What follows belongs to an exercise in optimizing a design on an open flow for small area; a production flow would make more cautious choices. RTL that was checked went through simulation tests only; none was proved equivalent to the original. The series may have gaps, and a smaller design here may also do less where the tests do not look. No functional check of the RTL was part of runs 2 to 4 and 10. The flow treats the clock pin as an ideal source, which a real chip does not have. Power figures rest on the tool's default switching activity, not on a simulated workload.

==> design.v <==
`timescale 1ns/10ps
module fifo (data_i, write_i, read_i, full_o, empty_o, data_o, clk, rst_n);
parameter DWIDTH = 8, FDEPTH = 5;
input wire [DWIDTH-1:0] data_i;
input wire write_i, read_i;
output full_o, empty_o;
output reg [DWIDTH-1:0] data_o;
input wire clk, rst_n;
reg [2:0]j, n_j;
reg [DWIDTH-1:0] n_data;
reg [DWIDTH-1:0] mem [FDEPTH-1:0];
reg [DWIDTH-1:0] n_mem [FDEPTH-1:0];
assign empty_o = j == 0 ? 1 : 0;
assign full_o = j >= (FDEPTH) ? 1 : 0;
always@(*) begin
	n_j = j;
	data_o = 0;
	n_mem[0] = mem[0];
	n_mem[1] = mem[1];
	n_mem[2] = mem[2];
	n_mem[3] = mem[3];
	n_mem[4] = mem[4];
	if(write_i && read_i)begin
		data_o = mem[0];
		case(j)
			1:begin
				n_mem[0] = data_i;
				n_mem[1] = 0;
				n_mem[2] = 0;
				n_mem[3] = 0;
				n_mem[4] = 0;
			end
			2:begin
				n_mem[0] = mem[1];
				n_mem[1] = data_i;
				n_mem[2] = 0;
				n_mem[3] = 0;
				n_mem[4] = 0;
			end
			3:begin
				n_mem[0] = mem[1];
				n_mem[1] = mem[2];
				n_mem[2] = data_i;
				n_mem[3] = 0;
				n_mem[4] = 0;
			end
			4:begin
				n_mem[0] = mem[1];
				n_mem[1] = mem[2];
				n_mem[2] = mem[3];
				n_mem[3] = data_i;
				n_mem[4] = 0;
			end
			5:begin
				n_mem[0] = mem[1];
				n_mem[1] = mem[2];
				n_mem[2] = mem[3];
				n_mem[3] = mem[4];
				n_mem[4] = data_i;
			end
		endcase
		n_j = j;
	end
	else if(!write_i && read_i)begin
		data_o = mem[0];
		n_mem[0] = mem[1];
		n_mem[1] = mem[2];
		n_mem[2] = mem[3];
		n_mem[3] = mem[4];
		n_mem[4] = 0;
		n_j = j - 1;
	end
	else if(write_i && !read_i)begin
		data_o = 0;
		n_mem[j] = data_i;
		n_j = j + 1;
	end
end
always @(posedge clk, negedge rst_n) begin
	if(!rst_n) begin
		j <= 0;
		mem[0] <= 0;
		mem[1] <= 0;
		mem[2] <= 0;
		mem[3] <= 0;
		mem[4] <= 0;
	end
	else begin
		j <= n_j;
		mem[0] <= n_mem[0];
		mem[1] <= n_mem[1];
		mem[2] <= n_mem[2];
		mem[3] <= n_mem[3];
		mem[4] <= n_mem[4];
	end
end
endmodule
`timescale 1ns/10ps
module path(clk, rst_n, data1_i, data2_i, valid1_i, valid2_i, data_o, req_o, gnt_i, stop1_o, stop2_o, valid_o);
parameter DWIDTH = 8;
parameter FDEPTH = 5;
input clk;
input rst_n;
input [DWIDTH-1:0] data1_i;
input [DWIDTH-1:0] data2_i;
input valid1_i;
input valid2_i;
input gnt_i;
output req_o;
output reg stop1_o;
output reg stop2_o;
output reg [DWIDTH-1:0] data_o;
output reg valid_o;
wire [DWIDTH-1:0] fifo_o;
wire full, empty, valid_i, almost_full;
wire bypass;
wire read_i;
wire write_i;
wire [DWIDTH-1:0] data_i;
reg n_req_o;
reg n_stop1_o;
reg n_stop2_o;
reg [DWIDTH-1:0] n_data_o;
reg n_valid_o; 
reg [3:0]count;
reg [3:0]n_count;
reg switch,n_switch;
reg [DWIDTH-1:0]n_data_i;
assign valid_i = valid1_i || valid2_i;
assign bypass = empty && gnt_i && valid_i;
assign data_i = n_data_i;
assign read_i = !empty && gnt_i;
assign write_i = !bypass && ((!switch && valid1_i && !stop1_o) || (switch && valid2_i && !stop2_o));
assign req_o = !empty || bypass;
always@(*) begin
	n_data_o =  data_o;
	n_valid_o = valid_o;
	n_count = count;
	n_switch = switch;
	if(full && !read_i) begin
		stop1_o = 1;
		stop2_o = 1;
	end
	else begin
		if(switch)begin
			stop1_o = 1;
			stop2_o = 0;
		end
		else begin
			stop1_o = 0;
			stop2_o = 1;
		end
	end
	if(!switch && valid1_i && !stop1_o)begin
		n_data_i = data1_i;
		if(count == 9)begin
			n_count = 0;
			n_switch = 1;
		end
		else begin
			n_count = count + 1;
			n_switch = 0;
		end
	end
	else if(switch && valid2_i && !stop2_o)begin
		n_data_i = data2_i;
		if(count == 9)begin
			n_count = 0;
			n_switch = 0;
		end
		else begin
			n_count = count + 1;
			n_switch = 1;
		end
	end
	else begin
		n_data_i = 0;
		n_count = count;
		n_switch = switch;
	end
	if(bypass)begin
		n_data_o =  n_data_i;
		n_valid_o = 1;
	end
	else if(read_i)begin
		n_data_o = fifo_o;
		n_valid_o = 1;
	end
	else begin
		n_data_o = data_o;
		n_valid_o = 0;
	end
end
always@(posedge clk, negedge rst_n)	begin
    if (!rst_n) begin
		data_o <= 0;
		valid_o <= 0;
		count <= 0;
		switch <= 0;
	end else begin
		data_o <=  n_data_o;
		valid_o <= n_valid_o;
		count <= n_count;
		switch <= n_switch;
	end
end
fifo fifo_inst (.data_i(data_i), .write_i(write_i), .read_i(read_i),
                .full_o(full), .empty_o(empty),
                .data_o(fifo_o), .clk(clk), .rst_n(rst_n));
endmodule
==> run.sh <==
#!/bin/bash
# synth_recipe.tcl (not shown) runs the flow's synth.tcl, then flattens the netlist and writes it again
# the make line also repeats each setting of config.mk as NAME=value (left out here)
make -C /OpenROAD-flow-scripts/flow DESIGN_CONFIG=/design/flow/config.mk WORK_HOME=/design/flow/orfs CLKGATE_MAP_FILE= SYNTH_SCRIPT=/design/flow/synth_recipe.tcl finish
==> config.mk <==
export PLATFORM = sky130hd
export DESIGN_NAME = path
export DESIGN_NICKNAME = path
export VERILOG_FILES = /design/flow/design.v
export SDC_FILE = /design/flow/constraint.sdc
export NUM_CORES = 4
export LEC_CHECK = 0
export CAP_MARGIN = 20
export CORE_MARGIN = 2
export CORE_UTILIZATION = 40
export SLEW_MARGIN = 20
==> constraint.sdc <==
create_clock -name core_clock -period 5.0 [get_ports {clk}]
set_input_delay 1.0000 -clock core_clock [delete_from_list [all_inputs] [get_ports {clk}]]
set_output_delay 1.0000 -clock core_clock [all_outputs]
set_load 0.01 [all_outputs]
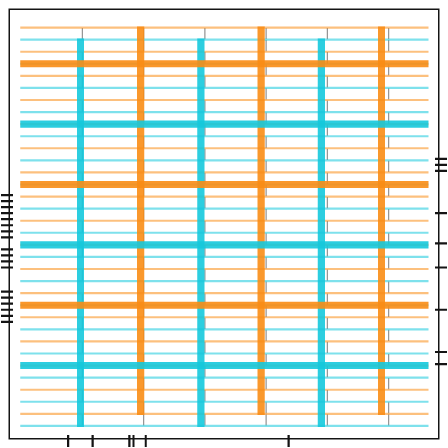
*Power grid, run 1*
Pins as bars on the die edge. Tap cells in grey.
Orange shows VDD. Cyan shows VSS.
105 tap cells. The core has 33 rows.
Die Y: 96.44 um
Core Area: 8258 sq um
die span in x: 96.44 um
maximum vdd drop: 0.2472 mV

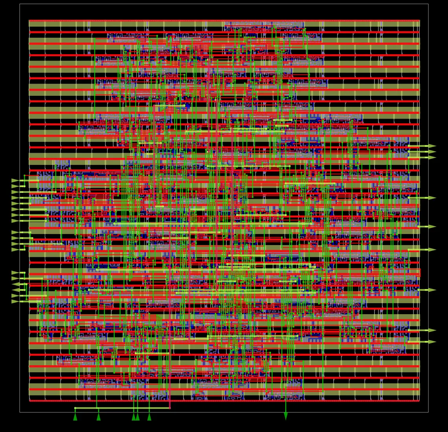
*Signal routing as the flow saved it, run 1*
WL final: 8.226 mm
highest metal used: met4
post-DR wirelength/cell: 16.65 um
WL met1: 3.988 mm

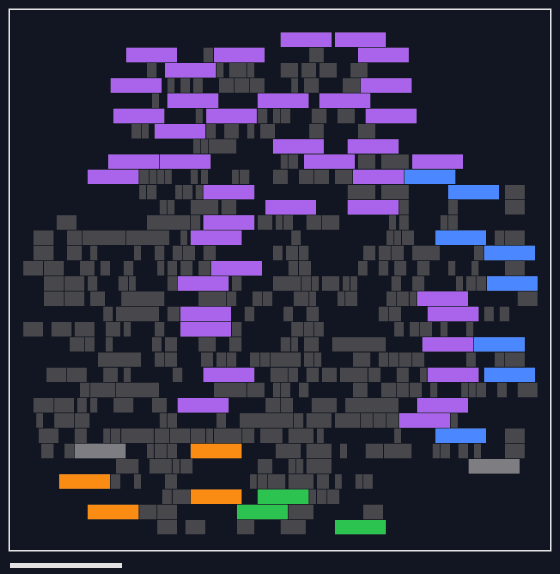
*Register map, names as in the netlist, run 1*
The bar under the picture is 20 um long.
Blue shows data_o, flops 8, where middle right. Orange shows count, flops 4. Purple shows fifo_inst.mem, flops 40. Green shows fifo_inst.j, flops 3.
Another 2 sequential cells are not coloured.

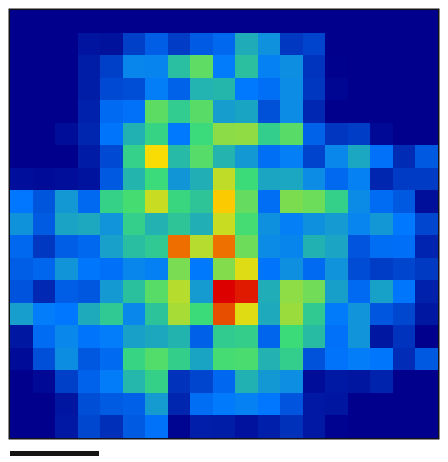
*Wire density map, run 1*
The bar under the picture is 20 um long. The die is cut into 19 by 19 equal tiles; dark blue is low, red is high, scaled to the fullest tile. Values are wire area over tile area, all layers added.
The fullest tile reaches 0.61. 22% of the tiles are nearly empty. The emptiest ninth of the die: upper right. 10% of the tiles are over half the peak.

==> reports/metrics.csv, run 1 <==
stage,metric,value,unit
layout,n_clock_buffer,11,
yosys,ys_top_cells_by_count,"57 x dfrtp_1, 38 x nand2_1, 37 x nand3_1",
yosys,synth.avg_cell_area,9.548,sq um
timing,fin_crit,4.152,ns
yosys,netlist.area_leader.share,0.4173,
yosys,synth_edf_count,0,
floorplanning,tap_cells,105,
yosys,synthMuxAreaShare,0.01025,
layout,largest_reg_flops,40,
worst_setup_path,crit_type,in -> reg,
worst_setup_path,crit_path_cell_trace,"clkdlybuf4s50_1, o21ai_0, or2_0, nand2_1, inv_1, ha_1, nor2_2, o21ai_1, and2_1, a31oi_1",
global_routing,grt_pass1_vias,2605,
cts,cts.sink_count,57,
routing,drt-initial-drc-count,272,
yosys,ys_async_sr_fraction,1.000,
global_routing,use_met1,0.2834,
cts,cts.clk_slew.worst_paths,0.06,ns
worst_setup_path,cp_top_family,simple AND/OR/NAND/NOR gates,
timing,worst_pin_slew,0.7555,ns
timing,fmax,240.9,MHz
layout,signal_buffers,35,
worst_setup_path,cp-start-kind,input port,
yosys,synth_cell_type_count,52,
timing,slew_viol_final,0,
layout,regArea,1426,sq um
global_routing,grt_max_degree,40,
power_and_ir_drop,p_sw,0.001209,W
yosys,yosys.area_share.simple,0.2105,
worst_setup_path,arrival,4.35,ns
cts,cts_buffers,9,
layout,multi_input_cells,274,
timing,fin_setup_tns,0,ns
power_and_ir_drop,p_clk_frac,0.142,
routing,via_per_inst,5.502,
routing,vias,2718,
yosys,synth-seq-cells,57,
timing,hold_viol,0,
global_routing,grt_util_met3,0.05043,
run_status,status,no timing/DRC/antenna violations,
yosys,synth_compound_area_frac,0.2683,
global_routing,grt_pass1_wl,13.70,mm
yosys,synthesis.instances,358,
cts,cts-root-buf,clkbuf_8,
yosys,seq_area_frac_synth,0.4173,
worst_setup_path,crit_path_end_kind,flip-flop,
timing,slew_headroom,0.4963,
layout,clk_share,0.04412,
placement,pre_cts_slack,0.5625,ns
power_and_ir_drop,swShare,0.4547,
cts,cts_tree,built,
layout,nNetsFinal,414,
power_and_ir_drop,p_int,0.001450,W
power_and_ir_drop,combinationalPowerShare,0.529,
worst_setup_path,worstPathRequired,5.20,ns
layout,largestClassByArea,multi-input combinational cells,
layout,top_regs,"fifo_inst.mem x40, data_o x8, count x4",
yosys,netlist_top_cells_area,"dfrtp_1 42%, nand3_1 5.4%, a22oi_4 4.4%",
timing,skew,0.008611,ns
timing,setup_ws,0.8481,ns
cts,clk-insertion-delay-late,0.34,ns
yosys,synth_top_family_by_area,compound AO/OA/AOI/OAI gates,
global_routing,globalRouteTotalUtil,0.1973,
layout,buffer_area_frac,0.08632,
cts,cts_buffer_depth,2,
run,cap_viol_max_count,0,
worst_setup_path,critPathMaxFanout,16,
layout,sh_seq_area,0.3645,
cts,htree_levels,3,
routing,ant_nets,0,
global_routing,grt_util_met2,0.2905,
layout,inverters_excl_clock,7,
yosys,synth_flop_cell,dfrtp_1,
placement,gp_congestion,0.8737,
worst_setup_path,critPathBufInv,2,
floorplanning,dieArea,9301,sq um
yosys,synth.largest_area_cell,dfrtp_1,
yosys,synth_fa_ha_area_frac,0.03294,
layout,multi_input_area_share,0.4648,
timing,rsz0062_at_grt,false,
cts,post_cts_resized,0,
floorplanning,num_rows,33,
placement,place.port_buffers,32,
timing,finalSetupViolations,0,
layout,regMostFlops,fifo_inst.mem,
yosys,synth-xor-area-share,0.01025,
routing,dr.pass1.iters,5,
power_and_ir_drop,p_leak,1.591,nW
layout,multi_input_area,1819,sq um
worst_hold_path,hp-class,reg -> reg,
global_routing,grt-busiest-layer,met2,
floorplanning,initial_core_util,0.4139,
global_routing,globalRouteOverflowTotal,0,
routing,dr_wl_met3,508,um
power_and_ir_drop,seqPwrFrac,0.329,
worst_setup_path,crit_slowest_cell,clkdlybuf4s50_1,
yosys,yosysMostFrequentCell,dfrtp_1,
worst_setup_path,slowest_delay,0.61,ns
global_routing,antenna_found_initial,0,
placement,place_hpwl,6.103,mm
layout,fillCellCount,828,
layout,area.growth.synth_to_final,14.49,%
timing,finalCritPeriodShare,0.8304,
cts,holdBufCountCts,0,
layout,drive_above_1_share,0.1208,
layout,n_sequential_cell,57,
yosys,yosys_warnings,4,
routing,drc,0,
yosys,netlist_area,3418,sq um
power_and_ir_drop,power.density,679.4,nW/um^2
cts,post-cts-setup-buffer-count,0,
layout,num_antenna_cells,0,
floorplanning,top_level_ports,33,
routing,wl_met2,3.533,mm
run 1: cells in the final DEF, fill, tap and decap left out, types with 2 or more instances in the layout:
master	synthesis	layout
nand2_2	2	2
a31oi_1	18	18
and2_1	2	2
xnor2_1	3	3
a21oi_4	2	2
a22oi_4	7	7
clkinv_2	0	3
buf_4	5	3
o21ai_1	16	16
nor2_1	28	28
inv_1	6	6
o21ai_0	5	5
a221oi_4	2	2
dfrtp_1	57	57
nor2b_1	2	2
ha_1	9	9
a21oi_2	5	5
nand2b_1	14	14
and3_1	2	2
nor3_1	2	2
clkbuf_8	0	10
a22oi_1	16	16
clkdlybuf4s50_1	0	31
nand3b_1	8	8
a21oi_1	26	26
nand3_1	37	37
nand2_1	38	38
a22o_1	9	9
run 1: tightest hold or removal path: cells and delay by family, from the launching register on:
kind / cells / cell delay, ns
AND/OR/NAND/NOR: 2 / 0.12
flip-flops: 1 / 0.34
run 1: power by group through the flow:
stage | clock network [W] | registers, W | logic [W]
after floorplan | 0 | 0.000820 | 0.00115
after global placement | 0 | 0.000871 | 0.00138
after detailed placement | 0 | 0.000877 | 0.00140
after CTS | 0.000388 | 0.000873 | 0.00141
after global routing | 0.000412 | 0.000907 | 0.00158
final | 0.000379 | 0.000875 | 0.00141
run 1: worst paths after layout:
kind | depth (start not counted) | end | slack [ns] | start
worst min register to register | 2 | data_o[0]$_DFFE_PN0P_ | 0.49 | fifo_inst.mem[0][0]$_DFFE_PN0P_
worst min-delay path | 2 | data_o[0]$_DFFE_PN0P_ | 0.49 | fifo_inst.mem[0][0]$_DFFE_PN0P_
worst max-delay path | 10 | fifo_inst.mem[1][4]$_DFFE_PN0P_ | 0.85 | valid1_i
min in group asynchronous | 1 | count[0]$_DFFE_PN0N_ | 0.59 | rst_n
worst max register to register | 11 | fifo_inst.mem[1][4]$_DFFE_PN0P_ | 1.26 | fifo_inst.j[1]$_DFFE_PN0P_
max in group asynchronous | 2 | fifo_inst.mem[2][2]$_DFFE_PN0P_ | 3.55 | rst_n
run 1: stage by stage:
step                utilization  total power (W)  cells  instance area [sq um]  hold slack (ns)
floorplan                     -         0.001975    358                   3418           0.4628
global route             0.4739         0.002897    494                   3914           0.5162
finish                   0.4739         0.002659    494                   3914           0.4916
global placement         0.4530         0.002253    478                   3741           0.4734
CTS                      0.4739         0.002672    494                   3914           0.4968
detailed placement       0.4530         0.002282    478                   3741           0.4837
==> run 1 -> run 2 <==
==> design.v (replaced) <==
`timescale 1ns/10ps
module path(clk, rst_n, data1_i, data2_i, valid1_i, valid2_i, data_o, req_o, gnt_i, stop1_o, stop2_o, valid_o);
input clk;
input rst_n;
input [7:0] data1_i;
input [7:0] data2_i;
input valid1_i;
input valid2_i;
input gnt_i;
output req_o;
output stop1_o;
output stop2_o;
output reg [7:0] data_o;
output reg valid_o;
reg [4:0] v;         
reg [3:0] count;     
reg sel;             
reg [7:0] mem0, mem1, mem2, mem3, mem4;
wire empty   = !v[0];
wire full    = v[4];
wire read    = v[0] && gnt_i;
wire blocked = full && !gnt_i;
wire vsel    = sel ? valid2_i : valid1_i;
wire accept  = vsel && !blocked;
wire bypass  = empty && gnt_i && (valid1_i || valid2_i);
wire write   = accept && !bypass;
wire [7:0] din = sel ? data2_i : data1_i;
assign stop1_o = blocked || sel;
assign stop2_o = blocked || !sel;
assign req_o   = v[0] || bypass;
wire [7:0] oldest = ({8{v[0] & !v[1]}} & mem0) | ({8{v[1] & !v[2]}} & mem1)
                  | ({8{v[2] & !v[3]}} & mem2) | ({8{v[3] & !v[4]}} & mem3)
                  | ({8{v[4]}} & mem4);
always @(posedge clk) begin
	if (write) begin
		mem0 <= din;
		mem1 <= mem0;
		mem2 <= mem1;
		mem3 <= mem2;
		mem4 <= mem3;
	end
end
always @(posedge clk, negedge rst_n) begin
	if (!rst_n) begin
		v <= 5'd0;
		count <= 4'd0;
		sel <= 1'b0;
		data_o <= 8'd0;
		valid_o <= 1'b0;
	end else begin
		if (write && !read)
			v <= {v[3:0], 1'b1};
		else if (read && !write)
			v <= {1'b0, v[4:1]};
		if (accept) begin
			if (count == 4'd9) begin
				count <= 4'd0;
				sel <= !sel;
			end else
				count <= count + 4'd1;
		end
		valid_o <= bypass || read;
		if (bypass)
			data_o <= accept ? din : 8'd0;
		else if (read)
			data_o <= oldest;
	end
end
endmodule
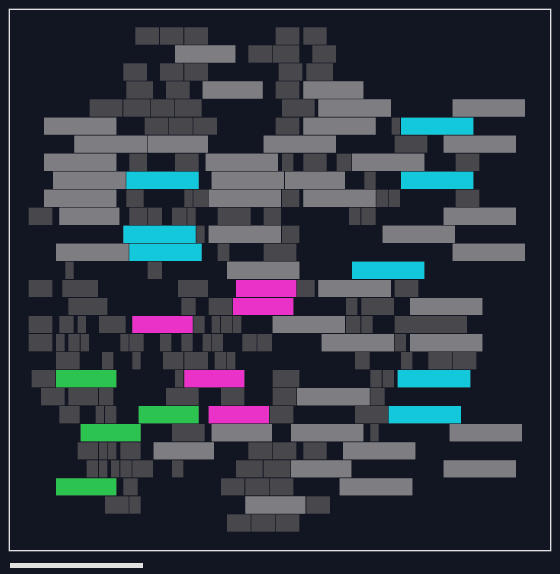
*Register map, names as in the netlist, run 2*
The bar under the picture is 20 um long.
Green shows count, flops 4, where lower left. Cyan shows mem2, flops 8. Magenta shows v, flops 5, where centre.
Reg area: 1677 sq um
Seq group: 0.000870 W
post-layout util: 0.5064

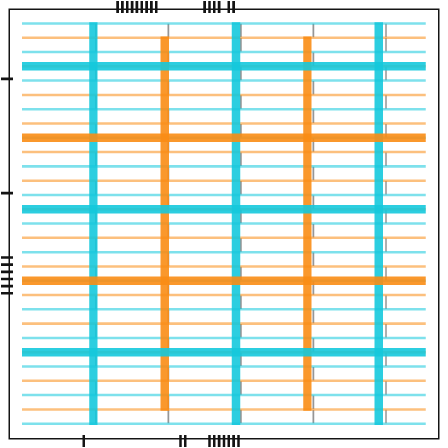
*Power grid, run 2*
Pins as bars on the die edge. Tap cells in grey.
Orange shows VDD. Cyan shows VSS.
29 met1 rails follow the rows. 75 tap cells. 5 straps on met5. 33 signal pins sit on the boundary.

==> reports/metrics.csv, run 2 <==
stage,metric,value,unit
floorplanning,die_y,81.44,um
global_routing,antenna_found_initial,0,
yosys,netlist.area_leader.share,0.5008,
placement,place.port_buffers,32,
layout,nNetsFinal,221,
cts,post-cts-setup-buffer-count,0,
placement,place_hpwl,3.352,mm
routing,drt-initial-drc-count,112,
yosys,synth.avg_cell_area,14.63,sq um
worst_setup_path,critPathMaxFanout,6,
yosys,yosys_warnings,1,
power_and_ir_drop,combinationalPowerShare,0.277,
timing,skew,0.005684,ns
yosys,synthesis.instances,164,
worst_setup_path,crit_path_end_kind,output pin,
timing,finalSetupViolations,0,
yosys,synth_cell_type_count,28,
yosys,synth_edf_count,40,
timing,fin_setup_tns,0,ns
cts,clk-insertion-delay-late,0.33,ns
yosys,synth_flop_cell,edfxtp_1,
global_routing,globalRouteOverflowTotal,0,
global_routing,grt_pass1_wl,7.686,mm
cts,htree_levels,3,
yosys,netlist_top_cells_area,"edfxtp_1 50%, dfrtp_1 20%, mux2_2 3.8%",
yosys,ys_top_cells_by_count,"40 x edfxtp_1, 19 x dfrtp_1, 16 x nand2_1",
timing,slew_headroom,0.3730,
placement,gp_congestion,0.7817,
power_and_ir_drop,p_int,0.001211,W
routing,drc,0,
routing,vias,1489,
worst_setup_path,reg2reg_from,sel$_DFFE_PN0P_,
routing,dr.pass1.iters,5,
power_and_ir_drop,p_clk_frac,0.231,
worst_setup_path,cp_top_family,buffers and inverters,
timing,slew_viol_final,0,
power_and_ir_drop,p_sw,0.0005564,W
power_and_ir_drop,power.density,596.7,nW/um^2
layout,final_common_cell,edfxtp_1,
cts,cts-root-buf,clkbuf_8,
routing,wl,4.974,mm
cts,cts_tree,built,
floorplanning,initial_core_util,0.4100,
worst_setup_path,cp-startpoint,gnt_i,
global_routing,grt_max_degree,24,
worst_hold_path,min_from,mem0[0]$_DFFE_PP_,
worst_setup_path,crit_slowest_cell,clkdlybuf4s50_1,
layout,num_antenna_cells,0,
global_routing,grt_pass1_vias,1569,
power_and_ir_drop,swShare,0.3147,
worst_hold_path,hp-class,reg -> reg,
cts,cts_buffer_depth,2,
power_and_ir_drop,peakVddDrop,0.2699,mV
routing,ant_nets,0,
worst_setup_path,slowest_delay,0.54,ns
yosys,netlist_area,2399,sq um
worst_setup_path,crit_type,in -> out,
floorplanning,num_rows,28,
timing,hold_viol,0,
timing,fmax,287.9,MHz
layout,area.growth.synth_to_final,23.53,%
power_and_ir_drop,p_leak,1.085,nW
timing,worst_pin_slew,0.9375,ns
cts,holdBufCountCts,0,
run_status,status,no timing/DRC/antenna violations,
timing,fin_crit,3.473,ns
worst_setup_path,crit_path_cell_trace,"clkdlybuf4s50_1, nand2b_1, nand2b_1, clkdlybuf4s50_1",
layout,final_cell_mix,"40 x edfxtp_1, 32 x clkdlybuf4s50_1, 19 x dfrtp_1, 16 x nand2_1, 11 x a21oi_1",
worst_setup_path,cp-start-kind,input port,
worst_setup_path,arrival,2.47,ns
yosys,synth-seq-cells,59,
cts,post_cts_resized,0,
yosys,ys_async_sr_fraction,0.3220,
cts,cts_buffers,9,
floorplanning,die_w,81.44,um
cts,cts.sink_count,59,
worst_setup_path,critPathBufInv,2,
run,cap_viol_max_count,0,
yosys,seq_area_frac_synth,0.6990,
cts,cts.clk_slew.worst_paths,0.06,ns
power_and_ir_drop,seqPwrFrac,0.492,
yosys,yosysMostFrequentCell,edfxtp_1,
floorplanning,core_area,5851,sq um
timing,rsz0062_at_grt,false,
floorplanning,top_level_ports,33,
yosys,synth.largest_area_cell,edfxtp_1,
worst_setup_path,worstPathRequired,4.00,ns
timing,finalCritPeriodShare,0.6946,
routing,via_per_inst,5.337,
layout,drive_above_1_share,0.1324,
routing,routedWlPerCell,17.83,um
floorplanning,dieArea,6632,sq um
global_routing,globalRouteTotalUtil,0.1628,
[run 2: layer usage]
metal | routed length, um | GRT usage | share of wire
met5 | 0 | 0 | 0
met2 | 2531 | 0.2598 | 0.51
met4 | 19 | 0.06949 | 0.0038
met1 | 2166 | 0.1988 | 0.44
met3 | 257 | 0.06044 | 0.052
[run 2: layout make-up]
class	count	area (sq um)
Sequential cell	59	1677
Timing Repair Buffer	33	327.8
Tap cell	75	93.84
Clock buffer	11	131.4
Inverter	3	11.26
Multi-Input combinational cell	93	668.1
Clock inverter	5	53.80
Fill cell	490	2888
[run 2: power groups by stage]
| stage | logic, W | clock network [W] | registers (W) |
|---|---|---|---|
| floorplan | 0.000327 | 0 | 0.000841 |
| global placement | 0.000476 | 0 | 0.000860 |
| detailed placement | 0.000494 | 0 | 0.000878 |
| CTS | 0.000495 | 0.000417 | 0.000870 |
| global route | 0.000537 | 0.000437 | 0.000893 |
| finish | 0.000490 | 0.000408 | 0.000870 |
[run 2: final timing paths]
path | endpoint | slack (ns) | cells past startpoint
hold / removal | mem1[0]$_DFFE_PP_ | 0.44 | 0
setup reg to reg | v[2]$_DFFE_PN0P_ | 2.50 | 6
max in group asynchronous | v[4]$_DFFE_PN0P_ | 3.24 | 1
min in group asynchronous | count[1]$_DFFE_PN0P_ | 1.19 | 1
hold reg to reg | mem1[0]$_DFFE_PP_ | 0.44 | 0
setup / recovery | stop1_o | 1.53 | 4
[run 2: cells by family after synthesis]
family / count (synthesis) / synth area share
flops: 59 / 0.6990
compound gates: 44 / 0.1315
simple gates: 33 / 0.06990
buf+inv: 12 / 0.02712
mux: 12 / 0.05634
xor+xnor: 3 / 0.01096
fa+ha+maj: 1 / 0.005216
[run 2: stage by stage]
| stage | instance area, sq um | setup WS, ns | hold WS (ns) | std cells | total power, W |
|---|---|---|---|---|---|
| CTS | 2963 | 1.527 | 0.4404 | 279 | 0.001783 |
| global placement | 2778 | 1.587 | 0.4268 | 263 | 0.001336 |
| global route | 2963 | 1.470 | 0.4521 | 279 | 0.001867 |
| floorplan | 2399 | 0.7241 | 0.4180 | 164 | 0.001167 |
| finish | 2963 | 1.527 | 0.4396 | 279 | 0.001768 |
| detailed placement | 2778 | 1.543 | 0.4264 | 263 | 0.001372 |
==> run 2 -> run 3 <==
--- a/config.mk
+++ b/config.mk
@@ -8,4 +8,7 @@
 export CAP_MARGIN = 20
 export CORE_MARGIN = 2
 export CORE_UTILIZATION = 40
+export CTS_BUF_LIST = sky130_fd_sc_hd__clkbuf_4
+export CTS_CLUSTER_DIAMETER = 100
+export CTS_CLUSTER_SIZE = 30
 export SLEW_MARGIN = 20
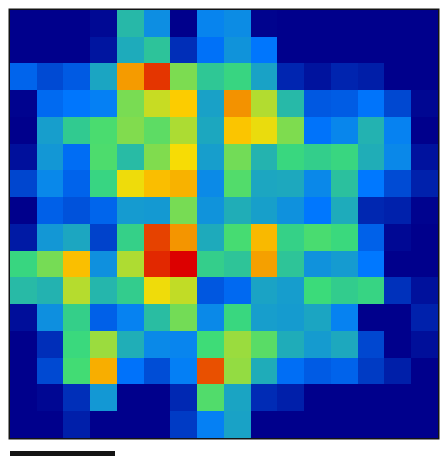
*Wire density map, run 3*
The bar under the picture is 20 um long. The die is cut into 16 by 16 equal tiles; dark blue is low, red is high, scaled to the fullest tile. Values are wire area over tile area, all layers added.
The fullest tile reaches 0.40. 23% of the tiles are nearly empty. The mean over all tiles is 0.12.

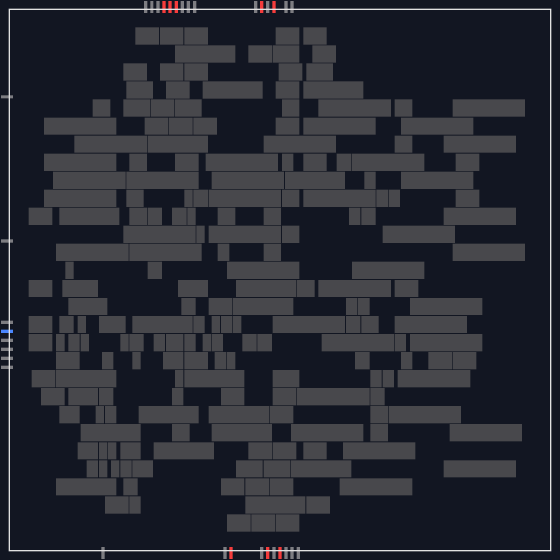
*Pin placement, run 3*
Pins as bars across the die edge, other pins in grey.
Red shows data2_i, pins 8, direction input, edge 5 top, 3 bottom. Blue shows stop2_o, pins 1, direction output, edge left.
All pins by edge: 15 top, 10 bottom, 8 left.

==> reports/metrics.csv, run 3 <==
stage,metric,value,unit
run_status,status,no timing/DRC/antenna violations,
yosys,ys_async_sr_fraction,0.3220,
cts,htree_levels,3,
layout,multi_input_cells,93,
layout,finalInstanceArea,2914,sq um
yosys,netlist_area,2399,sq um
routing,routedWlPerCell,17.82,um
layout,signal_buffers,33,
timing,worst_pin_slew,0.9471,ns
layout,multi_input_area_share,0.2293,
yosys,synth-seq-cells,59,
power_and_ir_drop,swShare,0.3224,
global_routing,grt_max_degree,24,
power_and_ir_drop,p_int,0.001143,W
yosys,synth.largest_area_cell,edfxtp_1,
yosys,synth_cell_type_count,28,
worst_setup_path,r2r_cells,6,
global_routing,grt_pass1_vias,1569,
routing,via_per_inst,5.326,
worst_setup_path,worstPathRequired,4.00,ns
yosys,yosysMostFrequentCell,edfxtp_1,
layout,buffer_area_frac,0.1125,
layout,inverters_excl_clock,3,
worst_setup_path,crit_end,stop1_o,
yosys,seq_area_frac_synth,0.6990,
placement,dpl.cell_count,263,
yosys,synthesis.instances,164,
placement,placed_cell_area,2778,sq um
routing,vias,1486,
cts,cts_buffer_depth,2,
worst_setup_path,r2r_slack,2.52,ns
yosys,synthMuxAreaShare,0.05634,
yosys,synth_fa_ha_area_frac,0.005216,
routing,drc,0,
yosys,netlist_top_cells_area,"edfxtp_1 50%, dfrtp_1 20%, mux2_2 3.8%",
placement,place.port_buffers,32,
yosys,synth_compound_area_frac,0.1315,
power_and_ir_drop,p_sw,0.0005440,W
layout,n_sequential_cell,59,
placement,gp_congestion,0.7817,
floorplanning,die_y,81.44,um
worst_setup_path,cp-startpoint,gnt_i,
worst_hold_path,hp-class,reg -> reg,
layout,fillCellCount,488,
power_and_ir_drop,combinationalPowerShare,0.291,
worst_setup_path,critPathMaxFanout,6,
cts,post_cts_resized,0,
floorplanning,num_rows,28,
floorplanning,top_level_ports,33,
yosys,netlist.area_leader.share,0.5008,
yosys,synth_flop_cell,edfxtp_1,
worst_hold_path,min_path_cells,0,
floorplanning,dieArea,6632,sq um
timing,fin_setup_tns,0,ns
layout,n_clock_buffer,11,
yosys,ys_top_cells_by_count,"40 x edfxtp_1, 19 x dfrtp_1, 16 x nand2_1",
timing,finalCritPeriodShare,0.6949,
layout,multi_input_area,668.1,sq um
placement,place_hpwl,3.352,mm
power_and_ir_drop,seqPwrFrac,0.514,
layout,regArea,1677,sq um
layout,num_antenna_cells,0,
yosys,yosys.area_share.simple,0.06990,
yosys,synth_top_family_by_area,compound AO/OA/AOI/OAI gates,
yosys,synth.avg_cell_area,14.63,sq um
routing,drt-initial-drc-count,102,
floorplanning,core_area,5851,sq um
timing,finalSetupViolations,0,
timing,fin_crit,3.475,ns
routing,dr.pass1.iters,4,
cts,holdBufCountCts,0,
layout,final_common_cell,edfxtp_1,
worst_setup_path,timing.rr.end,v[2]$_DFFE_PN0P_,
worst_setup_path,crit_type,in -> out,
layout,nNetsFinal,221,
routing,ant_nets,0,
routing,wl,4.972,mm
cts,cts_buffers,9,
layout,final_core_util,0.4981,
worst_setup_path,reg2reg_from,sel$_DFFE_PN0P_,
global_routing,antenna_found_initial,0,
floorplanning,die_w,81.44,um
power_and_ir_drop,peakVddDrop,0.3257,mV
power_and_ir_drop,power.density,579.1,nW/um^2
worst_setup_path,cp-start-kind,input port,
yosys,synth-xor-area-share,0.01095,
floorplanning,tap_cells,75,
layout,clk_share,0.04680,
run,cap_viol_max_count,0,
global_routing,globalRouteOverflowTotal,0,
yosys,synth_edf_count,40,
placement,pre_cts_slack,1.543,ns
global_routing,grt_pass1_wl,7.665,mm
power_and_ir_drop,p_leak,1.069,nW
timing,hold_viol,0,
timing,slew_headroom,0.3666,
timing,slew_viol_final,0,
cts,cts_tree,built,
worst_setup_path,crit_path_end_kind,output pin,
timing,skew,0.01321,ns
power_and_ir_drop,p_clk_frac,0.196,
layout,layoutNonFillerInstCount,279,
yosys,yosys_warnings,1,
cts,clk-insertion-delay-late,0.39,ns
layout,drive_above_1_share,0.1422,
timing,setup_ws,1.525,ns
timing,fmax,287.8,MHz
worst_setup_path,arrival,2.47,ns
floorplanning,initial_core_util,0.4100,
cts,post-cts-setup-buffer-count,0,
layout,largestClassByArea,flip-flops and latches,
cts,cts.clk_slew.worst_paths,0.09,ns
layout,final_cell_mix,"40 x edfxtp_1, 32 x clkdlybuf4s50_1, 19 x dfrtp_1, 16 x nand2_1",
layout,sh_seq_area,0.5754,
timing,rsz0062_at_grt,false,
cts,cts-root-buf,clkbuf_4,
cts,cts.sink_count,59,
layout,area.growth.synth_to_final,21.49,%
global_routing,globalRouteTotalUtil,0.1616,
[run 3: changes by cell type in the layout (fill, tap and decap cells not counted)]
cell	delta
clkbuf_4	+11
clkbuf_8	-9
clkbuf_1	-2
[run 3: layer usage]
| layer | global-route usage | wire length (um) |
|---|---|---|
| met1 | 0.1945 | 2162 |
| met4 | 0.06780 | 21 |
| met2 | 0.2615 | 2544 |
| met3 | 0.06044 | 244 |
| met5 | 0 | 0 |
[run 3: how the worst min path moves through the flow]
| stage | startpoint | to | slack (ns) |
|---|---|---|---|
| CTS | mem0[0]$_DFFE_PP_ | mem1[0]$_DFFE_PP_ | 0.45 |
| detailed placement | mem0[0]$_DFFE_PP_ | mem1[0]$_DFFE_PP_ | 0.43 |
| global placement | mem0[7]$_DFFE_PP_ | mem1[7]$_DFFE_PP_ | 0.43 |
| finish | mem0[0]$_DFFE_PP_ | mem1[0]$_DFFE_PP_ | 0.45 |
| global route | mem0[0]$_DFFE_PP_ | mem1[0]$_DFFE_PP_ | 0.46 |
| floorplan | mem0[0]$_DFFE_PP_ | mem1[0]$_DFFE_PP_ | 0.42 |
[run 3: kinds of logic after synthesis]
family | count (synthesis)
and+or+nand+nor | 33
DFF | 59
xor gates and xnor gates | 3
buffers and inverters | 12
AOI/OAI and AO/OA | 44
adders and majority gates | 1
muxes | 12
[run 3: metrics by stage]
step	power (W)	hold slack [ns]
6_report	0.001687	0.4464
5_1_grt	0.001787	0.4610
4_1_cts	0.001703	0.4476
3_5_place_dp	0.001372	0.4264
3_3_place_gp	0.001336	0.4268
2_1_floorplan	0.001167	0.4180
[run 3: critical path, stage by stage]
cell	delay, ns
clkdlybuf4s50_1	0.54
nand2b_1	0.28
nand2b_1	0.12
clkdlybuf4s50_1	0.53
[run 3: power groups by stage]
stage / clock network [W] / registers (W) / logic (W)
6_report: 0.000330 / 0.000867 / 0.000490
2_1_floorplan: 0 / 0.000841 / 0.000327
5_1_grt: 0.000360 / 0.000891 / 0.000537
4_1_cts: 0.000339 / 0.000868 / 0.000495
3_5_place_dp: 0 / 0.000878 / 0.000494
3_3_place_gp: 0 / 0.000860 / 0.000476
==> run 3 -> run 4 <==
==> flow/run.sh (new file) <==
#!/bin/bash
# The standard ORFS layout (standard.sh), with two changes to what it inserts:
#  - port buffers are the smallest buffer cell (buf_1) instead of clkdlybuf4s50_1;
#  - clock tree synthesis uses small clock buffers and inserts no dummy loads.
# The full make output goes to standard.log in this folder; ORFS's per-step
# logs stay under orfs/logs/.
set -euo pipefail
export BUFFER_PORTS_ARGS="-buffer_cell sky130_fd_sc_hd__buf_1"
export CTS_ARGS="-sink_clustering_enable -repair_clock_nets -dont_use_dummy_load -buf_list sky130_fd_sc_hd__clkbuf_4"
bash standard.sh > standard.log 2>&1
==> standard.sh (new file) <==
#!/bin/bash
# synth_recipe.tcl (not shown) runs the flow's synth.tcl, then flattens the netlist and writes it again
# the make line also repeats each setting of config.mk as NAME=value (left out here)
make -C /OpenROAD-flow-scripts/flow DESIGN_CONFIG=/design/flow/config.mk WORK_HOME=/design/flow/orfs CLKGATE_MAP_FILE= SYNTH_SCRIPT=/design/flow/synth_recipe.tcl "${@:-finish}"
--- a/config.mk
+++ b/config.mk
@@ -8,7 +8,4 @@
 export CAP_MARGIN = 20
 export CORE_MARGIN = 2
 export CORE_UTILIZATION = 40
-export CTS_BUF_LIST = sky130_fd_sc_hd__clkbuf_4
-export CTS_CLUSTER_DIAMETER = 100
-export CTS_CLUSTER_SIZE = 30
 export SLEW_MARGIN = 20
removed: run.sh
==> reports/metrics.csv, run 4 <==
stage,metric,value,unit
run_status,status,no timing/DRC/antenna violations,
worst_setup_path,crit_path_end_kind,output pin,
layout,regArea,1677,sq um
yosys,synth_fa_ha_area_frac,0.005216,
timing,hold_viol,0,
global_routing,antenna_found_initial,0,
timing,fmax,367.8,MHz
worst_setup_path,slowest_delay,0.26,ns
placement,dpl.cell_count,263,
yosys,synth-seq-cells,59,
layout,drive_above_1_share,0.1168,
routing,drc,0,
cts,post-cts-setup-buffer-count,0,
cts,cts_buffers,9,
floorplanning,initial_core_util,0.4100,
yosys,synth_top_family_by_area,compound AO/OA/AOI/OAI gates,
worst_hold_path,hp-class,reg -> reg,
yosys,synth_edf_count,40,
routing,via_per_inst,5.349,
floorplanning,top_level_ports,33,
worst_hold_path,min_to,mem3[1]$_DFFE_PP_,
routing,dr.pass1.iters,4,
yosys,synthMuxAreaShare,0.05634,
cts,clk-insertion-delay-late,0.38,ns
placement,place_hpwl,2.970,mm
layout,final_cell_mix,"40 x edfxtp_1, 31 x buf_1, 19 x dfrtp_1, 16 x nand2_1, 11 x a21oi_1",
global_routing,grt_pass1_vias,1483,
timing,skew,0.02136,ns
worst_setup_path,crit_path_cell_trace,"buf_1, nand2b_1, nand2_1, buf_1",
worst_setup_path,critPathMaxFanout,6,
timing,slew_headroom,0.4617,
placement,pre_cts_slack,2.280,ns
placement,place.port_buffers,32,
cts,htree_levels,3,
worst_setup_path,worstPathRequired,4.00,ns
worst_setup_path,crit_slowest_cell,buf_1,
cts,post_cts_resized,0,
worst_setup_path,cp_top_family,buffers and inverters,
worst_setup_path,arrival,1.72,ns
worst_setup_path,timing.rr.end,mem3[0]$_DFFE_PP_,
floorplanning,core_area,5851,sq um
cts,holdBufCountCts,0,
power_and_ir_drop,p_leak,0.9467,nW
timing,finalCritPeriodShare,0.5438,
yosys,yosys_warnings,1,
worst_setup_path,crit_type,in -> out,
cts,cts_tree,built,
yosys,seq_area_frac_synth,0.6990,
worst_setup_path,cp-start-kind,input port,
layout,multi_input_area,668.1,sq um
worst_setup_path,critPathBufInv,2,
worst_setup_path,reg2reg_from,sel$_DFFE_PN0P_,
yosys,synth_flop_cell,edfxtp_1,
yosys,synth.avg_cell_area,14.63,sq um
power_and_ir_drop,peakVddDrop,0.2817,mV
placement,gp_congestion,0.7633,
timing,worst_pin_slew,0.8027,ns
worst_setup_path,crit_path_frequent_cell,buf_1,
layout,num_antenna_cells,0,
yosys,synth-xor-area-share,0.01095,
routing,ant_nets,0,
global_routing,grt_max_degree,41,
floorplanning,die_w,81.44,um
## run 4: cell counts after synthesis
No cell type changed its count.
## run 4: cell type report
cell class / instances / share of cell area
Inverter: 3 / 0.004255
Sequential cell: 59 / 0.6336
Tap cell: 75 / 0.03546
Multi-Input combinational cell: 93 / 0.2525
Timing Repair Buffer: 33 / 0.04870
Clock buffer: 9 / 0.02553
## run 4: worst register-to-register path: cells and delay by family, from the launching register on
family / cells / cell delay [ns]
DFF: 1 / 0.69
buffers and inverters: 1 / 0.45
muxes: 1 / 0.27
AOI/OAI and AO/OA: 1 / 0.15
and+or+nand+nor: 1 / 0.11
## run 4: power by group
| part | total (W) | internal (W) | switching (W) | leakage [nW] |
|---|---|---|---|---|
| Clock | 0.000223 | 0.0000835 | 0.000140 | 0.0414 |
| Combinational | 0.000424 | 0.000179 | 0.000245 | 0.282 |
| Sequential | 0.000863 | 0.000742 | 0.000121 | 0.623 |
## run 4: stage by stage
step / area [sq um] / util / power (W)
2_1_floorplan: 2399 / - / 0.001167
3_3_place_gp: 2577 / 0.4405 / 0.001296
3_5_place_dp: 2577 / 0.4405 / 0.001302
4_1_cts: 2645 / 0.4521 / 0.001530
5_1_grt: 2646 / 0.4523 / 0.001624
6_report: 2646 / 0.4523 / 0.001510
## run 4: worst max path at each step
stage / startpoint / end / slack, ns / cells past startpoint
floorplan: gnt_i / v[1]$_DFFE_PN0P_ / 0.72 / 7
global placement: gnt_i / stop2_o / 2.31 / 4
detailed placement: gnt_i / stop2_o / 2.28 / 4
CTS: gnt_i / stop2_o / 2.28 / 4
global route: gnt_i / stop2_o / 2.19 / 4
finish: gnt_i / stop2_o / 2.28 / 4
## run 4: cells by family after synthesis
group / count (synthesis)
adders and majority gates: 1
DFF: 59
AOI/OAI and AO/OA: 44
buffers and inverters: 12
and+or+nand+nor: 33
muxes: 12
xor gates and xnor gates: 3
## run 4: metal layers
metal  vias up  wire (um)  global-route usage
li1        696          -                   -
met1       723       2200              0.2303
met2        30       2121              0.2311
met3         6        151             0.04615
met4         0         59             0.08136
met5         -          0                   0
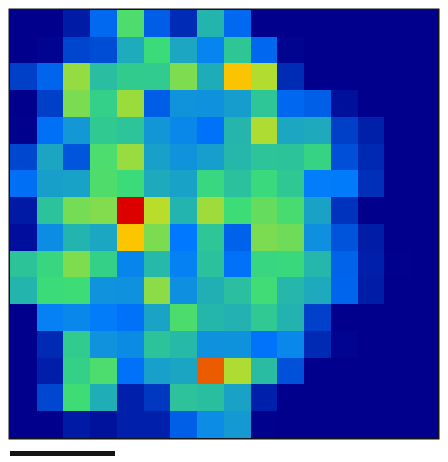
*Wire density map, run 4*
The bar under the picture is 20 um long. The die is cut into 16 by 16 equal tiles; dark blue is low, red is high, scaled to the fullest tile. Values are wire area over tile area, all layers added.
29% of the tiles are nearly empty. The mean over all tiles is 0.11. The fullest tile reaches 0.42. 13% of the tiles are over half the peak. The emptiest ninth of the die: lower right.
GR Util All Layers: 0.1631
WL final: 4.534 mm
post-DR wirelength/cell: 16.67 um

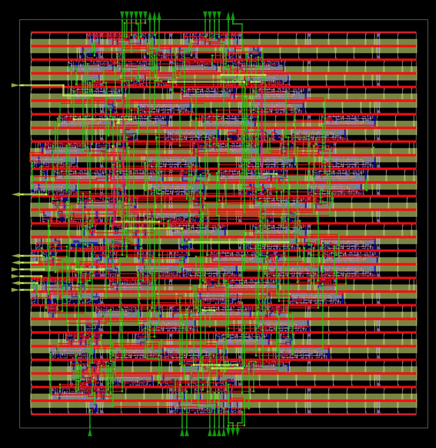
*Signal routing as the flow saved it, run 4*
met2 wire len: 2.121 mm
WL met1: 2.200 mm
wire length on met3: 151 um
vias after detailed routing: 1455

### Pin placement, run 4

Pins as bars across the die edge, other pins in grey.
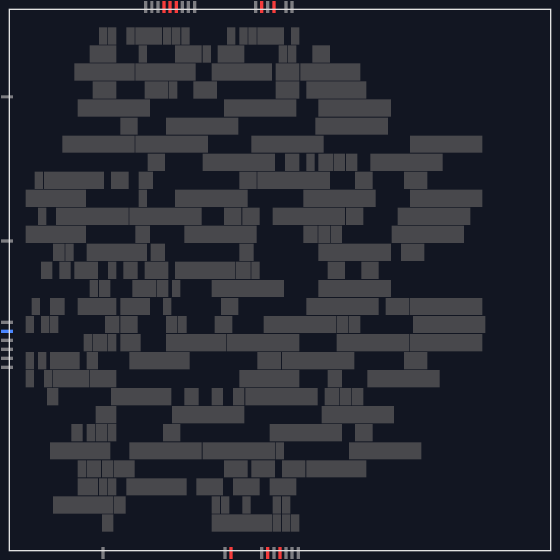

==> run 4 -> run 5 <==
--- a/design.v
+++ b/design.v
@@ -31,6 +31,7 @@
 wire [7:0] oldest = ({8{v[0] & !v[1]}} & mem0) | ({8{v[1] & !v[2]}} & mem1)
                   | ({8{v[2] & !v[3]}} & mem2) | ({8{v[3] & !v[4]}} & mem3)
                   | ({8{v[4]}} & mem4);
+wire a0 = accept & count[0];
 always @(posedge clk) begin
 	if (write) begin
 		mem0 <= din;
@@ -52,13 +53,11 @@
 			v <= {v[3:0], 1'b1};
 		else if (read && !write)
 			v <= {1'b0, v[4:1]};
-		if (accept) begin
-			if (count == 4'd9) begin
-				count <= 4'd0;
-				sel <= !sel;
-			end else
-				count <= count + 4'd1;
-		end
+		count[0] <= count[0] ^ accept;
+		count[1] <= count[1] ^ (a0 & !count[3]);
+		count[2] <= count[2] ^ (a0 & count[1]);
+		count[3] <= count[3] ^ (a0 & ((count[1] & count[2]) | count[3]));
+		sel <= sel ^ (a0 & count[3]);
 		valid_o <= bypass || read;
 		if (bypass)
 			data_o <= accept ? din : 8'd0;
==> flow/run.sh (replaced) <==
#!/bin/bash
# The standard ORFS layout (standard.sh), with changes to what it inserts and sizes:
#  - port buffers are the smallest buffer cell (buf_1) instead of clkdlybuf4s50_1;
#  - clock tree synthesis uses small clock buffers and inserts no dummy loads;
#  - buffers from synthesis are removed, and gates off the critical paths downsized.
# The full make output goes to standard.log in this folder; ORFS's per-step
# logs stay under orfs/logs/.
set -euo pipefail
export BUFFER_PORTS_ARGS="-buffer_cell sky130_fd_sc_hd__buf_1"
export CTS_ARGS="-sink_clustering_enable -repair_clock_nets -dont_use_dummy_load -buf_list sky130_fd_sc_hd__clkbuf_4 -sink_clustering_size 30 -sink_clustering_max_diameter 200"
export REMOVE_ABC_BUFFERS=1
export RECOVER_POWER=100
bash standard.sh > standard.log 2>&1
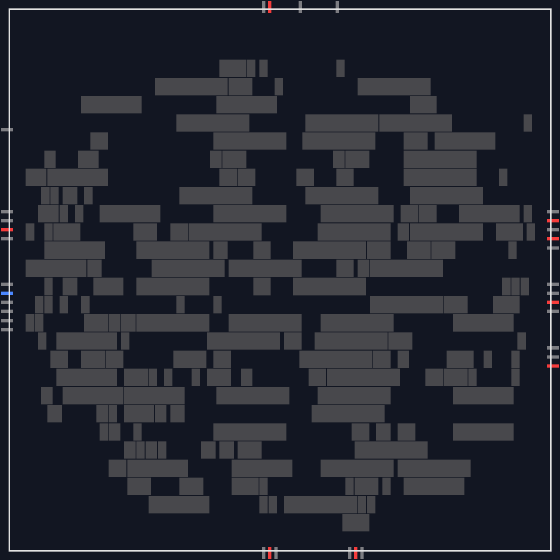
*Pin placement, run 5*
Pins as bars across the die edge, other pins in grey.
Blue shows stop2_o, pins 1, direction output, edge left. Red shows data2_i, pins 8, direction input, edge 4 right, 2 bottom, 1 top, 1 left.
Die Y: 80.83 um
die span in x: 80.83 um
IO Port Bufs: 32

==> reports/metrics.csv, run 5 <==
stage,metric,value,unit
yosys,netlist_area,2361,sq um
worst_hold_path,min_to,mem3[1]$_DFFE_PP_,
worst_setup_path,crit_type,reg -> reg,
layout,num_antenna_cells,0,
worst_hold_path,min_from,mem2[1]$_DFFE_PP_,
worst_setup_path,crit_end,mem2[4]$_DFFE_PP_,
worst_setup_path,r2r_cells,4,
routing,drt-initial-drc-count,123,
timing,slew_headroom,-0.05245,
run_status,failed_checks,"max-capacitance violations, max-slew violations",
routing,via_per_inst,5.560,
timing,fin_setup_tns,0,ns
floorplanning,initial_core_util,0.4210,
timing,skew,0.02570,ns
layout,final_cell_mix,"40 x edfxtp_1, 31 x buf_1, 19 x dfrtp_1, 13 x nand2_1, 10 x a22oi_1",
worst_setup_path,timing.rr.end,mem2[4]$_DFFE_PP_,
yosys,ys_async_sr_fraction,0.3220,
cts,cts.clk_slew.worst_paths,0.09,ns
global_routing,grt_pass1_wl,7.900,mm
floorplanning,dieArea,6533,sq um
yosys,ys_top_cells_by_count,"40 x edfxtp_1, 19 x dfrtp_1, 13 x nand2_1",
cts,htree_levels,3,
run_status,status,finished with violations,
cts,cts-root-buf,clkbuf_4,
placement,place_hpwl,3.144,mm
worst_setup_path,critPathMaxFanout,25,
timing,hold_viol,0,
timing,worst_pin_slew,1.565,ns
routing,ant_nets,0,
cts,cts_tree,built,
timing,rsz0062_at_grt,false,
yosys,synth.avg_cell_area,15.43,sq um
yosys,synth_cell_type_count,25,
yosys,synthesis.instances,153,
worst_setup_path,cp-start-kind,flip-flop,
power_and_ir_drop,p_clk_frac,0.161,
power_and_ir_drop,p_sw,0.0004792,W
global_routing,grt_pass1_vias,1511,
cts,cts_buffer_depth,2,
worst_setup_path,worstPathRequired,4.99,ns
layout,fillCellCount,537,
placement,dpl.cell_count,250,
layout,drive_above_1_share,0.06952,
worst_setup_path,crit_slowest_cell,clkbuf_1,
layout,area.growth.synth_to_final,9.698,%
yosys,synth.largest_area_cell,edfxtp_1,
timing,fin_hold_ws,0.4483,ns
yosys,netlist_top_cells_area,"edfxtp_1 51%, dfrtp_1 20%, mux2_2 3.8%",
global_routing,grt_max_degree,26,
cts,clk-insertion-delay-late,0.40,ns
yosys,synth_flop_cell,edfxtp_1,
worst_setup_path,r2r_slack,1.77,ns
layout,nNetsFinal,212,
power_and_ir_drop,p_leak,0.9060,nW
cts,holdBufCountCts,0,
timing,finalSetupViolations,0,
cts,cts.sink_count,59,
yosys,synth_edf_count,40,
worst_setup_path,cp-startpoint,sel$_DFF_PN0_,
yosys,synth-seq-cells,59,
worst_hold_path,min_path_cells,0,
power_and_ir_drop,power.density,555.5,nW/um^2
power_and_ir_drop,peakVddDrop,0.2330,mV
floorplanning,core_area,5608,sq um
timing,slew_viol_final,10,
power_and_ir_drop,p_int,0.0009596,W
yosys,yosysMostFrequentCell,edfxtp_1,
worst_setup_path,slowest_delay,1.02,ns
yosys,yosys_warnings,1,
routing,vias,1440,
global_routing,antenna_found_initial,0,
worst_hold_path,hp-class,reg -> reg,
power_and_ir_drop,swShare,0.3331,
layout,layoutNonFillerInstCount,259,
run,cap_viol_max_count,1,
timing,fmax,309.8,MHz
worst_setup_path,reg2reg_from,sel$_DFF_PN0_,
cts,post_cts_resized,0,
routing,routedWlPerCell,19.24,um
placement,gp_congestion,0.7091,
cts,cts_buffers,9,
power_and_ir_drop,seqPwrFrac,0.586,
layout,final_common_cell,edfxtp_1,
timing,finalCritPeriodShare,0.6455,
floorplanning,top_level_ports,33,
timing,fin_crit,3.228,ns
routing,dr.pass1.iters,5,
routing,drc,0,
worst_setup_path,crit_path_cell_trace,"mux2i_1, a21oi_1, o21a_1, clkbuf_1",
yosys,seq_area_frac_synth,0.7101,
worst_setup_path,crit_path_end_kind,flip-flop,
cts,post-cts-setup-buffer-count,0,
yosys,netlist.area_leader.share,0.5087,
power_and_ir_drop,combinationalPowerShare,0.253,
floorplanning,num_rows,27,
worst_setup_path,arrival,3.22,ns
global_routing,globalRouteOverflowTotal,0,
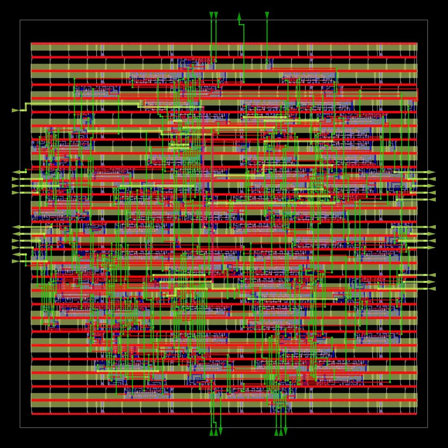
*Signal routing as the flow saved it, run 5*
WL final: 4.982 mm
GR Util All Layers: 0.1736
wire length on met3: 357 um

==> run 5: per-layer routing <==
| metal | routed length (um) | GRT usage |
|---|---|---|
| met2 | 2347 | 0.2587 |
| met4 | 53 | 0.06271 |
| met5 | 0 | 0 |
| met1 | 2224 | 0.2270 |
| met3 | 357 | 0.07444 |
==> run 5: final cells by class <==
class,count,area (sq um),share of cell area
clock buffers,9,67.56,0.02609
inverters,3,11.26,0.004348
multi-input cells,83,620.6,0.2396
flip-flops and latches,59,1677,0.6473
well taps,72,90.09,0.03478
repair buffers,33,123.9,0.04783
==> run 5: metrics by stage <==
stage / setup WS (ns) / instance area, sq um / total power (W) / util
4_1_cts: 2.301 / 2600 / 0.001466 / 0.4636
3_5_place_dp: 1.940 / 2532 / 0.001230 / 0.4516
6_report: 1.772 / 2590 / 0.001439 / 0.4618
5_1_grt: 1.430 / 2590 / 0.001536 / 0.4618
2_1_floorplan: 1.928 / 2313 / 0.001079 / -
3_3_place_gp: 2.168 / 2531 / 0.001207 / 0.4514
==> run 5: worst max-delay path: cells and delay by family (launching register included) <==
kind,cells,cell delay [ns]
multiplexers,1,0.21
buffers and inverters,1,1.02
flip-flops,1,0.76
AO/OA/AOI/OAI,2,0.84
==> run 5: kinds of logic after synthesis <==
kind of cell / count (synthesis) / synth area share
and+or+nand+nor: 24 / 0.05352
muxes: 12 / 0.05512
adders and majority gates: 2 / 0.01060
xor gates and xnor gates: 3 / 0.01113
DFF: 59 / 0.7101
buffers and inverters: 11 / 0.02490
AOI/OAI and AO/OA: 42 / 0.1346
==> run 5: power groups by stage <==
stage | Sequential, W | Combinational, W | Clock [W]
floorplan | 0.000824 | 0.000255 | 0
global placement | 0.000841 | 0.000366 | 0
detailed placement | 0.000850 | 0.000380 | 0
CTS | 0.000843 | 0.000381 | 0.000242
global route | 0.000863 | 0.000412 | 0.000261
finish | 0.000844 | 0.000364 | 0.000231
==> run 5 -> run 6 <==
--- a/flow/run.sh
+++ b/flow/run.sh
@@ -7,7 +7,7 @@
 # logs stay under orfs/logs/.
 set -euo pipefail
 export BUFFER_PORTS_ARGS="-buffer_cell sky130_fd_sc_hd__buf_1"
-export CTS_ARGS="-sink_clustering_enable -repair_clock_nets -dont_use_dummy_load -buf_list sky130_fd_sc_hd__clkbuf_4 -sink_clustering_size 30 -sink_clustering_max_diameter 200"
+export CTS_ARGS="-sink_clustering_enable -repair_clock_nets -dont_use_dummy_load -buf_list sky130_fd_sc_hd__clkbuf_8 -sink_clustering_size 64 -sink_clustering_max_diameter 500"
 export REMOVE_ABC_BUFFERS=1
 export RECOVER_POWER=100
 bash standard.sh > standard.log 2>&1
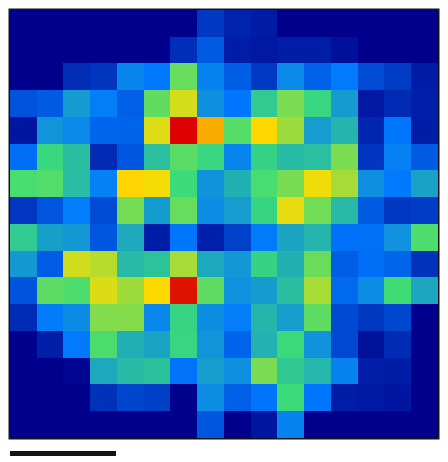
*Wire density map, run 6*
The bar under the picture is 20 um long. The die is cut into 16 by 16 equal tiles; dark blue is low, red is high, scaled to the fullest tile. Values are wire area over tile area, all layers added.
The mean over all tiles is 0.12. 17% of the tiles are over half the peak. The fullest tile reaches 0.46. 19% of the tiles are nearly empty.

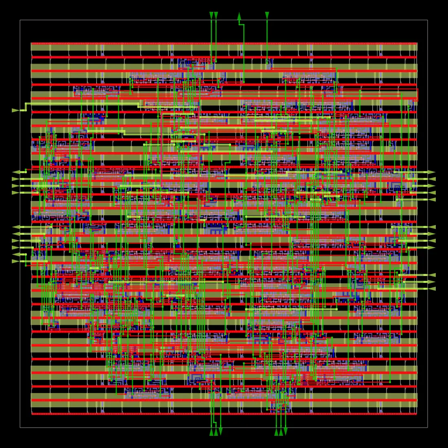
*Signal routing as the flow saved it, run 6*
WL final: 5.001 mm
wire length on met3: 384 um

==> reports/metrics.csv, run 6 <==
stage,metric,value,unit
power_and_ir_drop,swShare,0.3212,
yosys,seq_area_frac_synth,0.7101,
layout,area.growth.synth_to_final,12.08,%
timing,slew_headroom,-0.09334,
layout,nNetsFinal,212,
timing,worst_pin_slew,1.626,ns
cts,clk-insertion-delay-late,0.33,ns
run_status,failed_checks,"max-capacitance violations, max-slew violations",
timing,hold_viol,0,
yosys,synth.avg_cell_area,15.43,sq um
timing,slew_viol_final,10,
power_and_ir_drop,p_clk_frac,0.207,
timing,fin_setup_tns,0,ns
cts,post_cts_resized,0,
cts,cts.clk_slew.worst_paths,0.07,ns
yosys,synth-seq-cells,59,
routing,drt-initial-drc-count,130,
timing,rsz0062_at_grt,false,
floorplanning,die_w,80.83,um
floorplanning,core_area,5608,sq um
yosys,synth-xor-area-share,0.01113,
global_routing,grt_pass1_vias,1527,
worst_setup_path,cp-start-kind,flip-flop,
worst_setup_path,critPathMaxFanout,25,
global_routing,antenna_found_initial,0,
placement,gp_congestion,0.7091,
yosys,ys_async_sr_fraction,0.3220,
yosys,synth_top_family_by_area,compound AO/OA/AOI/OAI gates,
worst_setup_path,crit_path_end_kind,flip-flop,
cts,cts-root-buf,clkbuf_8,
floorplanning,top_level_ports,33,
cts,htree_levels,3,
yosys,synth.largest_area_cell,edfxtp_1,
worst_setup_path,arrival,3.17,ns
cts,post-cts-setup-buffer-count,0,
cts,holdBufCountCts,0,
timing,fin_crit,3.245,ns
power_and_ir_drop,power.density,577.7,nW/um^2
routing,via_per_inst,5.653,
timing,fmax,308.1,MHz
power_and_ir_drop,p_int,0.001038,W
global_routing,grt_max_degree,26,
timing,setup_ws,1.755,ns
layout,final_cell_mix,"40 x edfxtp_1, 31 x buf_1, 19 x dfrtp_1, 13 x nand2_1, 10 x a22oi_1",
yosys,synthesis.instances,153,
yosys,yosys.area_share.simple,0.05352,
yosys,yosys_warnings,1,
cts,cts.sink_count,59,
routing,ant_nets,0,
timing,skew,0.01671,ns
placement,pre_cts_slack,1.940,ns
layout,final_core_util,0.4719,
yosys,ys_top_cells_by_count,"40 x edfxtp_1, 19 x dfrtp_1, 13 x nand2_1",
yosys,netlist_top_cells_area,"edfxtp_1 51%, dfrtp_1 20%, mux2_2 3.8%",
yosys,synthMuxAreaShare,0.05511,
layout,drive_above_1_share,0.06952,
floorplanning,initial_core_util,0.4210,
run,cap_viol_max_count,1,
floorplanning,num_rows,27,
global_routing,globalRouteOverflowTotal,0,
layout,fillCellCount,530,
power_and_ir_drop,peakVddDrop,0.3045,mV
yosys,synth_fa_ha_area_frac,0.01060,
power_and_ir_drop,seqPwrFrac,0.553,
floorplanning,die_y,80.83,um
yosys,netlist.area_leader.share,0.5087,
routing,routedWlPerCell,19.31,um
timing,finalCritPeriodShare,0.6491,
placement,place_hpwl,3.144,mm
worst_hold_path,hp-class,reg -> reg,
yosys,synth_compound_area_frac,0.1346,
worst_setup_path,crit_type,reg -> reg,
routing,vias,1464,
cts,cts_tree,built,
power_and_ir_drop,p_leak,0.9294,nW
floorplanning,dieArea,6533,sq um
routing,drc,0,
cts,cts_buffers,9,
timing,finalSetupViolations,0,
timing,fin_hold_ws,0.4495,ns
yosys,yosysMostFrequentCell,edfxtp_1,
worst_setup_path,worstPathRequired,4.93,ns
yosys,netlist_area,2361,sq um
yosys,synth_flop_cell,edfxtp_1,
power_and_ir_drop,p_sw,0.0004910,W
global_routing,globalRouteTotalUtil,0.1726,
power_and_ir_drop,combinationalPowerShare,0.240,
layout,final_common_cell,edfxtp_1,
placement,place.port_buffers,32,
global_routing,grt_pass1_wl,7.914,mm
routing,dr.pass1.iters,5,
run_status,status,finished with violations,
yosys,synth_cell_type_count,25,
layout,num_antenna_cells,0,
yosys,synth_edf_count,40,
cts,cts_buffer_depth,2,
## run 6: layout make-up
class	instances	area, sq um	area share
Clock buffer	9	123.9	0.04681
Multi-Input combinational cell	83	620.6	0.2345
Tap cell	72	90.09	0.03404
Sequential cell	59	1677	0.6336
Timing Repair Buffer	33	123.9	0.04681
Inverter	3	11.26	0.004255
## run 6: power groups by stage
stage	Combinational (W)	Sequential (W)	Clock, W
2_1_floorplan	0.000255	0.000824	0
3_3_place_gp	0.000366	0.000841	0
3_5_place_dp	0.000380	0.000850	0
4_1_cts	0.000381	0.000845	0.000327
5_1_grt	0.000411	0.000865	0.000348
6_report	0.000366	0.000846	0.000317
## run 6: per-layer routing
metal  vias to the layer above  GRT usage  routed length (um)
li1                        665          -                   -
met1                       724     0.2284                2233
met2                        71     0.2579                2347
met3                         4    0.07111                 384
met4                         0    0.05932                  36
met5                         -          0                   0
## run 6: cell families (layout without fill, tap and decap cells)
logic type,count (synthesis),in the layout
xor gates and xnor gates,3,3
muxes,12,12
AOI/OAI and AO/OA,42,42
and+or+nand+nor,24,24
adders and majority gates,2,2
buffers and inverters,11,45
DFF,59,59
## run 6: worst max-delay path, stage by stage (launching register included)
cell and delay (ns):
dfrtp_1 0.75, mux2i_1 0.21, a21oi_1 0.21, o21a_1 0.62, clkbuf_1 1.04
## run 6: per-stage QoR
step | total power [W] | cells | instance area (sq um)
final | 0.001529 | 259 | 2646
after global routing | 0.001625 | 259 | 2646
after CTS | 0.001553 | 259 | 2656
after detailed placement | 0.001230 | 250 | 2532
after global placement | 0.001207 | 250 | 2531
after floorplan | 0.001079 | 145 | 2313
## run 6: final timing paths
check                                   endpoint  slack [ns]  cells after the start              start
setup / recovery               mem4[4]$_DFFE_PP_        1.75                      4      sel$_DFF_PN0_
hold / removal                 mem3[4]$_DFFE_PP_        0.45                      0  mem2[4]$_DFFE_PP_
setup reg to reg               mem4[4]$_DFFE_PP_        1.75                      4      sel$_DFF_PN0_
hold reg to reg                mem3[4]$_DFFE_PP_        0.45                      0  mem2[4]$_DFFE_PP_
max in group asynchronous  data_o[6]$_DFFE_PN0P_        3.42                      1              rst_n
min in group asynchronous  data_o[4]$_DFFE_PN0P_        0.88                      1              rst_n
==> run 6 -> run 7 <==
==> flow/run.sh (replaced) <==
#!/bin/bash
# The standard ORFS layout (standard.sh), with changes to what it inserts:
#  - port buffers are the smallest buffer cell (buf_1) instead of clkdlybuf4s50_1;
#  - clock tree synthesis uses clkbuf_4 buffers and inserts no dummy loads;
#  - buffers that synthesis (ABC) inserted are removed at floorplan; the
#    resizer's repair_design puts back what slew and capacitance need.
# The full make output goes to standard.log in this folder; ORFS's per-step
# logs stay under orfs/logs/.
set -euo pipefail
export BUFFER_PORTS_ARGS="-buffer_cell sky130_fd_sc_hd__buf_1"
export CTS_ARGS="-sink_clustering_enable -repair_clock_nets -dont_use_dummy_load -buf_list sky130_fd_sc_hd__clkbuf_4"
export REMOVE_ABC_BUFFERS=1
bash standard.sh > standard.log 2>&1
--- a/config.mk
+++ b/config.mk
@@ -7,5 +7,5 @@
 export LEC_CHECK = 0
 export CAP_MARGIN = 20
 export CORE_MARGIN = 2
-export CORE_UTILIZATION = 40
+export CORE_UTILIZATION = 65
 export SLEW_MARGIN = 20
==> reports/metrics.csv, run 7 <==
stage,metric,value,unit
timing,fin_crit,2.859,ns
routing,vias,1500,
cts,cts.clk_slew.worst_paths,0.09,ns
timing,fmax,349.8,MHz
routing,routedWlPerCell,20.27,um
power_and_ir_drop,p_clk_frac,0.157,
cts,cts_buffers,9,
floorplanning,top_level_ports,33,
cts,clk-insertion-delay-late,0.39,ns
routing,via_per_inst,6.438,
floorplanning,core_area,3416,sq um
cts,htree_levels,3,
placement,pre_cts_slack,1.785,ns
layout,layoutNonFillerInstCount,233,
timing,finalSetupViolations,0,
worst_setup_path,arrival,3.11,ns
yosys,yosysMostFrequentCell,edfxtp_1,
timing,finalCritPeriodShare,0.5717,
worst_setup_path,crit_path_end_kind,flip-flop,
yosys,yosys_warnings,1,
floorplanning,die_w,64.27,um
power_and_ir_drop,finalPower,0.001443,W
global_routing,grt_pass1_vias,1549,
global_routing,grt_max_degree,23,
timing,setup_ws,2.141,ns
placement,place_hpwl,3.063,mm
layout,drive_above_1_share,0.1230,
yosys,synth.avg_cell_area,15.43,sq um
layout,area.growth.synth_to_final,8.744,%
timing,rsz0062_at_grt,false,
yosys,ys_top_cells_by_count,"40 x edfxtp_1, 19 x dfrtp_1, 13 x nand2_1",
yosys,synth-seq-cells,59,
yosys,synthesis.instances,153,
power_and_ir_drop,p_sw,0.0004761,W
cts,holdBufCountCts,0,
yosys,netlist.area_leader.share,0.5087,
floorplanning,initial_core_util,0.6912,
global_routing,grt_pass1_wl,7.665,mm
cts,cts-root-buf,clkbuf_4,
timing,slew_headroom,0.3305,
layout,final_cell_mix,"40 x edfxtp_1, 31 x buf_1, 19 x dfrtp_1, 13 x nand2_1, 10 x a22oi_1",
yosys,synth_flop_cell,edfxtp_1,
placement,placed_cell_area,2499,sq um
run_status,status,no timing/DRC/antenna violations,
yosys,ys_async_sr_fraction,0.3220,
yosys,netlist_area,2361,sq um
timing,fin_hold_ws,0.4613,ns
floorplanning,num_rows,21,
worst_setup_path,worstPathRequired,5.25,ns
power_and_ir_drop,p_int,0.0009670,W
routing,drc,0,
worst_setup_path,cp-start-kind,flip-flop,
routing,dr.pass1.iters,5,
placement,place.port_buffers,32,
routing,wl,4.722,mm
yosys,synth_edf_count,40,
worst_hold_path,hp-class,reg -> reg,
cts,cts_buffer_depth,2,
cts,cts.sink_count,59,
layout,finalInstanceArea,2567,sq um
run,cap_viol_max_count,0,
yosys,synth_cell_type_count,25,
yosys,seq_area_frac_synth,0.7101,
yosys,synth.largest_area_cell,edfxtp_1,
global_routing,globalRouteOverflowTotal,0,
power_and_ir_drop,combinationalPowerShare,0.259,
timing,fin_setup_tns,0,ns
yosys,netlist_top_cells_area,"edfxtp_1 51%, dfrtp_1 20%, mux2_2 3.8%",
routing,ant_nets,0,
cts,cts_tree,built,
global_routing,globalRouteTotalUtil,0.2620,
worst_setup_path,crit_type,reg -> reg,
==> run 7: metal layers <==
layer / GRT usage / share of wire / routed length [um] / up-vias
met2: 0.4154 / 0.51 / 2420 / 63
met1: 0.3350 / 0.42 / 1967 / 763
li1: - / - / - / 669
met5: 0 / 0 / 0 / -
met3: 0.1056 / 0.060 / 285 / 5
met4: 0.07979 / 0.010 / 48 / 0
==> run 7: area by class of cell <==
class,instances,area [sq um]
inverters,3,11.26
fillers,219,848.3
flip-flops and latches,59,1677
multi-input cells,83,625.6
clock buffers,9,67.56
well taps,46,57.56
repair buffers,33,128.9
==> run 7: final timing paths <==
| check | from | end | slack, ns | cells after the start |
|---|---|---|---|---|
| min | mem0[3]$_DFFE_PP_ | mem1[3]$_DFFE_PP_ | 0.46 | 0 |
| max reg2reg | sel$_DFF_PN0_ | v[3]$_DFFE_PN0P_ | 2.14 | 6 |
| max | sel$_DFF_PN0_ | v[3]$_DFFE_PN0P_ | 2.14 | 6 |
| min in group asynchronous | rst_n | count[1]$_DFF_PN0_ | 0.56 | 1 |
| max in group asynchronous | rst_n | v[3]$_DFFE_PN0P_ | 4.09 | 1 |
| min reg2reg | mem0[3]$_DFFE_PP_ | mem1[3]$_DFFE_PP_ | 0.46 | 0 |
==> run 7: kinds of logic (layout without fill, tap and decap cells) <==
| group | after synthesis | in the layout | share of synthesized area |
|---|---|---|---|
| compound gates | 42 | 42 | 0.1346 |
| simple gates | 24 | 24 | 0.05352 |
| buf+inv | 11 | 45 | 0.02490 |
| fa+ha+maj | 2 | 2 | 0.01060 |
| mux | 12 | 12 | 0.05512 |
| xor+xnor | 3 | 3 | 0.01113 |
| flops | 59 | 59 | 0.7101 |
==> run 7: power groups by stage <==
stage	registers (W)	logic [W]	clock network [W]
2_1_floorplan	0.000824	0.000255	0
5_1_grt	0.000862	0.000411	0.000251
3_5_place_dp	0.000848	0.000375	0
6_report	0.000843	0.000374	0.000227
4_1_cts	0.000841	0.000377	0.000232
3_3_place_gp	0.000839	0.000363	0
==> run 7: critical path: stages (launching register included) <==
cell     delay [ns]
dfrtp_1        0.71
mux2i_1        0.21
a21oi_1        0.21
o21a_1         0.83
ha_1           0.43
mux2i_1        0.21
o21ai_0        0.10
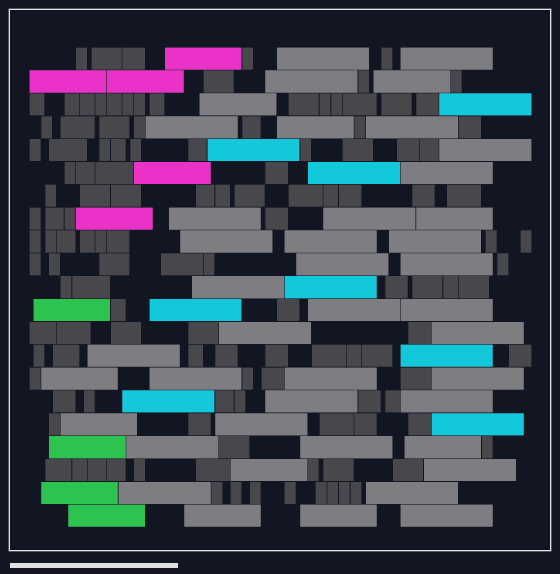
*Register map, names as in the netlist, run 7*
The bar under the picture is 20 um long.
Cyan shows mem2, flops 8. Green shows count, flops 4, where lower left. Magenta shows v, flops 5, where upper left.
post-layout util: 0.7516
Seq group: 0.000843 W
Seq/total area: 0.6530

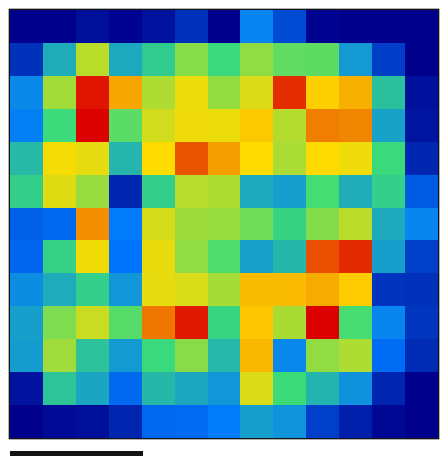
*Wire density map, run 7*
The bar under the picture is 20 um long. The die is cut into 13 by 13 equal tiles; dark blue is low, red is high, scaled to the fullest tile. Values are wire area over tile area, all layers added.
The fullest tile reaches 0.41. The mean over all tiles is 0.18. 43% of the tiles are over half the peak. The densest ninth of the die: centre. 7.7% of the tiles are nearly empty.

### Power grid, run 7

Pins as bars on the die edge. Tap cells in grey.
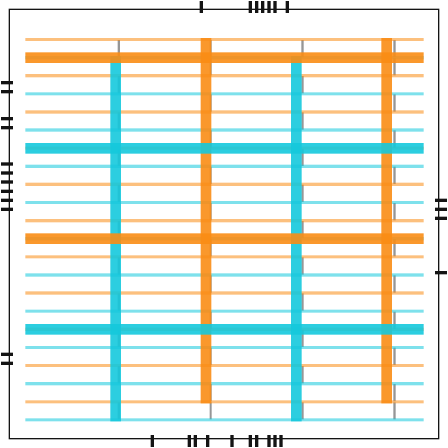

==> run 7 -> run 8 <==
--- a/config.mk
+++ b/config.mk
@@ -7,5 +7,5 @@
 export LEC_CHECK = 0
 export CAP_MARGIN = 20
 export CORE_MARGIN = 2
-export CORE_UTILIZATION = 65
+export CORE_UTILIZATION = 40
 export SLEW_MARGIN = 20
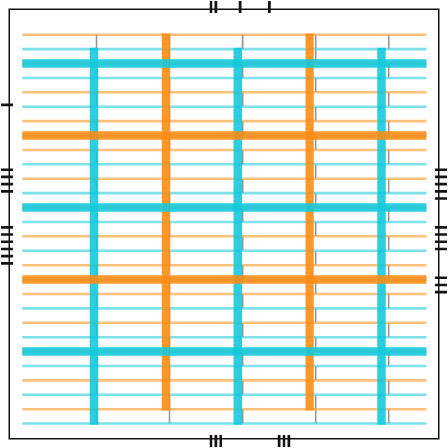
*Power grid, run 8*
Pins as bars on the die edge. Tap cells in grey.
Orange shows VDD. Cyan shows VSS.
28 met1 rails follow the rows. 5 straps on met5. 72 tap cells.
Core Area: 5608 sq um
maximum vdd drop: 0.2358 mV

==> reports/metrics.csv, run 8 <==
stage,metric,value,unit
run_status,status,no timing/DRC/antenna violations,
floorplanning,initial_core_util,0.4210,
yosys,synth-xor-area-share,0.01113,
floorplanning,die_w,80.83,um
cts,clk-insertion-delay-late,0.40,ns
global_routing,globalRouteOverflowTotal,0,
cts,cts.sink_count,59,
yosys,synth.largest_area_cell,edfxtp_1,
yosys,synthMuxAreaShare,0.05511,
layout,multi_input_area,625.6,sq um
yosys,seq_area_frac_synth,0.7101,
timing,slew_headroom,0.3651,
worst_hold_path,hp-class,reg -> reg,
cts,cts.clk_slew.worst_paths,0.09,ns
timing,finalSetupViolations,0,
worst_hold_path,min_to,mem3[1]$_DFFE_PP_,
yosys,netlist_top_cells_area,"edfxtp_1 51%, dfrtp_1 20%, mux2_2 3.8%",
global_routing,grt_max_degree,26,
cts,post_cts_resized,0,
layout,nNetsFinal,212,
worst_setup_path,crit_type,reg -> reg,
cts,holdBufCountCts,0,
worst_setup_path,critPathMaxFanout,17,
routing,via_per_inst,5.571,
timing,hold_viol,0,
yosys,synth_top_family_by_area,compound AO/OA/AOI/OAI gates,
yosys,ys_async_sr_fraction,0.3220,
placement,gp_congestion,0.7091,
yosys,synthesis.instances,153,
timing,slew_viol_final,0,
worst_setup_path,cp-start-kind,flip-flop,
worst_setup_path,reg2reg_from,sel$_DFF_PN0_,
global_routing,antenna_found_initial,0,
floorplanning,top_level_ports,33,
layout,drive_above_1_share,0.1230,
layout,fillCellCount,535,
placement,dpl.cell_count,250,
yosys,synth.avg_cell_area,15.43,sq um
worst_setup_path,timing.rr.end,v[1]$_DFFE_PN0P_,
layout,area.growth.synth_to_final,10.12,%
worst_hold_path,min_path_cells,0,
timing,fin_setup_tns,0,ns
yosys,yosysMostFrequentCell,edfxtp_1,
cts,cts_tree,built,
cts,cts_buffer_depth,2,
placement,place_hpwl,3.144,mm
timing,fmax,374.6,MHz
power_and_ir_drop,p_leak,0.9125,nW
power_and_ir_drop,power.density,556.4,nW/um^2
placement,place.port_buffers,32,
timing,worst_pin_slew,0.9467,ns
worst_setup_path,crit_path_end_kind,flip-flop,
yosys,synth_edf_count,40,
routing,drc,0,
routing,ant_nets,0,
timing,finalCritPeriodShare,0.5339,
layout,num_antenna_cells,0,
timing,fin_crit,2.670,ns
routing,dr.pass1.iters,5,
worst_setup_path,r2r_slack,2.33,ns
yosys,yosys.area_share.simple,0.05352,
yosys,netlist.area_leader.share,0.5087,
layout,final_common_cell,edfxtp_1,
layout,layoutNonFillerInstCount,259,
cts,cts_buffers,9,
routing,vias,1443,
worst_setup_path,worstPathRequired,5.26,ns
power_and_ir_drop,finalPower,0.001447,W
worst_setup_path,arrival,2.93,ns
yosys,synth_compound_area_frac,0.1346,
cts,post-cts-setup-buffer-count,0,
timing,rsz0062_at_grt,false,
routing,wl,4.979,mm
run,cap_viol_max_count,0,
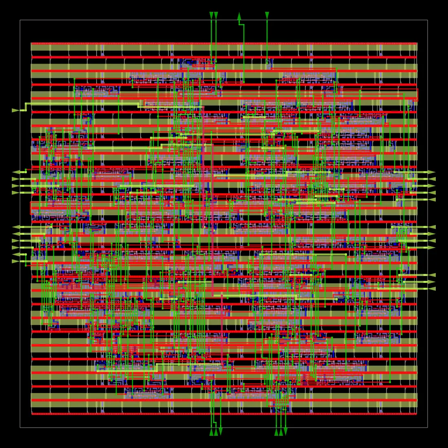
*Signal routing as the flow saved it, run 8*
post-DR wirelength/cell: 19.22 um
wire length on met3: 345 um

-- run 8: changes by cell type in the layout (fill, tap and decap cells not counted) --
cell | before | now
buf_2 | 0 | 1
clkbuf_2 | 1 | 0
-- run 8: cell families (layout without fill, tap and decap cells) --
| group | count (synthesis) | after routing |
|---|---|---|
| muxes | 12 | 12 |
| DFF | 59 | 59 |
| xor gates and xnor gates | 3 | 3 |
| adders and majority gates | 2 | 2 |
| and+or+nand+nor | 24 | 24 |
| AOI/OAI and AO/OA | 42 | 42 |
| buffers and inverters | 11 | 45 |
-- run 8: final cells by class --
class,instances,area share
Sequential cell,59,0.6449
Timing Repair Buffer,33,0.04957
Tap cell,72,0.03465
Clock buffer,9,0.02599
Multi-Input combinational cell,83,0.2406
Inverter,3,0.004331
-- run 8: critical path, stage by stage (launching register included) --
cell,delay (ns)
dfrtp_1,0.76
mux2i_1,0.21
a21oi_1,0.21
o21a_1,0.64
ha_1,0.41
mux2i_1,0.22
o21ai_0,0.09
-- run 8: layer usage --
metal  GRT usage  part of all wire  up-vias  wire length (um)
li1            -                 -      665                 -
met1      0.2270              0.45      708              2253
met2      0.2587              0.46       61              2313
met3     0.07444             0.069        9               345
met4     0.06271             0.013        0                67
met5           0                 0        -                 0
-- run 8: worst max path at each step --
stage / start / to / slack (ns) / depth (start not counted)
floorplan: valid2_i / v[3]$_DFFE_PN0P_ / 1.93 / 6
global placement: gnt_i / v[3]$_DFFE_PN0P_ / 2.17 / 7
detailed placement: gnt_i / v[2]$_DFFE_PN0P_ / 1.94 / 7
CTS: sel$_DFF_PN0_ / v[2]$_DFFE_PN0P_ / 2.30 / 6
global route: sel$_DFF_PN0_ / v[1]$_DFFE_PN0P_ / 2.03 / 6
finish: sel$_DFF_PN0_ / v[1]$_DFFE_PN0P_ / 2.33 / 6
-- run 8: report_power, final --
group | switching [W] | internal, W
logic | 0.000213 | 0.000160
registers | 0.000119 | 0.000723
clock network | 0.000148 | 0.0000835
total | 0.000480 | 0.000966
-- run 8: stage by stage --
step | setup slack, ns | area, sq um
final | 2.330 | 2600
after global routing | 2.032 | 2600
after CTS | 2.301 | 2600
after detailed placement | 1.940 | 2532
after global placement | 2.168 | 2531
after floorplan | 1.928 | 2313
==> run 8 -> run 9 <==
==> design.v (replaced) <==
`timescale 1ns/10ps
module path(clk, rst_n, data1_i, data2_i, valid1_i, valid2_i, data_o, req_o, gnt_i, stop1_o, stop2_o, valid_o);
input clk;
input rst_n;
input [7:0] data1_i;
input [7:0] data2_i;
input valid1_i;
input valid2_i;
input gnt_i;
output req_o;
output stop1_o;
output stop2_o;
output reg [7:0] data_o;
output reg valid_o;
reg [2:0] n;         
reg [3:0] count;     
reg sel;             
reg [7:0] mem0, mem1, mem2, mem3, mem4;
wire empty   = (n == 3'd0);
wire full    = (n == 3'd5);
wire read    = !empty && gnt_i;
wire blocked = full && !gnt_i;
wire vsel    = sel ? valid2_i : valid1_i;
wire accept  = vsel && !blocked;
wire bypass  = empty && gnt_i && (valid1_i || valid2_i);
wire write   = accept && !bypass;
wire [7:0] din = sel ? data2_i : data1_i;
assign stop1_o = blocked || sel;
assign stop2_o = blocked || !sel;
assign req_o   = !empty || bypass;
wire r1 = (n == 3'd1);
wire r2 = (n == 3'd2);
wire r3 = (n == 3'd3);
wire r4 = (n == 3'd4);
wire [7:0] oldest = ({8{r1}} & mem0) | ({8{r2}} & mem1) | ({8{r3}} & mem2)
                  | ({8{r4}} & mem3) | ({8{full}} & mem4);
always @(posedge clk) begin
	if (write) begin
		mem0 <= din;
		mem1 <= mem0;
		mem2 <= mem1;
		mem3 <= mem2;
		mem4 <= mem3;
	end
end
always @(posedge clk, negedge rst_n) begin
	if (!rst_n) begin
		n <= 3'd0;
		count <= 4'd0;
		sel <= 1'b0;
		data_o <= 8'd0;
		valid_o <= 1'b0;
	end else begin
		if (write && !read)
			n <= n + 3'd1;
		else if (read && !write)
			n <= n - 3'd1;
		if (accept) begin
			if (count == 4'd9) begin
				count <= 4'd0;
				sel <= !sel;
			end else
				count <= count + 4'd1;
		end
		valid_o <= bypass || read;
		if (bypass)
			data_o <= accept ? din : 8'd0;
		else if (read)
			data_o <= oldest;
	end
end
endmodule
==> run.sh (new file) <==
#!/bin/bash
# synth_recipe.tcl (not shown) runs the flow's synth.tcl, then flattens the netlist and writes it again
# the make line also repeats each setting of config.mk as NAME=value (left out here)
make -C /OpenROAD-flow-scripts/flow DESIGN_CONFIG=/design/flow/config.mk WORK_HOME=/design/flow/orfs CLKGATE_MAP_FILE= SYNTH_SCRIPT=/design/flow/synth_recipe.tcl finish
removed: flow/run.sh
removed: standard.sh
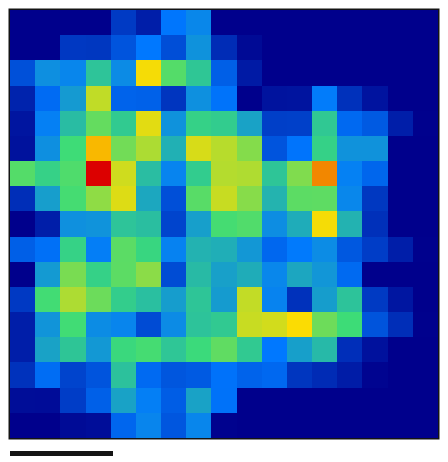
*Wire density map, run 9*
The bar under the picture is 20 um long. The die is cut into 17 by 17 equal tiles; dark blue is low, red is high, scaled to the fullest tile. Values are wire area over tile area, all layers added.
16% of the tiles are over half the peak. The emptiest ninth of the die: upper right. 26% of the tiles are nearly empty. The mean over all tiles is 0.12.

==> reports/metrics.csv, run 9 <==
stage,metric,value,unit
worst_setup_path,crit_path_end_kind,output pin,
floorplanning,dieArea,6898,sq um
cts,cts_tree,built,
placement,place_hpwl,3.314,mm
global_routing,grt_max_degree,33,
yosys,netlist_top_cells_area,"edfxtp_1 48%, dfrtp_1 17%, ha_1 3.5%",
timing,rsz0062_at_grt,false,
layout,fillCellCount,527,
yosys,netlist_area,2500,sq um
timing,fin_setup_tns,0,ns
yosys,synth.largest_area_cell,edfxtp_1,
worst_hold_path,min_from,mem3[1]$_DFFE_PP_,
global_routing,globalRouteOverflowTotal,0,
timing,finalCritPeriodShare,0.7180,
global_routing,use_met1,0.2076,
power_and_ir_drop,p_int,0.001407,W
routing,routedWlPerCell,17.06,um
worst_setup_path,worstPathRequired,4.00,ns
global_routing,grt_pass1_wl,8.562,mm
floorplanning,top_level_ports,33,
layout,multi_input_area,763.2,sq um
timing,slew_viol_final,0,
power_and_ir_drop,p_sw,0.0007044,W
global_routing,grt_util_met3,0.06362,
power_and_ir_drop,finalPower,0.002111,W
yosys,seq_area_frac_synth,0.6507,
power_and_ir_drop,seqPwrFrac,0.438,
worst_setup_path,cp-start-kind,input port,
power_and_ir_drop,p_leak,1.199,nW
global_routing,globalRouteTotalUtil,0.1632,
timing,fmax,278.5,MHz
routing,ant_nets,0,
power_and_ir_drop,power.density,682.5,nW/um^2
routing,drc,0,
yosys,ys_async_sr_fraction,0.2982,
worst_setup_path,arrival,2.59,ns
run_status,status,no timing/DRC/antenna violations,
cts,holdBufCountCts,0,
layout,drive_above_1_share,0.1171,
cts,cts-root-buf,clkbuf_8,
cts,cts.sink_count,57,
worst_setup_path,crit_slowest_cell,clkdlybuf4s50_1,
floorplanning,die_w,83.06,um
global_routing,antenna_found_initial,0,
layout,final_core_util,0.5163,
yosys,synth-seq-cells,57,
power_and_ir_drop,p_clk_frac,0.241,
worst_setup_path,crit_type,in -> out,
cts,cts_buffer_depth,2,
power_and_ir_drop,swShare,0.3337,
floorplanning,initial_core_util,0.4173,
layout,nNetsFinal,245,
timing,fin_crit,3.590,ns
run,cap_viol_max_count,0,
placement,gp_congestion,0.7546,
worst_setup_path,slowest_delay,0.56,ns
worst_setup_path,critPathMaxFanout,7,
timing,slew_headroom,0.4252,
placement,place.port_buffers,32,
routing,via_per_inst,5.242,
yosys,yosysMostFrequentCell,edfxtp_1,
placement,pre_cts_slack,1.406,ns
worst_setup_path,cp-startpoint,gnt_i,
timing,skew,0.005695,ns
layout,final_common_cell,edfxtp_1,
routing,vias,1557,
global_routing,grt_util_met2,0.2566,
worst_setup_path,critPathBufInv,2,
layout,final_cell_mix,"40 x edfxtp_1, 32 x clkdlybuf4s50_1, 17 x a21oi_1, 17 x dfrtp_1, 14 x nand2_1",
yosys,synthesis.instances,183,
layout,num_antenna_cells,0,
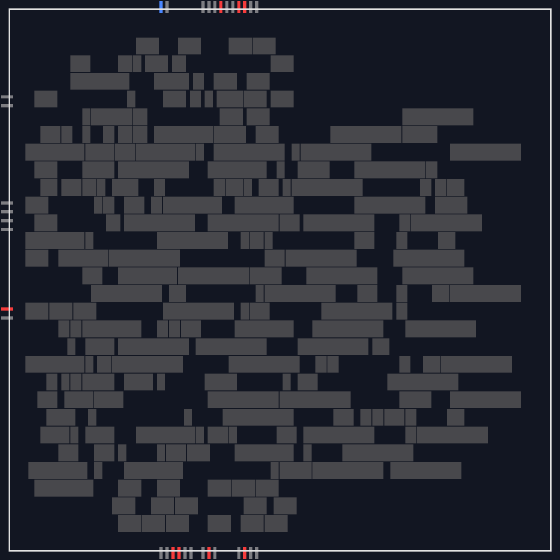
*Pin placement, run 9*
Pins as bars across the die edge, other pins in grey.
Blue shows stop2_o, pins 1, direction output, edge top. Red shows data2_i, pins 8, direction input, edge 4 bottom, 3 top, 1 left.

-- run 9: cell count changes after synthesis, sizes merged, moves of 5 or more --
cell	before	now
a21oi	7	17
inv	3	13
a221o	8	0
a221oi	0	8
o221ai	0	7
a222oi	6	0
mux2	8	2
buf	4	9
ha	2	7
-- run 9: final timing paths --
path | end | depth (start not counted) | slack, ns
setup reg to reg | n[2]$_DFFE_PN0P_ | 8 | 2.42
setup / recovery | stop1_o | 4 | 1.41
hold / removal | mem4[1]$_DFFE_PP_ | 0 | 0.45
hold reg to reg | mem4[1]$_DFFE_PP_ | 0 | 0.45
max in group asynchronous | data_o[0]$_DFFE_PN0P_ | 1 | 3.31
min in group asynchronous | count[2]$_DFFE_PN0N_ | 1 | 1.15
-- run 9: through the flow --
stage	area (sq um)	hold slack, ns	instances
final	3093	0.4481	297
after global routing	3093	0.4649	297
after CTS	3093	0.4513	297
after detailed placement	2860	0.4367	281
after global placement	2860	0.4298	281
after floorplan	2500	0.4267	183
-- run 9: logic make-up (layout without fill, tap and decap cells) --
group                      count (synthesis)  in the layout  synth area share
DFF                                       57             57            0.6507
AOI/OAI and AO/OA                         52             52            0.1436
and+or+nand+nor                           30             30           0.06456
buffers and inverters                     23             62           0.05005
muxes                                      9              9           0.03854
adders and majority gates                  7              7           0.03503
xor gates and xnor gates                   5              5           0.01752
-- run 9: worst register-to-register path: cells and delay by family, from the launching register on --
kind                       cells  cell delay (ns)
and+or+nand+nor                2             0.51
DFF                            1             0.41
buffers and inverters          1             0.11
AOI/OAI and AO/OA              3             0.37
adders and majority gates      2             1.06
-- run 9: metal layers --
metal / vias to the layer above / wire, um
met1: 746 / 2316
met4: 0 / 40
li1: 760 / -
met2: 45 / 2426
met3: 6 / 282
met5: - / 0
-- run 9: power by group through the flow --
stage | registers (W) | clock network [W] | logic (W)
2_1_floorplan | 0.000882 | 0 | 0.000505
3_3_place_gp | 0.000927 | 0 | 0.000678
3_5_place_dp | 0.000935 | 0 | 0.000685
4_1_cts | 0.000927 | 0.000520 | 0.000688
5_1_grt | 0.000959 | 0.000539 | 0.000763
6_report | 0.000925 | 0.000510 | 0.000676
-- run 9: final cells by class --
cell class,count,area share
Clock buffer,9,0.04005
Clock inverter,7,0.03519
Inverter,13,0.01578
Multi-Input combinational cell,103,0.2468
Sequential cell,57,0.5259
Tap cell,75,0.03034
Timing Repair Buffer,33,0.1060
==> run 10: a larger rewrite; changed files in full <==
removed: run.sh
==> design.v <==
`timescale 1ns/10ps
module path(clk, rst_n, data1_i, data2_i, valid1_i, valid2_i, data_o, req_o, gnt_i, stop1_o, stop2_o, valid_o);
input clk;
input rst_n;
input [7:0] data1_i;
input [7:0] data2_i;
input valid1_i;
input valid2_i;
input gnt_i;
output req_o;
output stop1_o;
output stop2_o;
output reg [7:0] data_o;
output reg valid_o;
reg [4:0] v;         
reg [3:0] count;     
reg sel;             
reg [7:0] mem0, mem1, mem2, mem3, mem4;
wire blocked = v[4] && !gnt_i;
wire vsel    = sel ? valid2_i : valid1_i;
wire accept  = vsel && !blocked;
wire anyv    = valid1_i || valid2_i;
wire [7:0] din = sel ? data2_i : data1_i;
assign stop1_o = blocked || sel;
assign stop2_o = blocked || !sel;
assign req_o   = v[0] || (gnt_i && anyv);
wire write = vsel && (v[0] ? (!v[4] || gnt_i) : !gnt_i);
wire up    = vsel && !gnt_i && !v[4];
wire down  = v[0] && gnt_i && !vsel;
wire s0 = gnt_i & v[0] & !v[1];
wire s1 = gnt_i & v[1] & !v[2];
wire s2 = gnt_i & v[2] & !v[3];
wire s3 = gnt_i & v[3] & !v[4];
wire s4 = gnt_i & v[4];
wire sb = gnt_i & !v[0] & vsel;
wire go = gnt_i && (v[0] || anyv);
wire [7:0] data_d = ({8{s0}} & mem0) | ({8{s1}} & mem1) | ({8{s2}} & mem2)
                  | ({8{s3}} & mem3) | ({8{s4}} & mem4) | ({8{sb}} & din)
                  | ({8{!go}} & data_o);
wire a0 = accept & count[0];
always @(posedge clk) begin
	if (write) begin
		mem0 <= din;
		mem1 <= mem0;
		mem2 <= mem1;
		mem3 <= mem2;
		mem4 <= mem3;
	end
end
always @(posedge clk, negedge rst_n) begin
	if (!rst_n) begin
		v <= 5'd0;
		count <= 4'd0;
		sel <= 1'b0;
		data_o <= 8'd0;
		valid_o <= 1'b0;
	end else begin
		v[0] <= (v[0] & !(down & !v[1])) | up;
		v[1] <= (v[1] & !(down & !v[2])) | (up & v[0]);
		v[2] <= (v[2] & !(down & !v[3])) | (up & v[1]);
		v[3] <= (v[3] & !(down & !v[4])) | (up & v[2]);
		v[4] <= (v[4] & !down) | (up & v[3]);
		count[0] <= count[0] ^ accept;
		count[1] <= count[1] ^ (a0 & !count[3]);
		count[2] <= count[2] ^ (a0 & count[1]);
		count[3] <= count[3] ^ (a0 & ((count[1] & count[2]) | count[3]));
		sel <= sel ^ (a0 & count[3]);
		valid_o <= go;
		data_o <= data_d;
	end
end
endmodule
==> flow/run.sh <==
#!/bin/bash
# The standard ORFS layout (standard.sh), with changes to what it inserts and sizes:
#  - port buffers are the smallest buffer cell (buf_1) instead of clkdlybuf4s50_1;
#  - clock tree synthesis uses clkbuf_4 buffers and inserts no dummy loads;
#  - buffers that synthesis (ABC) inserted are removed at floorplan;
#  - before repair_design (3_4_place_resized), every gate is swapped for its
#    smallest drive strength (flow/downsize.tcl); repair_design and the later
#    timing repair size up what slew, capacitance and timing need.
# The full make output goes to standard.log in this folder; ORFS's per-step
# logs stay under orfs/logs/.
set -euo pipefail
export BUFFER_PORTS_ARGS="-buffer_cell sky130_fd_sc_hd__buf_1"
export CTS_ARGS="-sink_clustering_enable -repair_clock_nets -dont_use_dummy_load -buf_list sky130_fd_sc_hd__clkbuf_4"
export REMOVE_ABC_BUFFERS=1
export PRE_RESIZE_TCL="$PWD/flow/downsize.tcl"
bash standard.sh > standard.log 2>&1
==> flow/downsize.tcl <==
# PRE_RESIZE hook: swap every standard cell for the smallest-area cell of the
# same kind (the same name up to the drive-strength suffix), so that repair_design,
# which runs next, and the later timing repair size up only what needs it.
set ds_lib [lindex [get_libs *] 0]
set ds_block [ord::get_db_block]
set ds_db [ord::get_db]
set ds_swapped 0
foreach inst [$ds_block getInsts] {
  set master [$inst getMaster]
  if {[$master getType] ne "CORE"} { continue }
  set name [$master getName]
  if {![regexp {^(sky130_fd_sc_hd__.+)_([0-9]+)$} $name -> base drive]} { continue }
  if {[string match "*dfxtp*" $base] || [string match "*df*" $base] || [string match "*edf*" $base]} { continue }
  set best $name
  set best_area [expr {[$master getWidth] * [$master getHeight]}]
  foreach cand [$ds_db getLibs] {
    foreach m [$cand getMasters] {
      set mn [$m getName]
      if {![regexp "^[string map {+ \\+} $base]_(\[0-9\]+)\$" $mn]} { continue }
      set lc [get_lib_cells -quiet */$mn]
      if {$lc eq "" || [get_property $lc dont_use]} { continue }
      set a [expr {[$m getWidth] * [$m getHeight]}]
      if {$a < $best_area} { set best $mn; set best_area $a }
    }
  }
  if {$best ne $name} {
    replace_cell [$inst getName] $best
    incr ds_swapped
  }
}
puts "downsize.tcl: swapped $ds_swapped cells to smaller ones"
==> standard.sh <==
#!/bin/bash
# synth_recipe.tcl (not shown) runs the flow's synth.tcl, then flattens the netlist and writes it again
# the make line also repeats each setting of config.mk as NAME=value (left out here)
make -C /OpenROAD-flow-scripts/flow DESIGN_CONFIG=/design/flow/config.mk WORK_HOME=/design/flow/orfs CLKGATE_MAP_FILE= SYNTH_SCRIPT=/design/flow/synth_recipe.tcl "${@:-finish}"
==> reports/metrics.csv, run 10 <==
stage,metric,value,unit
run_status,status,no timing/DRC/antenna violations,
timing,finalCritPeriodShare,0.6560,
placement,pre_cts_slack,1.708,ns
global_routing,globalRouteOverflowTotal,0,
cts,cts.clk_slew.worst_paths,0.10,ns
timing,hold_viol,0,
worst_setup_path,worstPathRequired,4.00,ns
placement,place.port_buffers,32,
global_routing,globalRouteTotalUtil,0.1684,
layout,final_cell_mix,"40 x edfxtp_1, 32 x buf_1, 19 x dfrtp_1, 16 x nand2_1, 9 x clkbuf_4",
timing,finalSetupViolations,0,
power_and_ir_drop,peakVddDrop,0.3667,mV
yosys,synthMuxAreaShare,0.05285,
cts,holdBufCountCts,0,
cts,post-cts-setup-buffer-count,0,
layout,fillCellCount,535,
yosys,synth_flop_cell,edfxtp_1,
layout,num_antenna_cells,0,
power_and_ir_drop,combinationalPowerShare,0.263,
routing,wl_met1,2.269,mm
yosys,synth_cell_type_count,34,
yosys,seq_area_frac_synth,0.7012,
timing,rsz0062_at_grt,false,
yosys,netlist_top_cells_area,"edfxtp_1 50%, dfrtp_1 20%, mux2_4 3.8%",
global_routing,grt_pass1_wl,7.866,mm
worst_setup_path,crit_slowest_cell,buf_1,
yosys,synthesis.instances,162,
yosys,synth_fa_ha_area_frac,0.005233,
global_routing,grt_max_degree,24,
placement,dpl.cell_count,265,
yosys,yosys.area_share.simple,0.08320,
cts,cts_buffer_depth,2,
routing,drt-initial-drc-count,175,
worst_setup_path,crit_path_end_kind,output pin,
routing,via_per_inst,5.500,
power_and_ir_drop,power.density,579.1,nW/um^2
floorplanning,top_level_ports,33,
yosys,synth-seq-cells,59,
timing,fin_setup_tns,0,ns
timing,slew_headroom,0.2686,
worst_setup_path,critPathMaxFanout,19,
yosys,synth.largest_area_cell,edfxtp_1,
global_routing,grt_util_met2,0.2311,
routing,wl_met2,2.254,mm
yosys,synth_edf_count,40,
power_and_ir_drop,swShare,0.3325,
global_routing,grt_pass1_vias,1465,
timing,slew_viol_final,0,
placement,placed_cell_area,2576,sq um
yosys,ys_top_cells_by_count,"40 x edfxtp_1, 19 x dfrtp_1, 15 x nand2_1",
yosys,yosys_warnings,1,
worst_hold_path,hp-class,reg -> reg,
routing,routedWlPerCell,17.78,um
worst_setup_path,crit_path_cell_trace,"buf_1, nor2b_1, or2_2, buf_1",
yosys,synth-xor-area-share,0.01099,
power_and_ir_drop,finalPower,0.001531,W
routing,dr_wl_met3,232,um
power_and_ir_drop,p_int,0.001022,W
layout,final_common_cell,edfxtp_1,
cts,clk-insertion-delay-late,0.40,ns
worst_setup_path,crit_type,in -> out,
global_routing,antenna_found_initial,0,
power_and_ir_drop,seqPwrFrac,0.589,
routing,drc,0,
cts,htree_levels,3,
routing,routed.top_layer,met4,
global_routing,grt-busiest-layer,met1,
yosys,yosysMostFrequentCell,edfxtp_1,
yosys,synth.avg_cell_area,14.76,sq um
yosys,netlist.area_leader.share,0.5024,
layout,layoutNonFillerInstCount,274,
cts,post_cts_resized,0,
floorplanning,initial_core_util,0.4087,
placement,gp_congestion,0.7460,
global_routing,grt_util_met3,0.03444,
global_routing,use_met1,0.2463,
power_and_ir_drop,p_clk_frac,0.147,
power_and_ir_drop,p_leak,0.9375,nW
yosys,synth_compound_area_frac,0.1266,
timing,setup_ws,1.720,ns
routing,vias,1507,
run,cap_viol_max_count,0,
yosys,netlist_area,2391,sq um
timing,skew,0.02474,ns
cts,cts_buffers,9,
floorplanning,num_rows,28,
timing,worst_pin_slew,1.089,ns
run 10: cell count changes in the layout (fill, tap and decap cells not counted), moves of 5 or more:
| cell | change |
|---|---|
| ha_1 | -6 |
| mux2i_1 | -6 |
| a221oi_1 | -6 |
| a22o_1 | +7 |
| o221ai_1 | -7 |
| a222oi_1 | +7 |
| clkbuf_4 | +9 |
| clkbuf_8 | -9 |
| clkdlybuf4s50_1 | -32 |
| mux2_1 | +6 |
| buf_1 | +32 |
| a21oi_1 | -12 |
| nand3_1 | +5 |
| inv_1 | -10 |
run 10: path summary, 6_finish.rpt:
path	cells past startpoint	startpoint	to	slack [ns]
setup / recovery	4	gnt_i	stop1_o	1.72
hold / removal	0	mem1[2]$_DFFE_PP_	mem2[2]$_DFFE_PP_	0.43
setup reg to reg	5	sel$_DFF_PN0_	mem2[0]$_DFFE_PP_	2.71
hold reg to reg	0	mem1[2]$_DFFE_PP_	mem2[2]$_DFFE_PP_	0.43
max in group asynchronous	2	rst_n	valid_o$_DFF_PN0_	4.00
min in group asynchronous	2	rst_n	data_o[2]$_DFF_PN0_	0.63
run 10: per-stage QoR:
step                hold slack [ns]  utilization
CTS                          0.4297       0.4519
floorplan                    0.4262            -
global placement             0.4316       0.4423
detailed placement           0.4367       0.4403
global route                 0.4410       0.4519
finish                       0.4288       0.4519
run 10: final cells by class:
type                            count  area, sq um  area share
Clock buffer                        9        67.56     0.02556
Timing Repair Buffer               35        157.7     0.05963
Inverter                            4        15.01    0.005679
Sequential cell                    59         1677      0.6342
Multi-Input combinational cell     92        633.1      0.2395
Tap cell                           75        93.84     0.03549
run 10: cell families (layout without fill, tap and decap cells):
logic type                 after synthesis  in the layout
DFF                                     59             59
and+or+nand+nor                         40             40
AOI/OAI and AO/OA                       39             39
buffers and inverters                   11             48
muxes                                    9              9
xor gates and xnor gates                 3              3
adders and majority gates                1              1
run 10: power groups by stage:
stage / clock network (W) / registers, W / logic [W]
after floorplan: 0 / 0.000886 / 0.000277
after global placement: 0 / 0.000918 / 0.000402
after detailed placement: 0 / 0.000914 / 0.000406
after CTS: 0.000236 / 0.000904 / 0.000409
after global routing: 0.000252 / 0.000928 / 0.000454
final: 0.000226 / 0.000902 / 0.000403
run 10: worst max-delay path, delay by kind of cell:
| kind | cells | cell delay [ns] |
|---|---|---|
| buf+inv | 2 | 0.81 |
| simple gates | 2 | 0.47 |
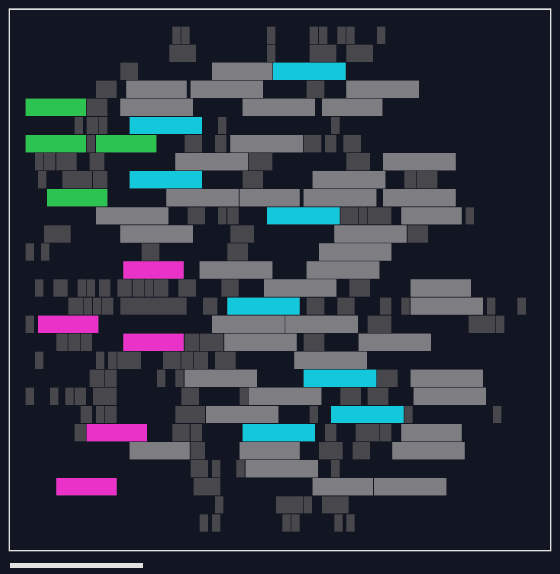
*Register map, names as in the netlist, run 10*
The bar under the picture is 20 um long.
Cyan shows mem2, flops 8. Magenta shows v, flops 5. Green shows count, flops 4, where upper left.
Another 42 sequential cells are not coloured.
Seq group: 0.000902 W
Seq/total area: 0.6342

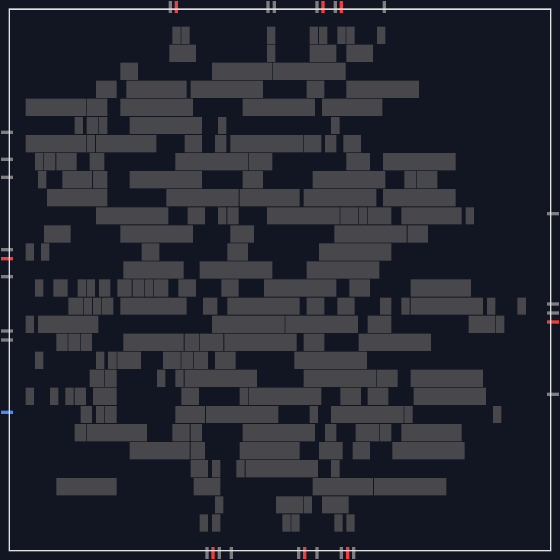
*Pin placement, run 10*
Pins as bars across the die edge, other pins in grey.
Red shows data2_i, pins 8, direction input, edge 3 top, 3 bottom, 1 right, 1 left. Blue shows stop2_o, pins 1, direction output, edge left.
All pins by edge: 10 bottom, 9 left, 9 top, 5 right.
Die Y: 81.32 um
die span in x: 81.32 um

==> run 11: a larger rewrite; changed files in full <==
removed: flow/downsize.tcl
==> design.v <==
`timescale 1ns/10ps
module dsel(s, m, d);
input [6:0] s;
input [6:0] m;
output d;
assign d = |(s & m);
endmodule
module vsel(up, down, hold, below, above, self, d);
input up, down, hold, below, above, self;
output d;
assign d = (up & below) | (down & above) | (hold & self);
endmodule
`timescale 1ns/10ps
module path(clk, rst_n, data1_i, data2_i, valid1_i, valid2_i, data_o, req_o, gnt_i, stop1_o, stop2_o, valid_o);
input clk;
input rst_n;
input [7:0] data1_i;
input [7:0] data2_i;
input valid1_i;
input valid2_i;
input gnt_i;
output req_o;
output stop1_o;
output stop2_o;
output reg [7:0] data_o;
output reg valid_o;
reg [4:0] v;         
reg [3:0] count;     
reg sel;             
reg [7:0] mem0, mem1, mem2, mem3, mem4;
wire empty   = !v[0];
wire full    = v[4];
wire read    = v[0] && gnt_i;
wire blocked = full && !gnt_i;
wire vsel    = sel ? valid2_i : valid1_i;
wire accept  = vsel && !blocked;
wire bypass  = empty && gnt_i && (valid1_i || valid2_i);
wire write   = accept && !bypass;
wire [7:0] din = sel ? data2_i : data1_i;
assign stop1_o = blocked || sel;
assign stop2_o = blocked || !sel;
assign req_o   = v[0] || bypass;
wire go = bypass || read;
wire [6:0] dsel_s = {read & v[4], read & v[3] & !v[4], read & v[2] & !v[3],
                     read & v[1] & !v[2], read & v[0] & !v[1], bypass & accept, !go};
wire [7:0] data_d;
genvar b;
generate
	for (b = 0; b < 8; b = b + 1) begin : bit_
		dsel u_dsel (.s(dsel_s),
		             .m({mem4[b], mem3[b], mem2[b], mem1[b], mem0[b], din[b], data_o[b]}),
		             .d(data_d[b]));
	end
endgenerate
wire up = write & !read;
wire down = read & !write;
wire hold = !(up | down);
wire [4:0] v_d;
assign v_d[0] = up | (down & v[1]) | (hold & v[0]);
assign v_d[4] = (up & v[3]) | (hold & v[4]);
generate
	for (b = 1; b < 4; b = b + 1) begin : vbit_
		vsel u_vsel (.up(up), .down(down), .hold(hold), .below(v[b - 1]),
		             .above(v[b + 1]), .self(v[b]), .d(v_d[b]));
	end
endgenerate
wire a0 = accept & count[0];
always @(posedge clk) begin
	if (write) begin
		mem0 <= din;
		mem1 <= mem0;
		mem2 <= mem1;
		mem3 <= mem2;
		mem4 <= mem3;
	end
end
always @(posedge clk, negedge rst_n) begin
	if (!rst_n) begin
		v <= 5'd0;
		count <= 4'd0;
		sel <= 1'b0;
		data_o <= 8'd0;
		valid_o <= 1'b0;
	end else begin
		v <= v_d;
		count[0] <= count[0] ^ accept;
		count[1] <= count[1] ^ (a0 & !count[3]);
		count[2] <= count[2] ^ (a0 & count[1]);
		count[3] <= count[3] ^ (a0 & ((count[1] & count[2]) | count[3]));
		sel <= sel ^ (a0 & count[3]);
		valid_o <= go;
		data_o <= data_d;
	end
end
endmodule
==> flow/run.sh <==
#!/bin/bash
# The standard ORFS layout (standard.sh), with changes to what it inserts:
#  - port buffers are the smallest buffer cell (buf_1) instead of clkdlybuf4s50_1;
#  - clock tree synthesis uses clkbuf_4 buffers and inserts no dummy loads;
#    after CTS, flow/shrink.tcl shrinks clock buffers that can be smaller
#    while every flip-flop clock pin stays well under the slew limit;
#  - buffers that synthesis (ABC) inserted are removed at floorplan; the
#    resizer's repair_design puts back what slew and capacitance need.
# The full make output goes to standard.log in this folder; ORFS's per-step
# logs stay under orfs/logs/.
set -euo pipefail
export BUFFER_PORTS_ARGS="-buffer_cell sky130_fd_sc_hd__buf_1"
export CTS_ARGS="-sink_clustering_enable -repair_clock_nets -dont_use_dummy_load -buf_list sky130_fd_sc_hd__clkbuf_4"
export REMOVE_ABC_BUFFERS=1
export POST_CTS_TCL="$PWD/flow/shrink.tcl"
export CLK_SHRINK_CELLS="sky130_fd_sc_hd__clkbuf_1 sky130_fd_sc_hd__clkbuf_2"
export CLK_SHRINK_SLEW_PS=105
bash standard.sh > standard.log 2>&1
==> flow/shrink.tcl <==
# POST_CTS hook: shrink the clock buffers that CTS placed. Each clock buffer is
# tried at the smaller sizes in CLK_SHRINK_CELLS (smallest first); a size is kept
# if, with placement parasitics, every flip-flop clock pin stays under
# CLK_SHRINK_SLEW_PS and timing stays met.
set_propagated_clock [all_clocks]
proc cs_worst_clk_slew {} {
  estimate_parasitics -placement
  set w 0
  foreach pin [all_registers -clock_pins -edge_triggered] {
    foreach edge {rise fall} {
      foreach an {min max} {
        set sl [get_property $pin slew_${an}_$edge]
        set ps [expr {[sta::time_ui_sta $sl] * 1e12}]
        if {$ps > $w} { set w $ps }
      }
    }
  }
  return $w
}
proc cs_ok {} {
  if {[cs_worst_clk_slew] > $::env(CLK_SHRINK_SLEW_PS)} { return 0 }
  if {[sta::worst_slack_cmd max] < 0 || [sta::worst_slack_cmd min] < 0} { return 0 }
  if {[sta::max_slew_violation_count] > 0 || [sta::max_capacitance_violation_count] > 0} { return 0 }
  return 1
}
set cs_block [ord::get_db_block]
set cs_bufs {}
foreach inst [$cs_block getInsts] {
  if {[string match "clkbuf_*" [$inst getName]] && [string match "*clkbuf*" [[$inst getMaster] getName]]} {
    lappend cs_bufs $inst
  }
}
# leaves first, the root (clkbuf_0_*) last
set cs_bufs [lsort -decreasing -command {apply {{a b} {string compare [$a getName] [$b getName]}}} $cs_bufs]
puts "shrink.tcl: worst clock-pin slew before: [cs_worst_clk_slew] ps"
set cs_n 0
foreach inst $cs_bufs {
  set orig [[$inst getMaster] getName]
  foreach cell $::env(CLK_SHRINK_CELLS) {
    if {$cell eq $orig} { break }
    replace_cell [$inst getName] $cell
    if {[cs_ok]} {
      puts "shrink.tcl: [$inst getName] $orig -> $cell"
      incr cs_n
      break
    }
    replace_cell [$inst getName] $orig
  }
}
puts "shrink.tcl: shrank $cs_n of [llength $cs_bufs] clock buffers; worst clock-pin slew now [cs_worst_clk_slew] ps"
detailed_placement
==> config.mk <==
export PLATFORM = sky130hd
export DESIGN_NAME = path
export DESIGN_NICKNAME = path
export VERILOG_FILES = /design/flow/design.v
export SDC_FILE = /design/flow/constraint.sdc
export NUM_CORES = 4
export LEC_CHECK = 0
export CAP_MARGIN = 20
export CORE_MARGIN = 2
export CORE_UTILIZATION = 40
export SLEW_MARGIN = 20
export SYNTH_HIERARCHICAL = 1
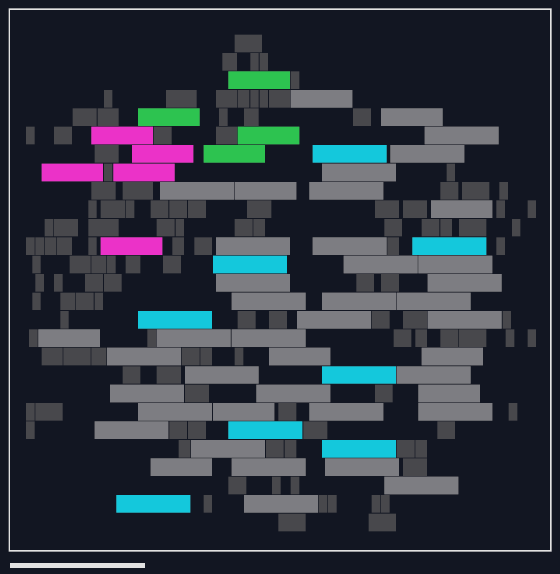
*Register map, names as in the netlist, run 11*
The bar under the picture is 20 um long.
Green shows count, flops 4, where top centre. Magenta shows v, flops 5. Cyan shows mem2, flops 8.
Another 42 sequential cells are not coloured.
Seq group: 0.000913 W
post-layout util: 0.4679
Seq/total area: 0.6467

==> reports/metrics.csv, run 11 <==
stage,metric,value,unit
run_status,status,no timing/DRC/antenna violations,
yosys,ys_async_sr_fraction,0.3220,
layout,final_cell_mix,"40 x edfxtp_1, 32 x buf_1, 19 x dfrtp_1, 16 x a22oi_1, 11 x a222oi_1",
floorplanning,top_level_ports,33,
global_routing,globalRouteOverflowTotal,0,
layout,area.growth.synth_to_final,12.98,%
layout,finalInstanceArea,2592,sq um
placement,place_hpwl,3.072,mm
cts,cts.sink_count,59,
floorplanning,core_area,5540,sq um
placement,placed_cell_area,2531,sq um
power_and_ir_drop,finalPower,0.001528,W
worst_hold_path,hp-class,in -> async,
yosys,yosys_warnings,7,
timing,slew_viol_final,0,
timing,rsz0062_at_grt,false,
layout,nNetsFinal,211,
yosys,synth_flop_cell,edfxtp_1,
routing,drt-initial-drc-count,144,
power_and_ir_drop,p_int,0.001022,W
timing,fin_hold_ws,0.3100,ns
power_and_ir_drop,p_sw,0.0005063,W
power_and_ir_drop,p_leak,0.9480,nW
routing,vias,1450,
yosys,netlist_area,2295,sq um
cts,cts_tree,built,
cts,cts.clk_slew.worst_paths,0.10,ns
timing,fin_crit,2.730,ns
worst_setup_path,worstPathRequired,4.00,ns
layout,num_antenna_cells,0,
placement,dpl.cell_count,248,
global_routing,grt_max_degree,42,
layout,fillCellCount,516,
yosys,synth_cell_type_count,24,
floorplanning,die_w,79.74,um
power_and_ir_drop,p_clk_frac,0.139,
cts,clk-insertion-delay-late,0.64,ns
timing,fmax,366.3,MHz
worst_setup_path,cp-start-kind,flip-flop,
global_routing,antenna_found_initial,0,
power_and_ir_drop,power.density,589.6,nW/um^2
layout,drive_above_1_share,0.1135,
layout,final_common_cell,edfxtp_1,
routing,drc,0,
timing,hold_viol,0,
timing,setup_ws,2.270,ns
placement,pre_cts_slack,2.194,ns
power_and_ir_drop,combinationalPowerShare,0.264,
yosys,synth.largest_area_cell,edfxtp_1,
floorplanning,dieArea,6358,sq um
power_and_ir_drop,swShare,0.3313,
placement,gp_congestion,0.7482,
power_and_ir_drop,peakVddDrop,0.3142,mV
worst_setup_path,arrival,1.73,ns
yosys,synth-seq-cells,59,
run,cap_viol_max_count,0,
power_and_ir_drop,seqPwrFrac,0.598,
global_routing,grt_pass1_wl,7.424,mm
yosys,netlist_top_cells_area,"edfxtp_1 52%, dfrtp_1 21%, a22oi_1 5.2%",
yosys,synth.avg_cell_area,16.39,sq um
global_routing,grt_pass1_vias,1449,
worst_setup_path,crit_type,reg -> out,
yosys,seq_area_frac_synth,0.7306,
yosys,yosysMostFrequentCell,edfxtp_1,
routing,dr.pass1.iters,5,
timing,slew_headroom,0.4804,
routing,ant_nets,0,
timing,worst_pin_slew,0.7765,ns
timing,finalCritPeriodShare,0.5460,
yosys,synth_edf_count,40,
worst_setup_path,critPathMaxFanout,12,
timing,skew,0.05515,ns
placement,place.port_buffers,32,
yosys,netlist.area_leader.share,0.5234,
floorplanning,num_rows,27,
floorplanning,initial_core_util,0.4142,
routing,via_per_inst,5.642,
yosys,ys_top_cells_by_count,"40 x edfxtp_1, 19 x dfrtp_1, 16 x a22oi_1",
timing,fin_setup_tns,0,ns
layout,layoutNonFillerInstCount,257,
yosys,synthesis.instances,140,
floorplanning,die_y,79.74,um
timing,finalSetupViolations,0,
worst_setup_path,crit_path_end_kind,output pin,
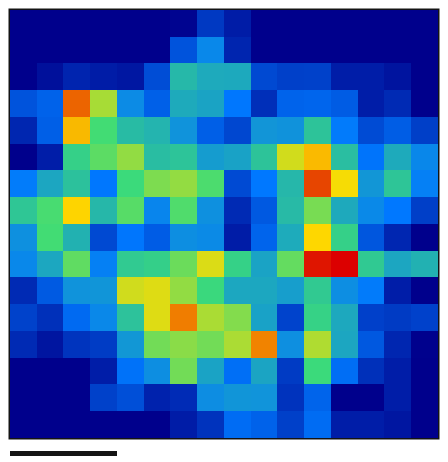
*Wire density map, run 11*
The bar under the picture is 20 um long. The die is cut into 16 by 16 equal tiles; dark blue is low, red is high, scaled to the fullest tile. Values are wire area over tile area, all layers added.
The densest ninth of the die: middle right. The fullest tile reaches 0.46. The emptiest ninth of the die: upper right. 16% of the tiles are over half the peak. The mean over all tiles is 0.12.
WL final: 4.740 mm
post-DR wirelength/cell: 18.44 um
GR Util All Layers: 0.1641

==> run 11: cell count changes after synthesis, moves of 3 or more <==
cell | previous run | this run
a21oi_1 | 5 | 0
o21ai_0 | 7 | 2
nand2_1 | 15 | 5
mux2_4 | 6 | 0
clkbuf_1 | 3 | 0
a222oi_1 | 7 | 11
mux2_2 | 2 | 8
a22o_1 | 7 | 1
a22oi_1 | 6 | 16
==> run 11: worst paths after layout <==
path	from	to	slack, ns	cells past startpoint
min in group core_clock	mem3[1]$_DFFE_PP_	mem4[1]$_DFFE_PP_	0.41	0
setup / recovery	sel$_DFF_PN0_	stop1_o	2.27	2
max in group asynchronous	rst_n	v[3]$_DFF_PN0_	4.43	2
setup reg to reg	sel$_DFF_PN0_	v[3]$_DFF_PN0_	2.43	6
hold / removal	rst_n	data_o[0]$_DFF_PN0_	0.31	2
hold reg to reg	mem3[1]$_DFFE_PP_	mem4[1]$_DFFE_PP_	0.41	0
==> run 11: Yosys stat by module (local to each module, per instance) <==
| module | copies in the design | cell area [sq um] | cells |
|---|---|---|---|
| vsel | 3 | 13.76 | 2 |
| dsel | 8 | 30.03 | 4 |
| path | 1 | 2013 | 102 |
==> run 11: cells by family (layout without fill, tap and decap cells) <==
kind of cell    after synthesis  after routing  synth area share
simple gates                 28             28           0.06817
buf+inv                       6             51           0.01309
compound gates               32             32            0.1167
xor+xnor                      3              3           0.01145
fa+ha+maj                     3              3           0.01636
flops                        59             59            0.7306
mux                           9              9           0.04362
==> run 11: power groups by stage <==
stage,Sequential (W),Clock [W],Combinational (W)
floorplan,0.000890,0,0.000269
global placement,0.000905,0,0.000389
detailed placement,0.000924,0,0.000407
global route,0.000938,0.000240,0.000457
finish,0.000913,0.000212,0.000403
==> run 11: cell type report <==
cell class	count	area, sq um	area share
clock buffers	9	61.31	0.02365
inverters	5	18.77	0.007239
multi-input cells	75	588.1	0.2268
flip-flops and latches	59	1677	0.6467
well taps	72	90.09	0.03475
repair buffers	37	157.7	0.06081
==> run 11: worst max-delay path, stage by stage (launching register included) <==
cell	delay, ns
dfrtp_1	0.76
nand2b_1	0.19
buf_1	0.15
==> run 11: layer usage <==
layer / GRT usage / vias up / part of all wire
li1: - / 664 / -
met1: 0.2247 / 701 / 0.45
met5: 0 / - / 0
met3: 0.03846 / 10 / 0.064
met2: 0.2387 / 75 / 0.47
met4: 0.09661 / 0 / 0.020
==> run 11 -> run 12 <==
--- a/design.v
+++ b/design.v
@@ -24,25 +24,30 @@
 output stop2_o;
 output reg [7:0] data_o;
 output reg valid_o;
-reg [4:0] v;         
+reg [2:0] j;         
 reg [3:0] count;     
 reg sel;             
 reg [7:0] mem0, mem1, mem2, mem3, mem4;
-wire empty   = !v[0];
-wire full    = v[4];
-wire read    = v[0] && gnt_i;
+wire n1 = j[0] & !j[1];
+wire n2 = j[1] & !j[2];
+wire n3 = j[2] & j[0];
+wire n4 = j[1] & !j[0];
+wire n5 = j[2] & !j[1];
+wire nz      = j[0] | j[2];
+wire full    = n5;
+wire read    = nz && gnt_i;
 wire blocked = full && !gnt_i;
 wire vsel    = sel ? valid2_i : valid1_i;
 wire accept  = vsel && !blocked;
-wire bypass  = empty && gnt_i && (valid1_i || valid2_i);
+wire bypass  = !nz && gnt_i && (valid1_i || valid2_i);
 wire write   = accept && !bypass;
 wire [7:0] din = sel ? data2_i : data1_i;
 assign stop1_o = blocked || sel;
 assign stop2_o = blocked || !sel;
-assign req_o   = v[0] || bypass;
+assign req_o   = nz || bypass;
 wire go = bypass || read;
-wire [6:0] dsel_s = {read & v[4], read & v[3] & !v[4], read & v[2] & !v[3],
-                     read & v[1] & !v[2], read & v[0] & !v[1], bypass & accept, !go};
+wire [6:0] dsel_s = {read & n5, read & n4, read & n3, read & n2, read & n1,
+                     bypass & accept, !go};
 wire [7:0] data_d;
 genvar b;
 generate
@@ -55,13 +60,13 @@
 wire up = write & !read;
 wire down = read & !write;
 wire hold = !(up | down);
-wire [4:0] v_d;
-assign v_d[0] = up | (down & v[1]) | (hold & v[0]);
-assign v_d[4] = (up & v[3]) | (hold & v[4]);
+wire [2:0] j_up = {j[1:0], !j[2]};
+wire [2:0] j_down = {!j[0], j[2:1]};
+wire [2:0] j_d;
 generate
-	for (b = 1; b < 4; b = b + 1) begin : vbit_
-		vsel u_vsel (.up(up), .down(down), .hold(hold), .below(v[b - 1]),
-		             .above(v[b + 1]), .self(v[b]), .d(v_d[b]));
+	for (b = 0; b < 3; b = b + 1) begin : jbit_
+		vsel u_vsel (.up(up), .down(down), .hold(hold), .below(j_up[b]),
+		             .above(j_down[b]), .self(j[b]), .d(j_d[b]));
 	end
 endgenerate
 wire a0 = accept & count[0];
@@ -76,13 +81,13 @@
 end
 always @(posedge clk, negedge rst_n) begin
 	if (!rst_n) begin
-		v <= 5'd0;
+		j <= 3'd0;
 		count <= 4'd0;
 		sel <= 1'b0;
 		data_o <= 8'd0;
 		valid_o <= 1'b0;
 	end else begin
-		v <= v_d;
+		j <= j_d;
 		count[0] <= count[0] ^ accept;
 		count[1] <= count[1] ^ (a0 & !count[3]);
 		count[2] <= count[2] ^ (a0 & count[1]);
--- a/config.mk
+++ b/config.mk
@@ -8,5 +8,6 @@
 export CAP_MARGIN = 20
 export CORE_MARGIN = 2
 export CORE_UTILIZATION = 40
+export GPL_TIMING_DRIVEN = 0
 export SLEW_MARGIN = 20
 export SYNTH_HIERARCHICAL = 1
==> reports/metrics.csv, run 12 <==
stage,metric,value,unit
global_routing,globalRouteOverflowTotal,0,
power_and_ir_drop,p_leak,0.9248,nW
routing,wl_met2,2.318,mm
yosys,yosysMostFrequentCell,edfxtp_1,
global_routing,grt_pass1_vias,1515,
routing,routedWlPerCell,18.75,um
global_routing,grt_max_degree,18,
timing,fin_crit,2.892,ns
yosys,netlist_top_cells_area,"edfxtp_1 53%, dfrtp_1 19%, a22oi_1 5.3%",
routing,via_per_inst,5.609,
placement,place.port_buffers,32,
cts,clk-insertion-delay-late,0.67,ns
yosys,synth_flop_cell,edfxtp_1,
timing,slew_headroom,0.5051,
floorplanning,top_level_ports,33,
yosys,synth.avg_cell_area,15.98,sq um
worst_setup_path,crit_type,in -> out,
floorplanning,dieArea,6250,sq um
yosys,netlist.area_leader.share,0.5330,
routing,dr.pass1.iters,4,
global_routing,grt_util_met3,0.06818,
routing,wl_met1,2.106,mm
floorplanning,die_y,79.06,um
layout,area.growth.synth_to_final,14.44,%
placement,pre_cts_slack,2.133,ns
routing,routed.top_layer,met4,
worst_setup_path,arrival,1.89,ns
global_routing,antenna_found_initial,0,
routing,wl,4.799,mm
cts,cts.sink_count,57,
timing,fin_hold_ws,0.2771,ns
routing,drc,0,
run_status,status,no timing/DRC/antenna violations,
worst_setup_path,critPathMaxFanout,7,
routing,ant_nets,0,
yosys,seq_area_frac_synth,0.7218,
timing,hold_viol,0,
[run 12: layout make-up]
class,count,area [sq um]
inverters,6,22.52
fillers,516,2894
flip-flops and latches,57,1627
repair buffers,35,155.1
multi-input cells,77,620.6
clock buffers,9,63.81
well taps,72,90.09
[run 12: logic make-up after synthesis]
kind of cell    count (synthesis)  synth area share
mux                             9           0.04442
flops                          57            0.7218
compound gates                 34            0.1260
buf+inv                         7           0.01333
fa+ha+maj                       3           0.01666
simple gates                   28           0.06608
xor+xnor                        3           0.01166
[run 12: power breakdown]
group | switching (W) | internal [W] | total [W] | leakage (nW)
clock network | 0.000137 | 0.0000757 | 0.000213 | 0.0380
registers | 0.000136 | 0.000745 | 0.000880 | 0.592
logic | 0.000248 | 0.000185 | 0.000433 | 0.295
total | 0.000521 | 0.00101 | 0.00153 | 0.925
[run 12: path summary, 6_finish.rpt]
check,from,to,slack (ns),depth (start not counted)
worst max-delay path,gnt_i,stop2_o,2.11,4
worst min-delay path,rst_n,count[0]$_DFF_PN0_,0.28,1
worst max register to register,sel$_DFF_PN0_,j[2]$_DFF_PN0_,2.62,5
worst min register to register,mem3[4]$_DFFE_PP_,mem4[4]$_DFFE_PP_,0.45,0
max in group asynchronous,rst_n,j[0]$_DFF_PN0_,4.36,1
min in group core_clock,mem3[4]$_DFFE_PP_,mem4[4]$_DFFE_PP_,0.45,0
[run 12: critical path: stages]
cell	delay, ns
buf_1	0.20
nor3b_4	0.37
nand2b_1	0.15
buf_1	0.16
[run 12: metrics by stage]
step	utilization	total power [W]	instances	TNS [ns]
after floorplan	-	0.001142	140	-0.2020
after global placement	0.4488	0.001281	244	-45.25
after detailed placement	0.4593	0.001328	247	0
after global routing	0.4712	0.001638	256	0
final	0.4712	0.001527	256	0
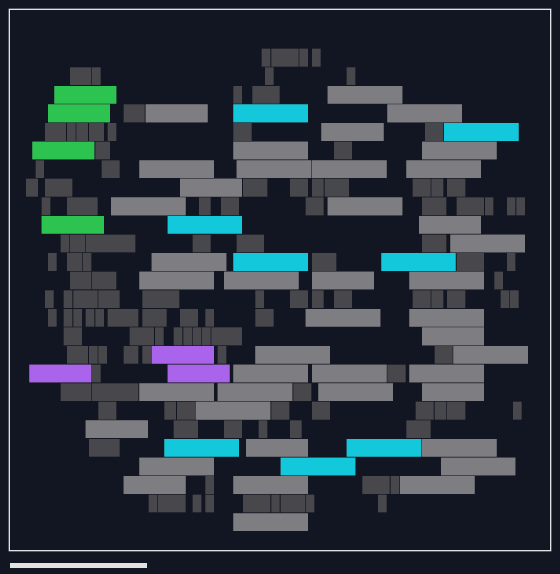
*Register map, names as in the netlist, run 12*
The bar under the picture is 20 um long.
Green shows count, flops 4, where upper left. Cyan shows mem2, flops 8. Purple shows j, flops 3.

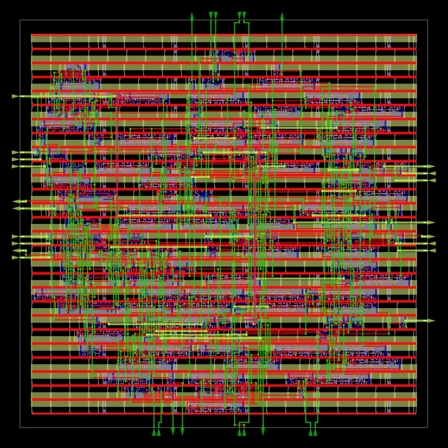
*Signal routing as the flow saved it, run 12*
GR Util All Layers: 0.1743
vias after detailed routing: 1436


==> screenshots <==
Register map, names as in the netlist.
The bar under the picture is 20 um long.
panel A
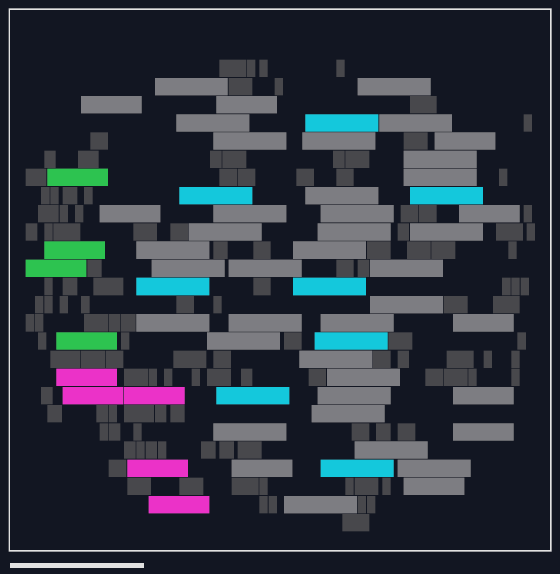
panel B
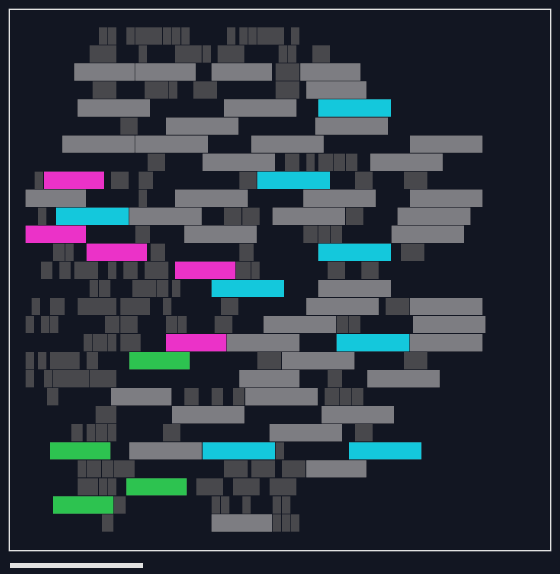
panel C
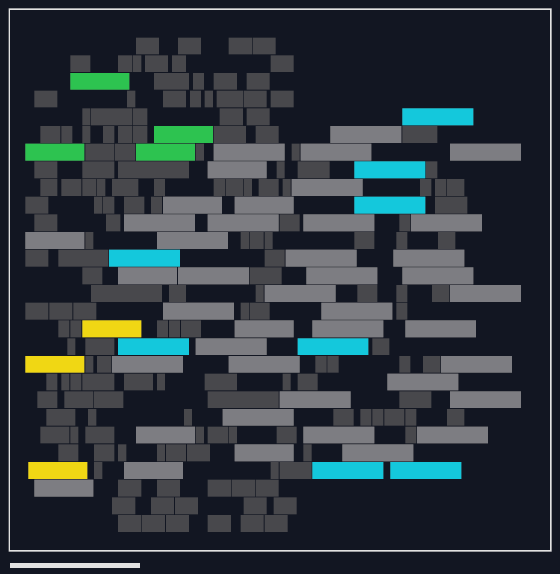
panel D
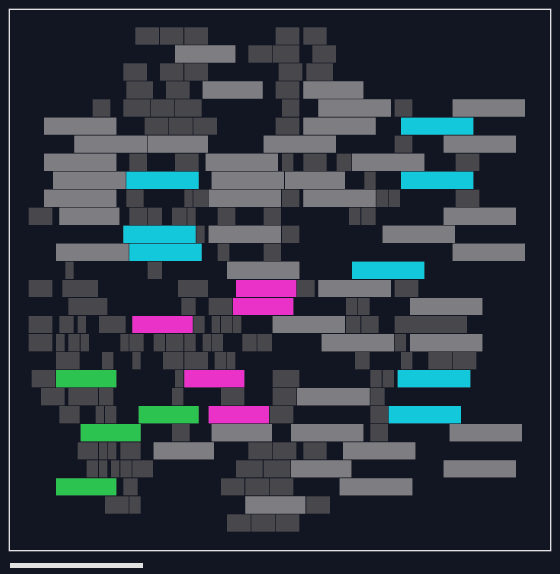
panel C: run 9
panel A: run 8
panel B: run 4
panel D: run 3

Key to panel B:
Green shows count, flops 4, where lower left. Cyan shows mem2, flops 8. Magenta shows v, flops 5, where middle left.
Another 42 sequential cells are not coloured.


==> layout pictures side by side <==
Pin placement.
Pins as bars across the die edge, other pins in grey.
(a)
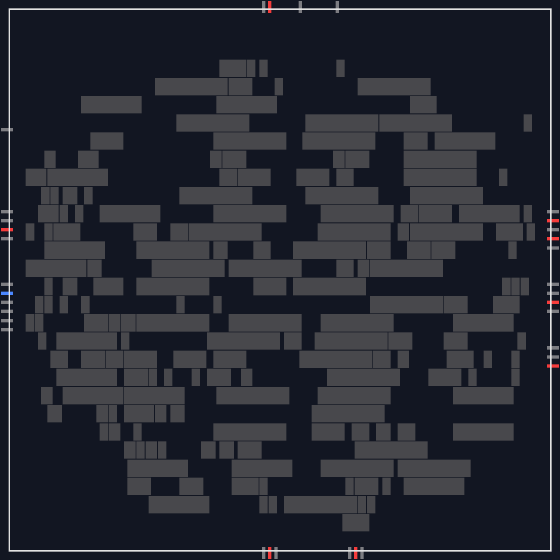
(b)
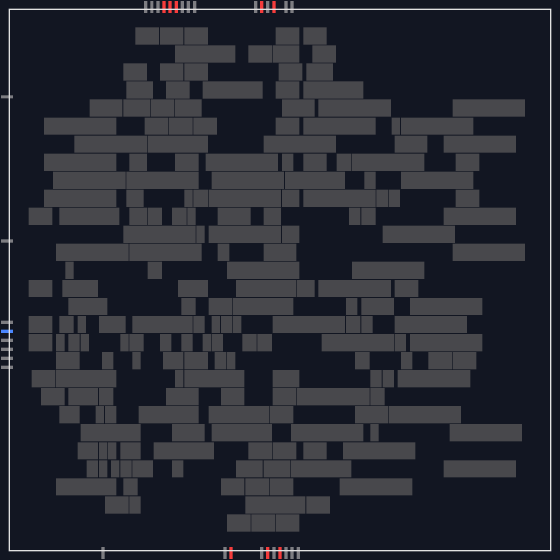
(c)
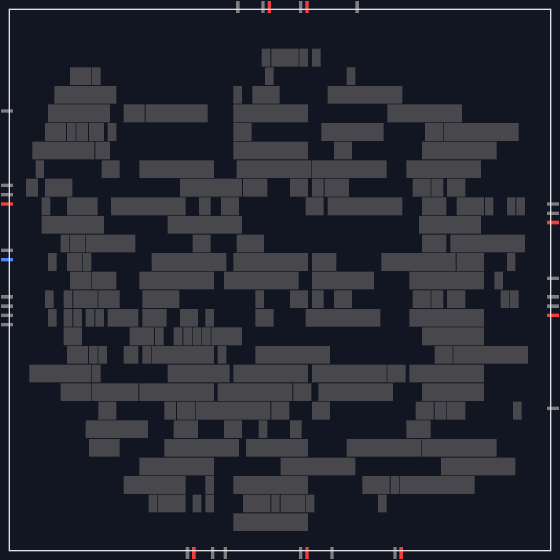
(d)
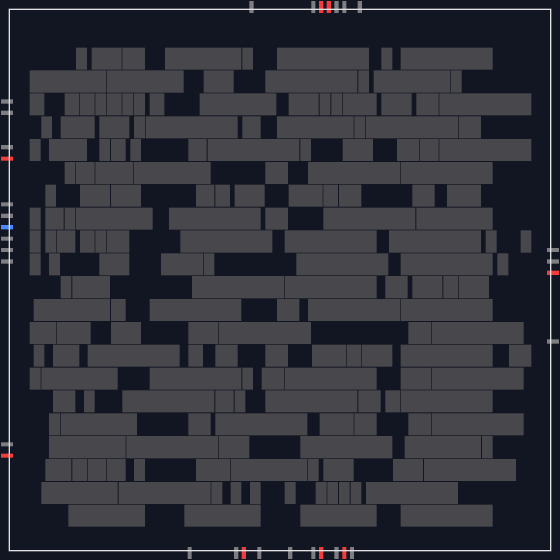
(e)
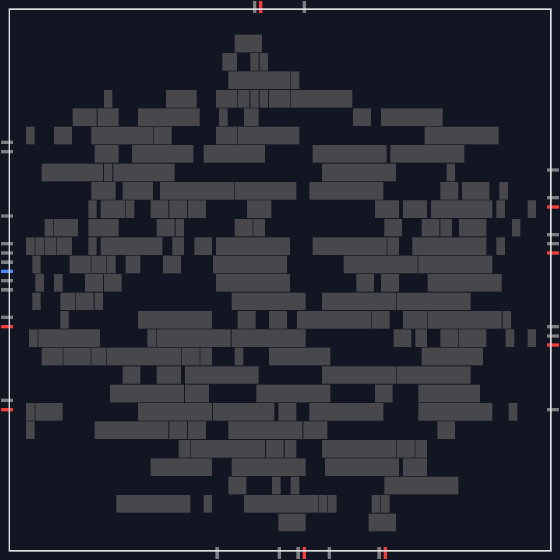
| from | picture |
|---|---|
| run 12 | (c) |
| run 7 | (d) |
| run 2 | (b) |
| run 11 | (e) |
| run 6 | (a) |

Key to (d):
Red shows data2_i, pins 8, direction input, edge 3 bottom, 2 top, 2 left, 1 right. Blue shows stop2_o, pins 1, direction output, edge left.

Setup slack of run 12, layout unchanged: 2.108 ns with ideal ports, 2.087 ns with driving cells assumed (clock clkbuf_16, inputs buf_2), 2.087 ns with port delays also shifted by the 0.691 ns mid clock arrival.
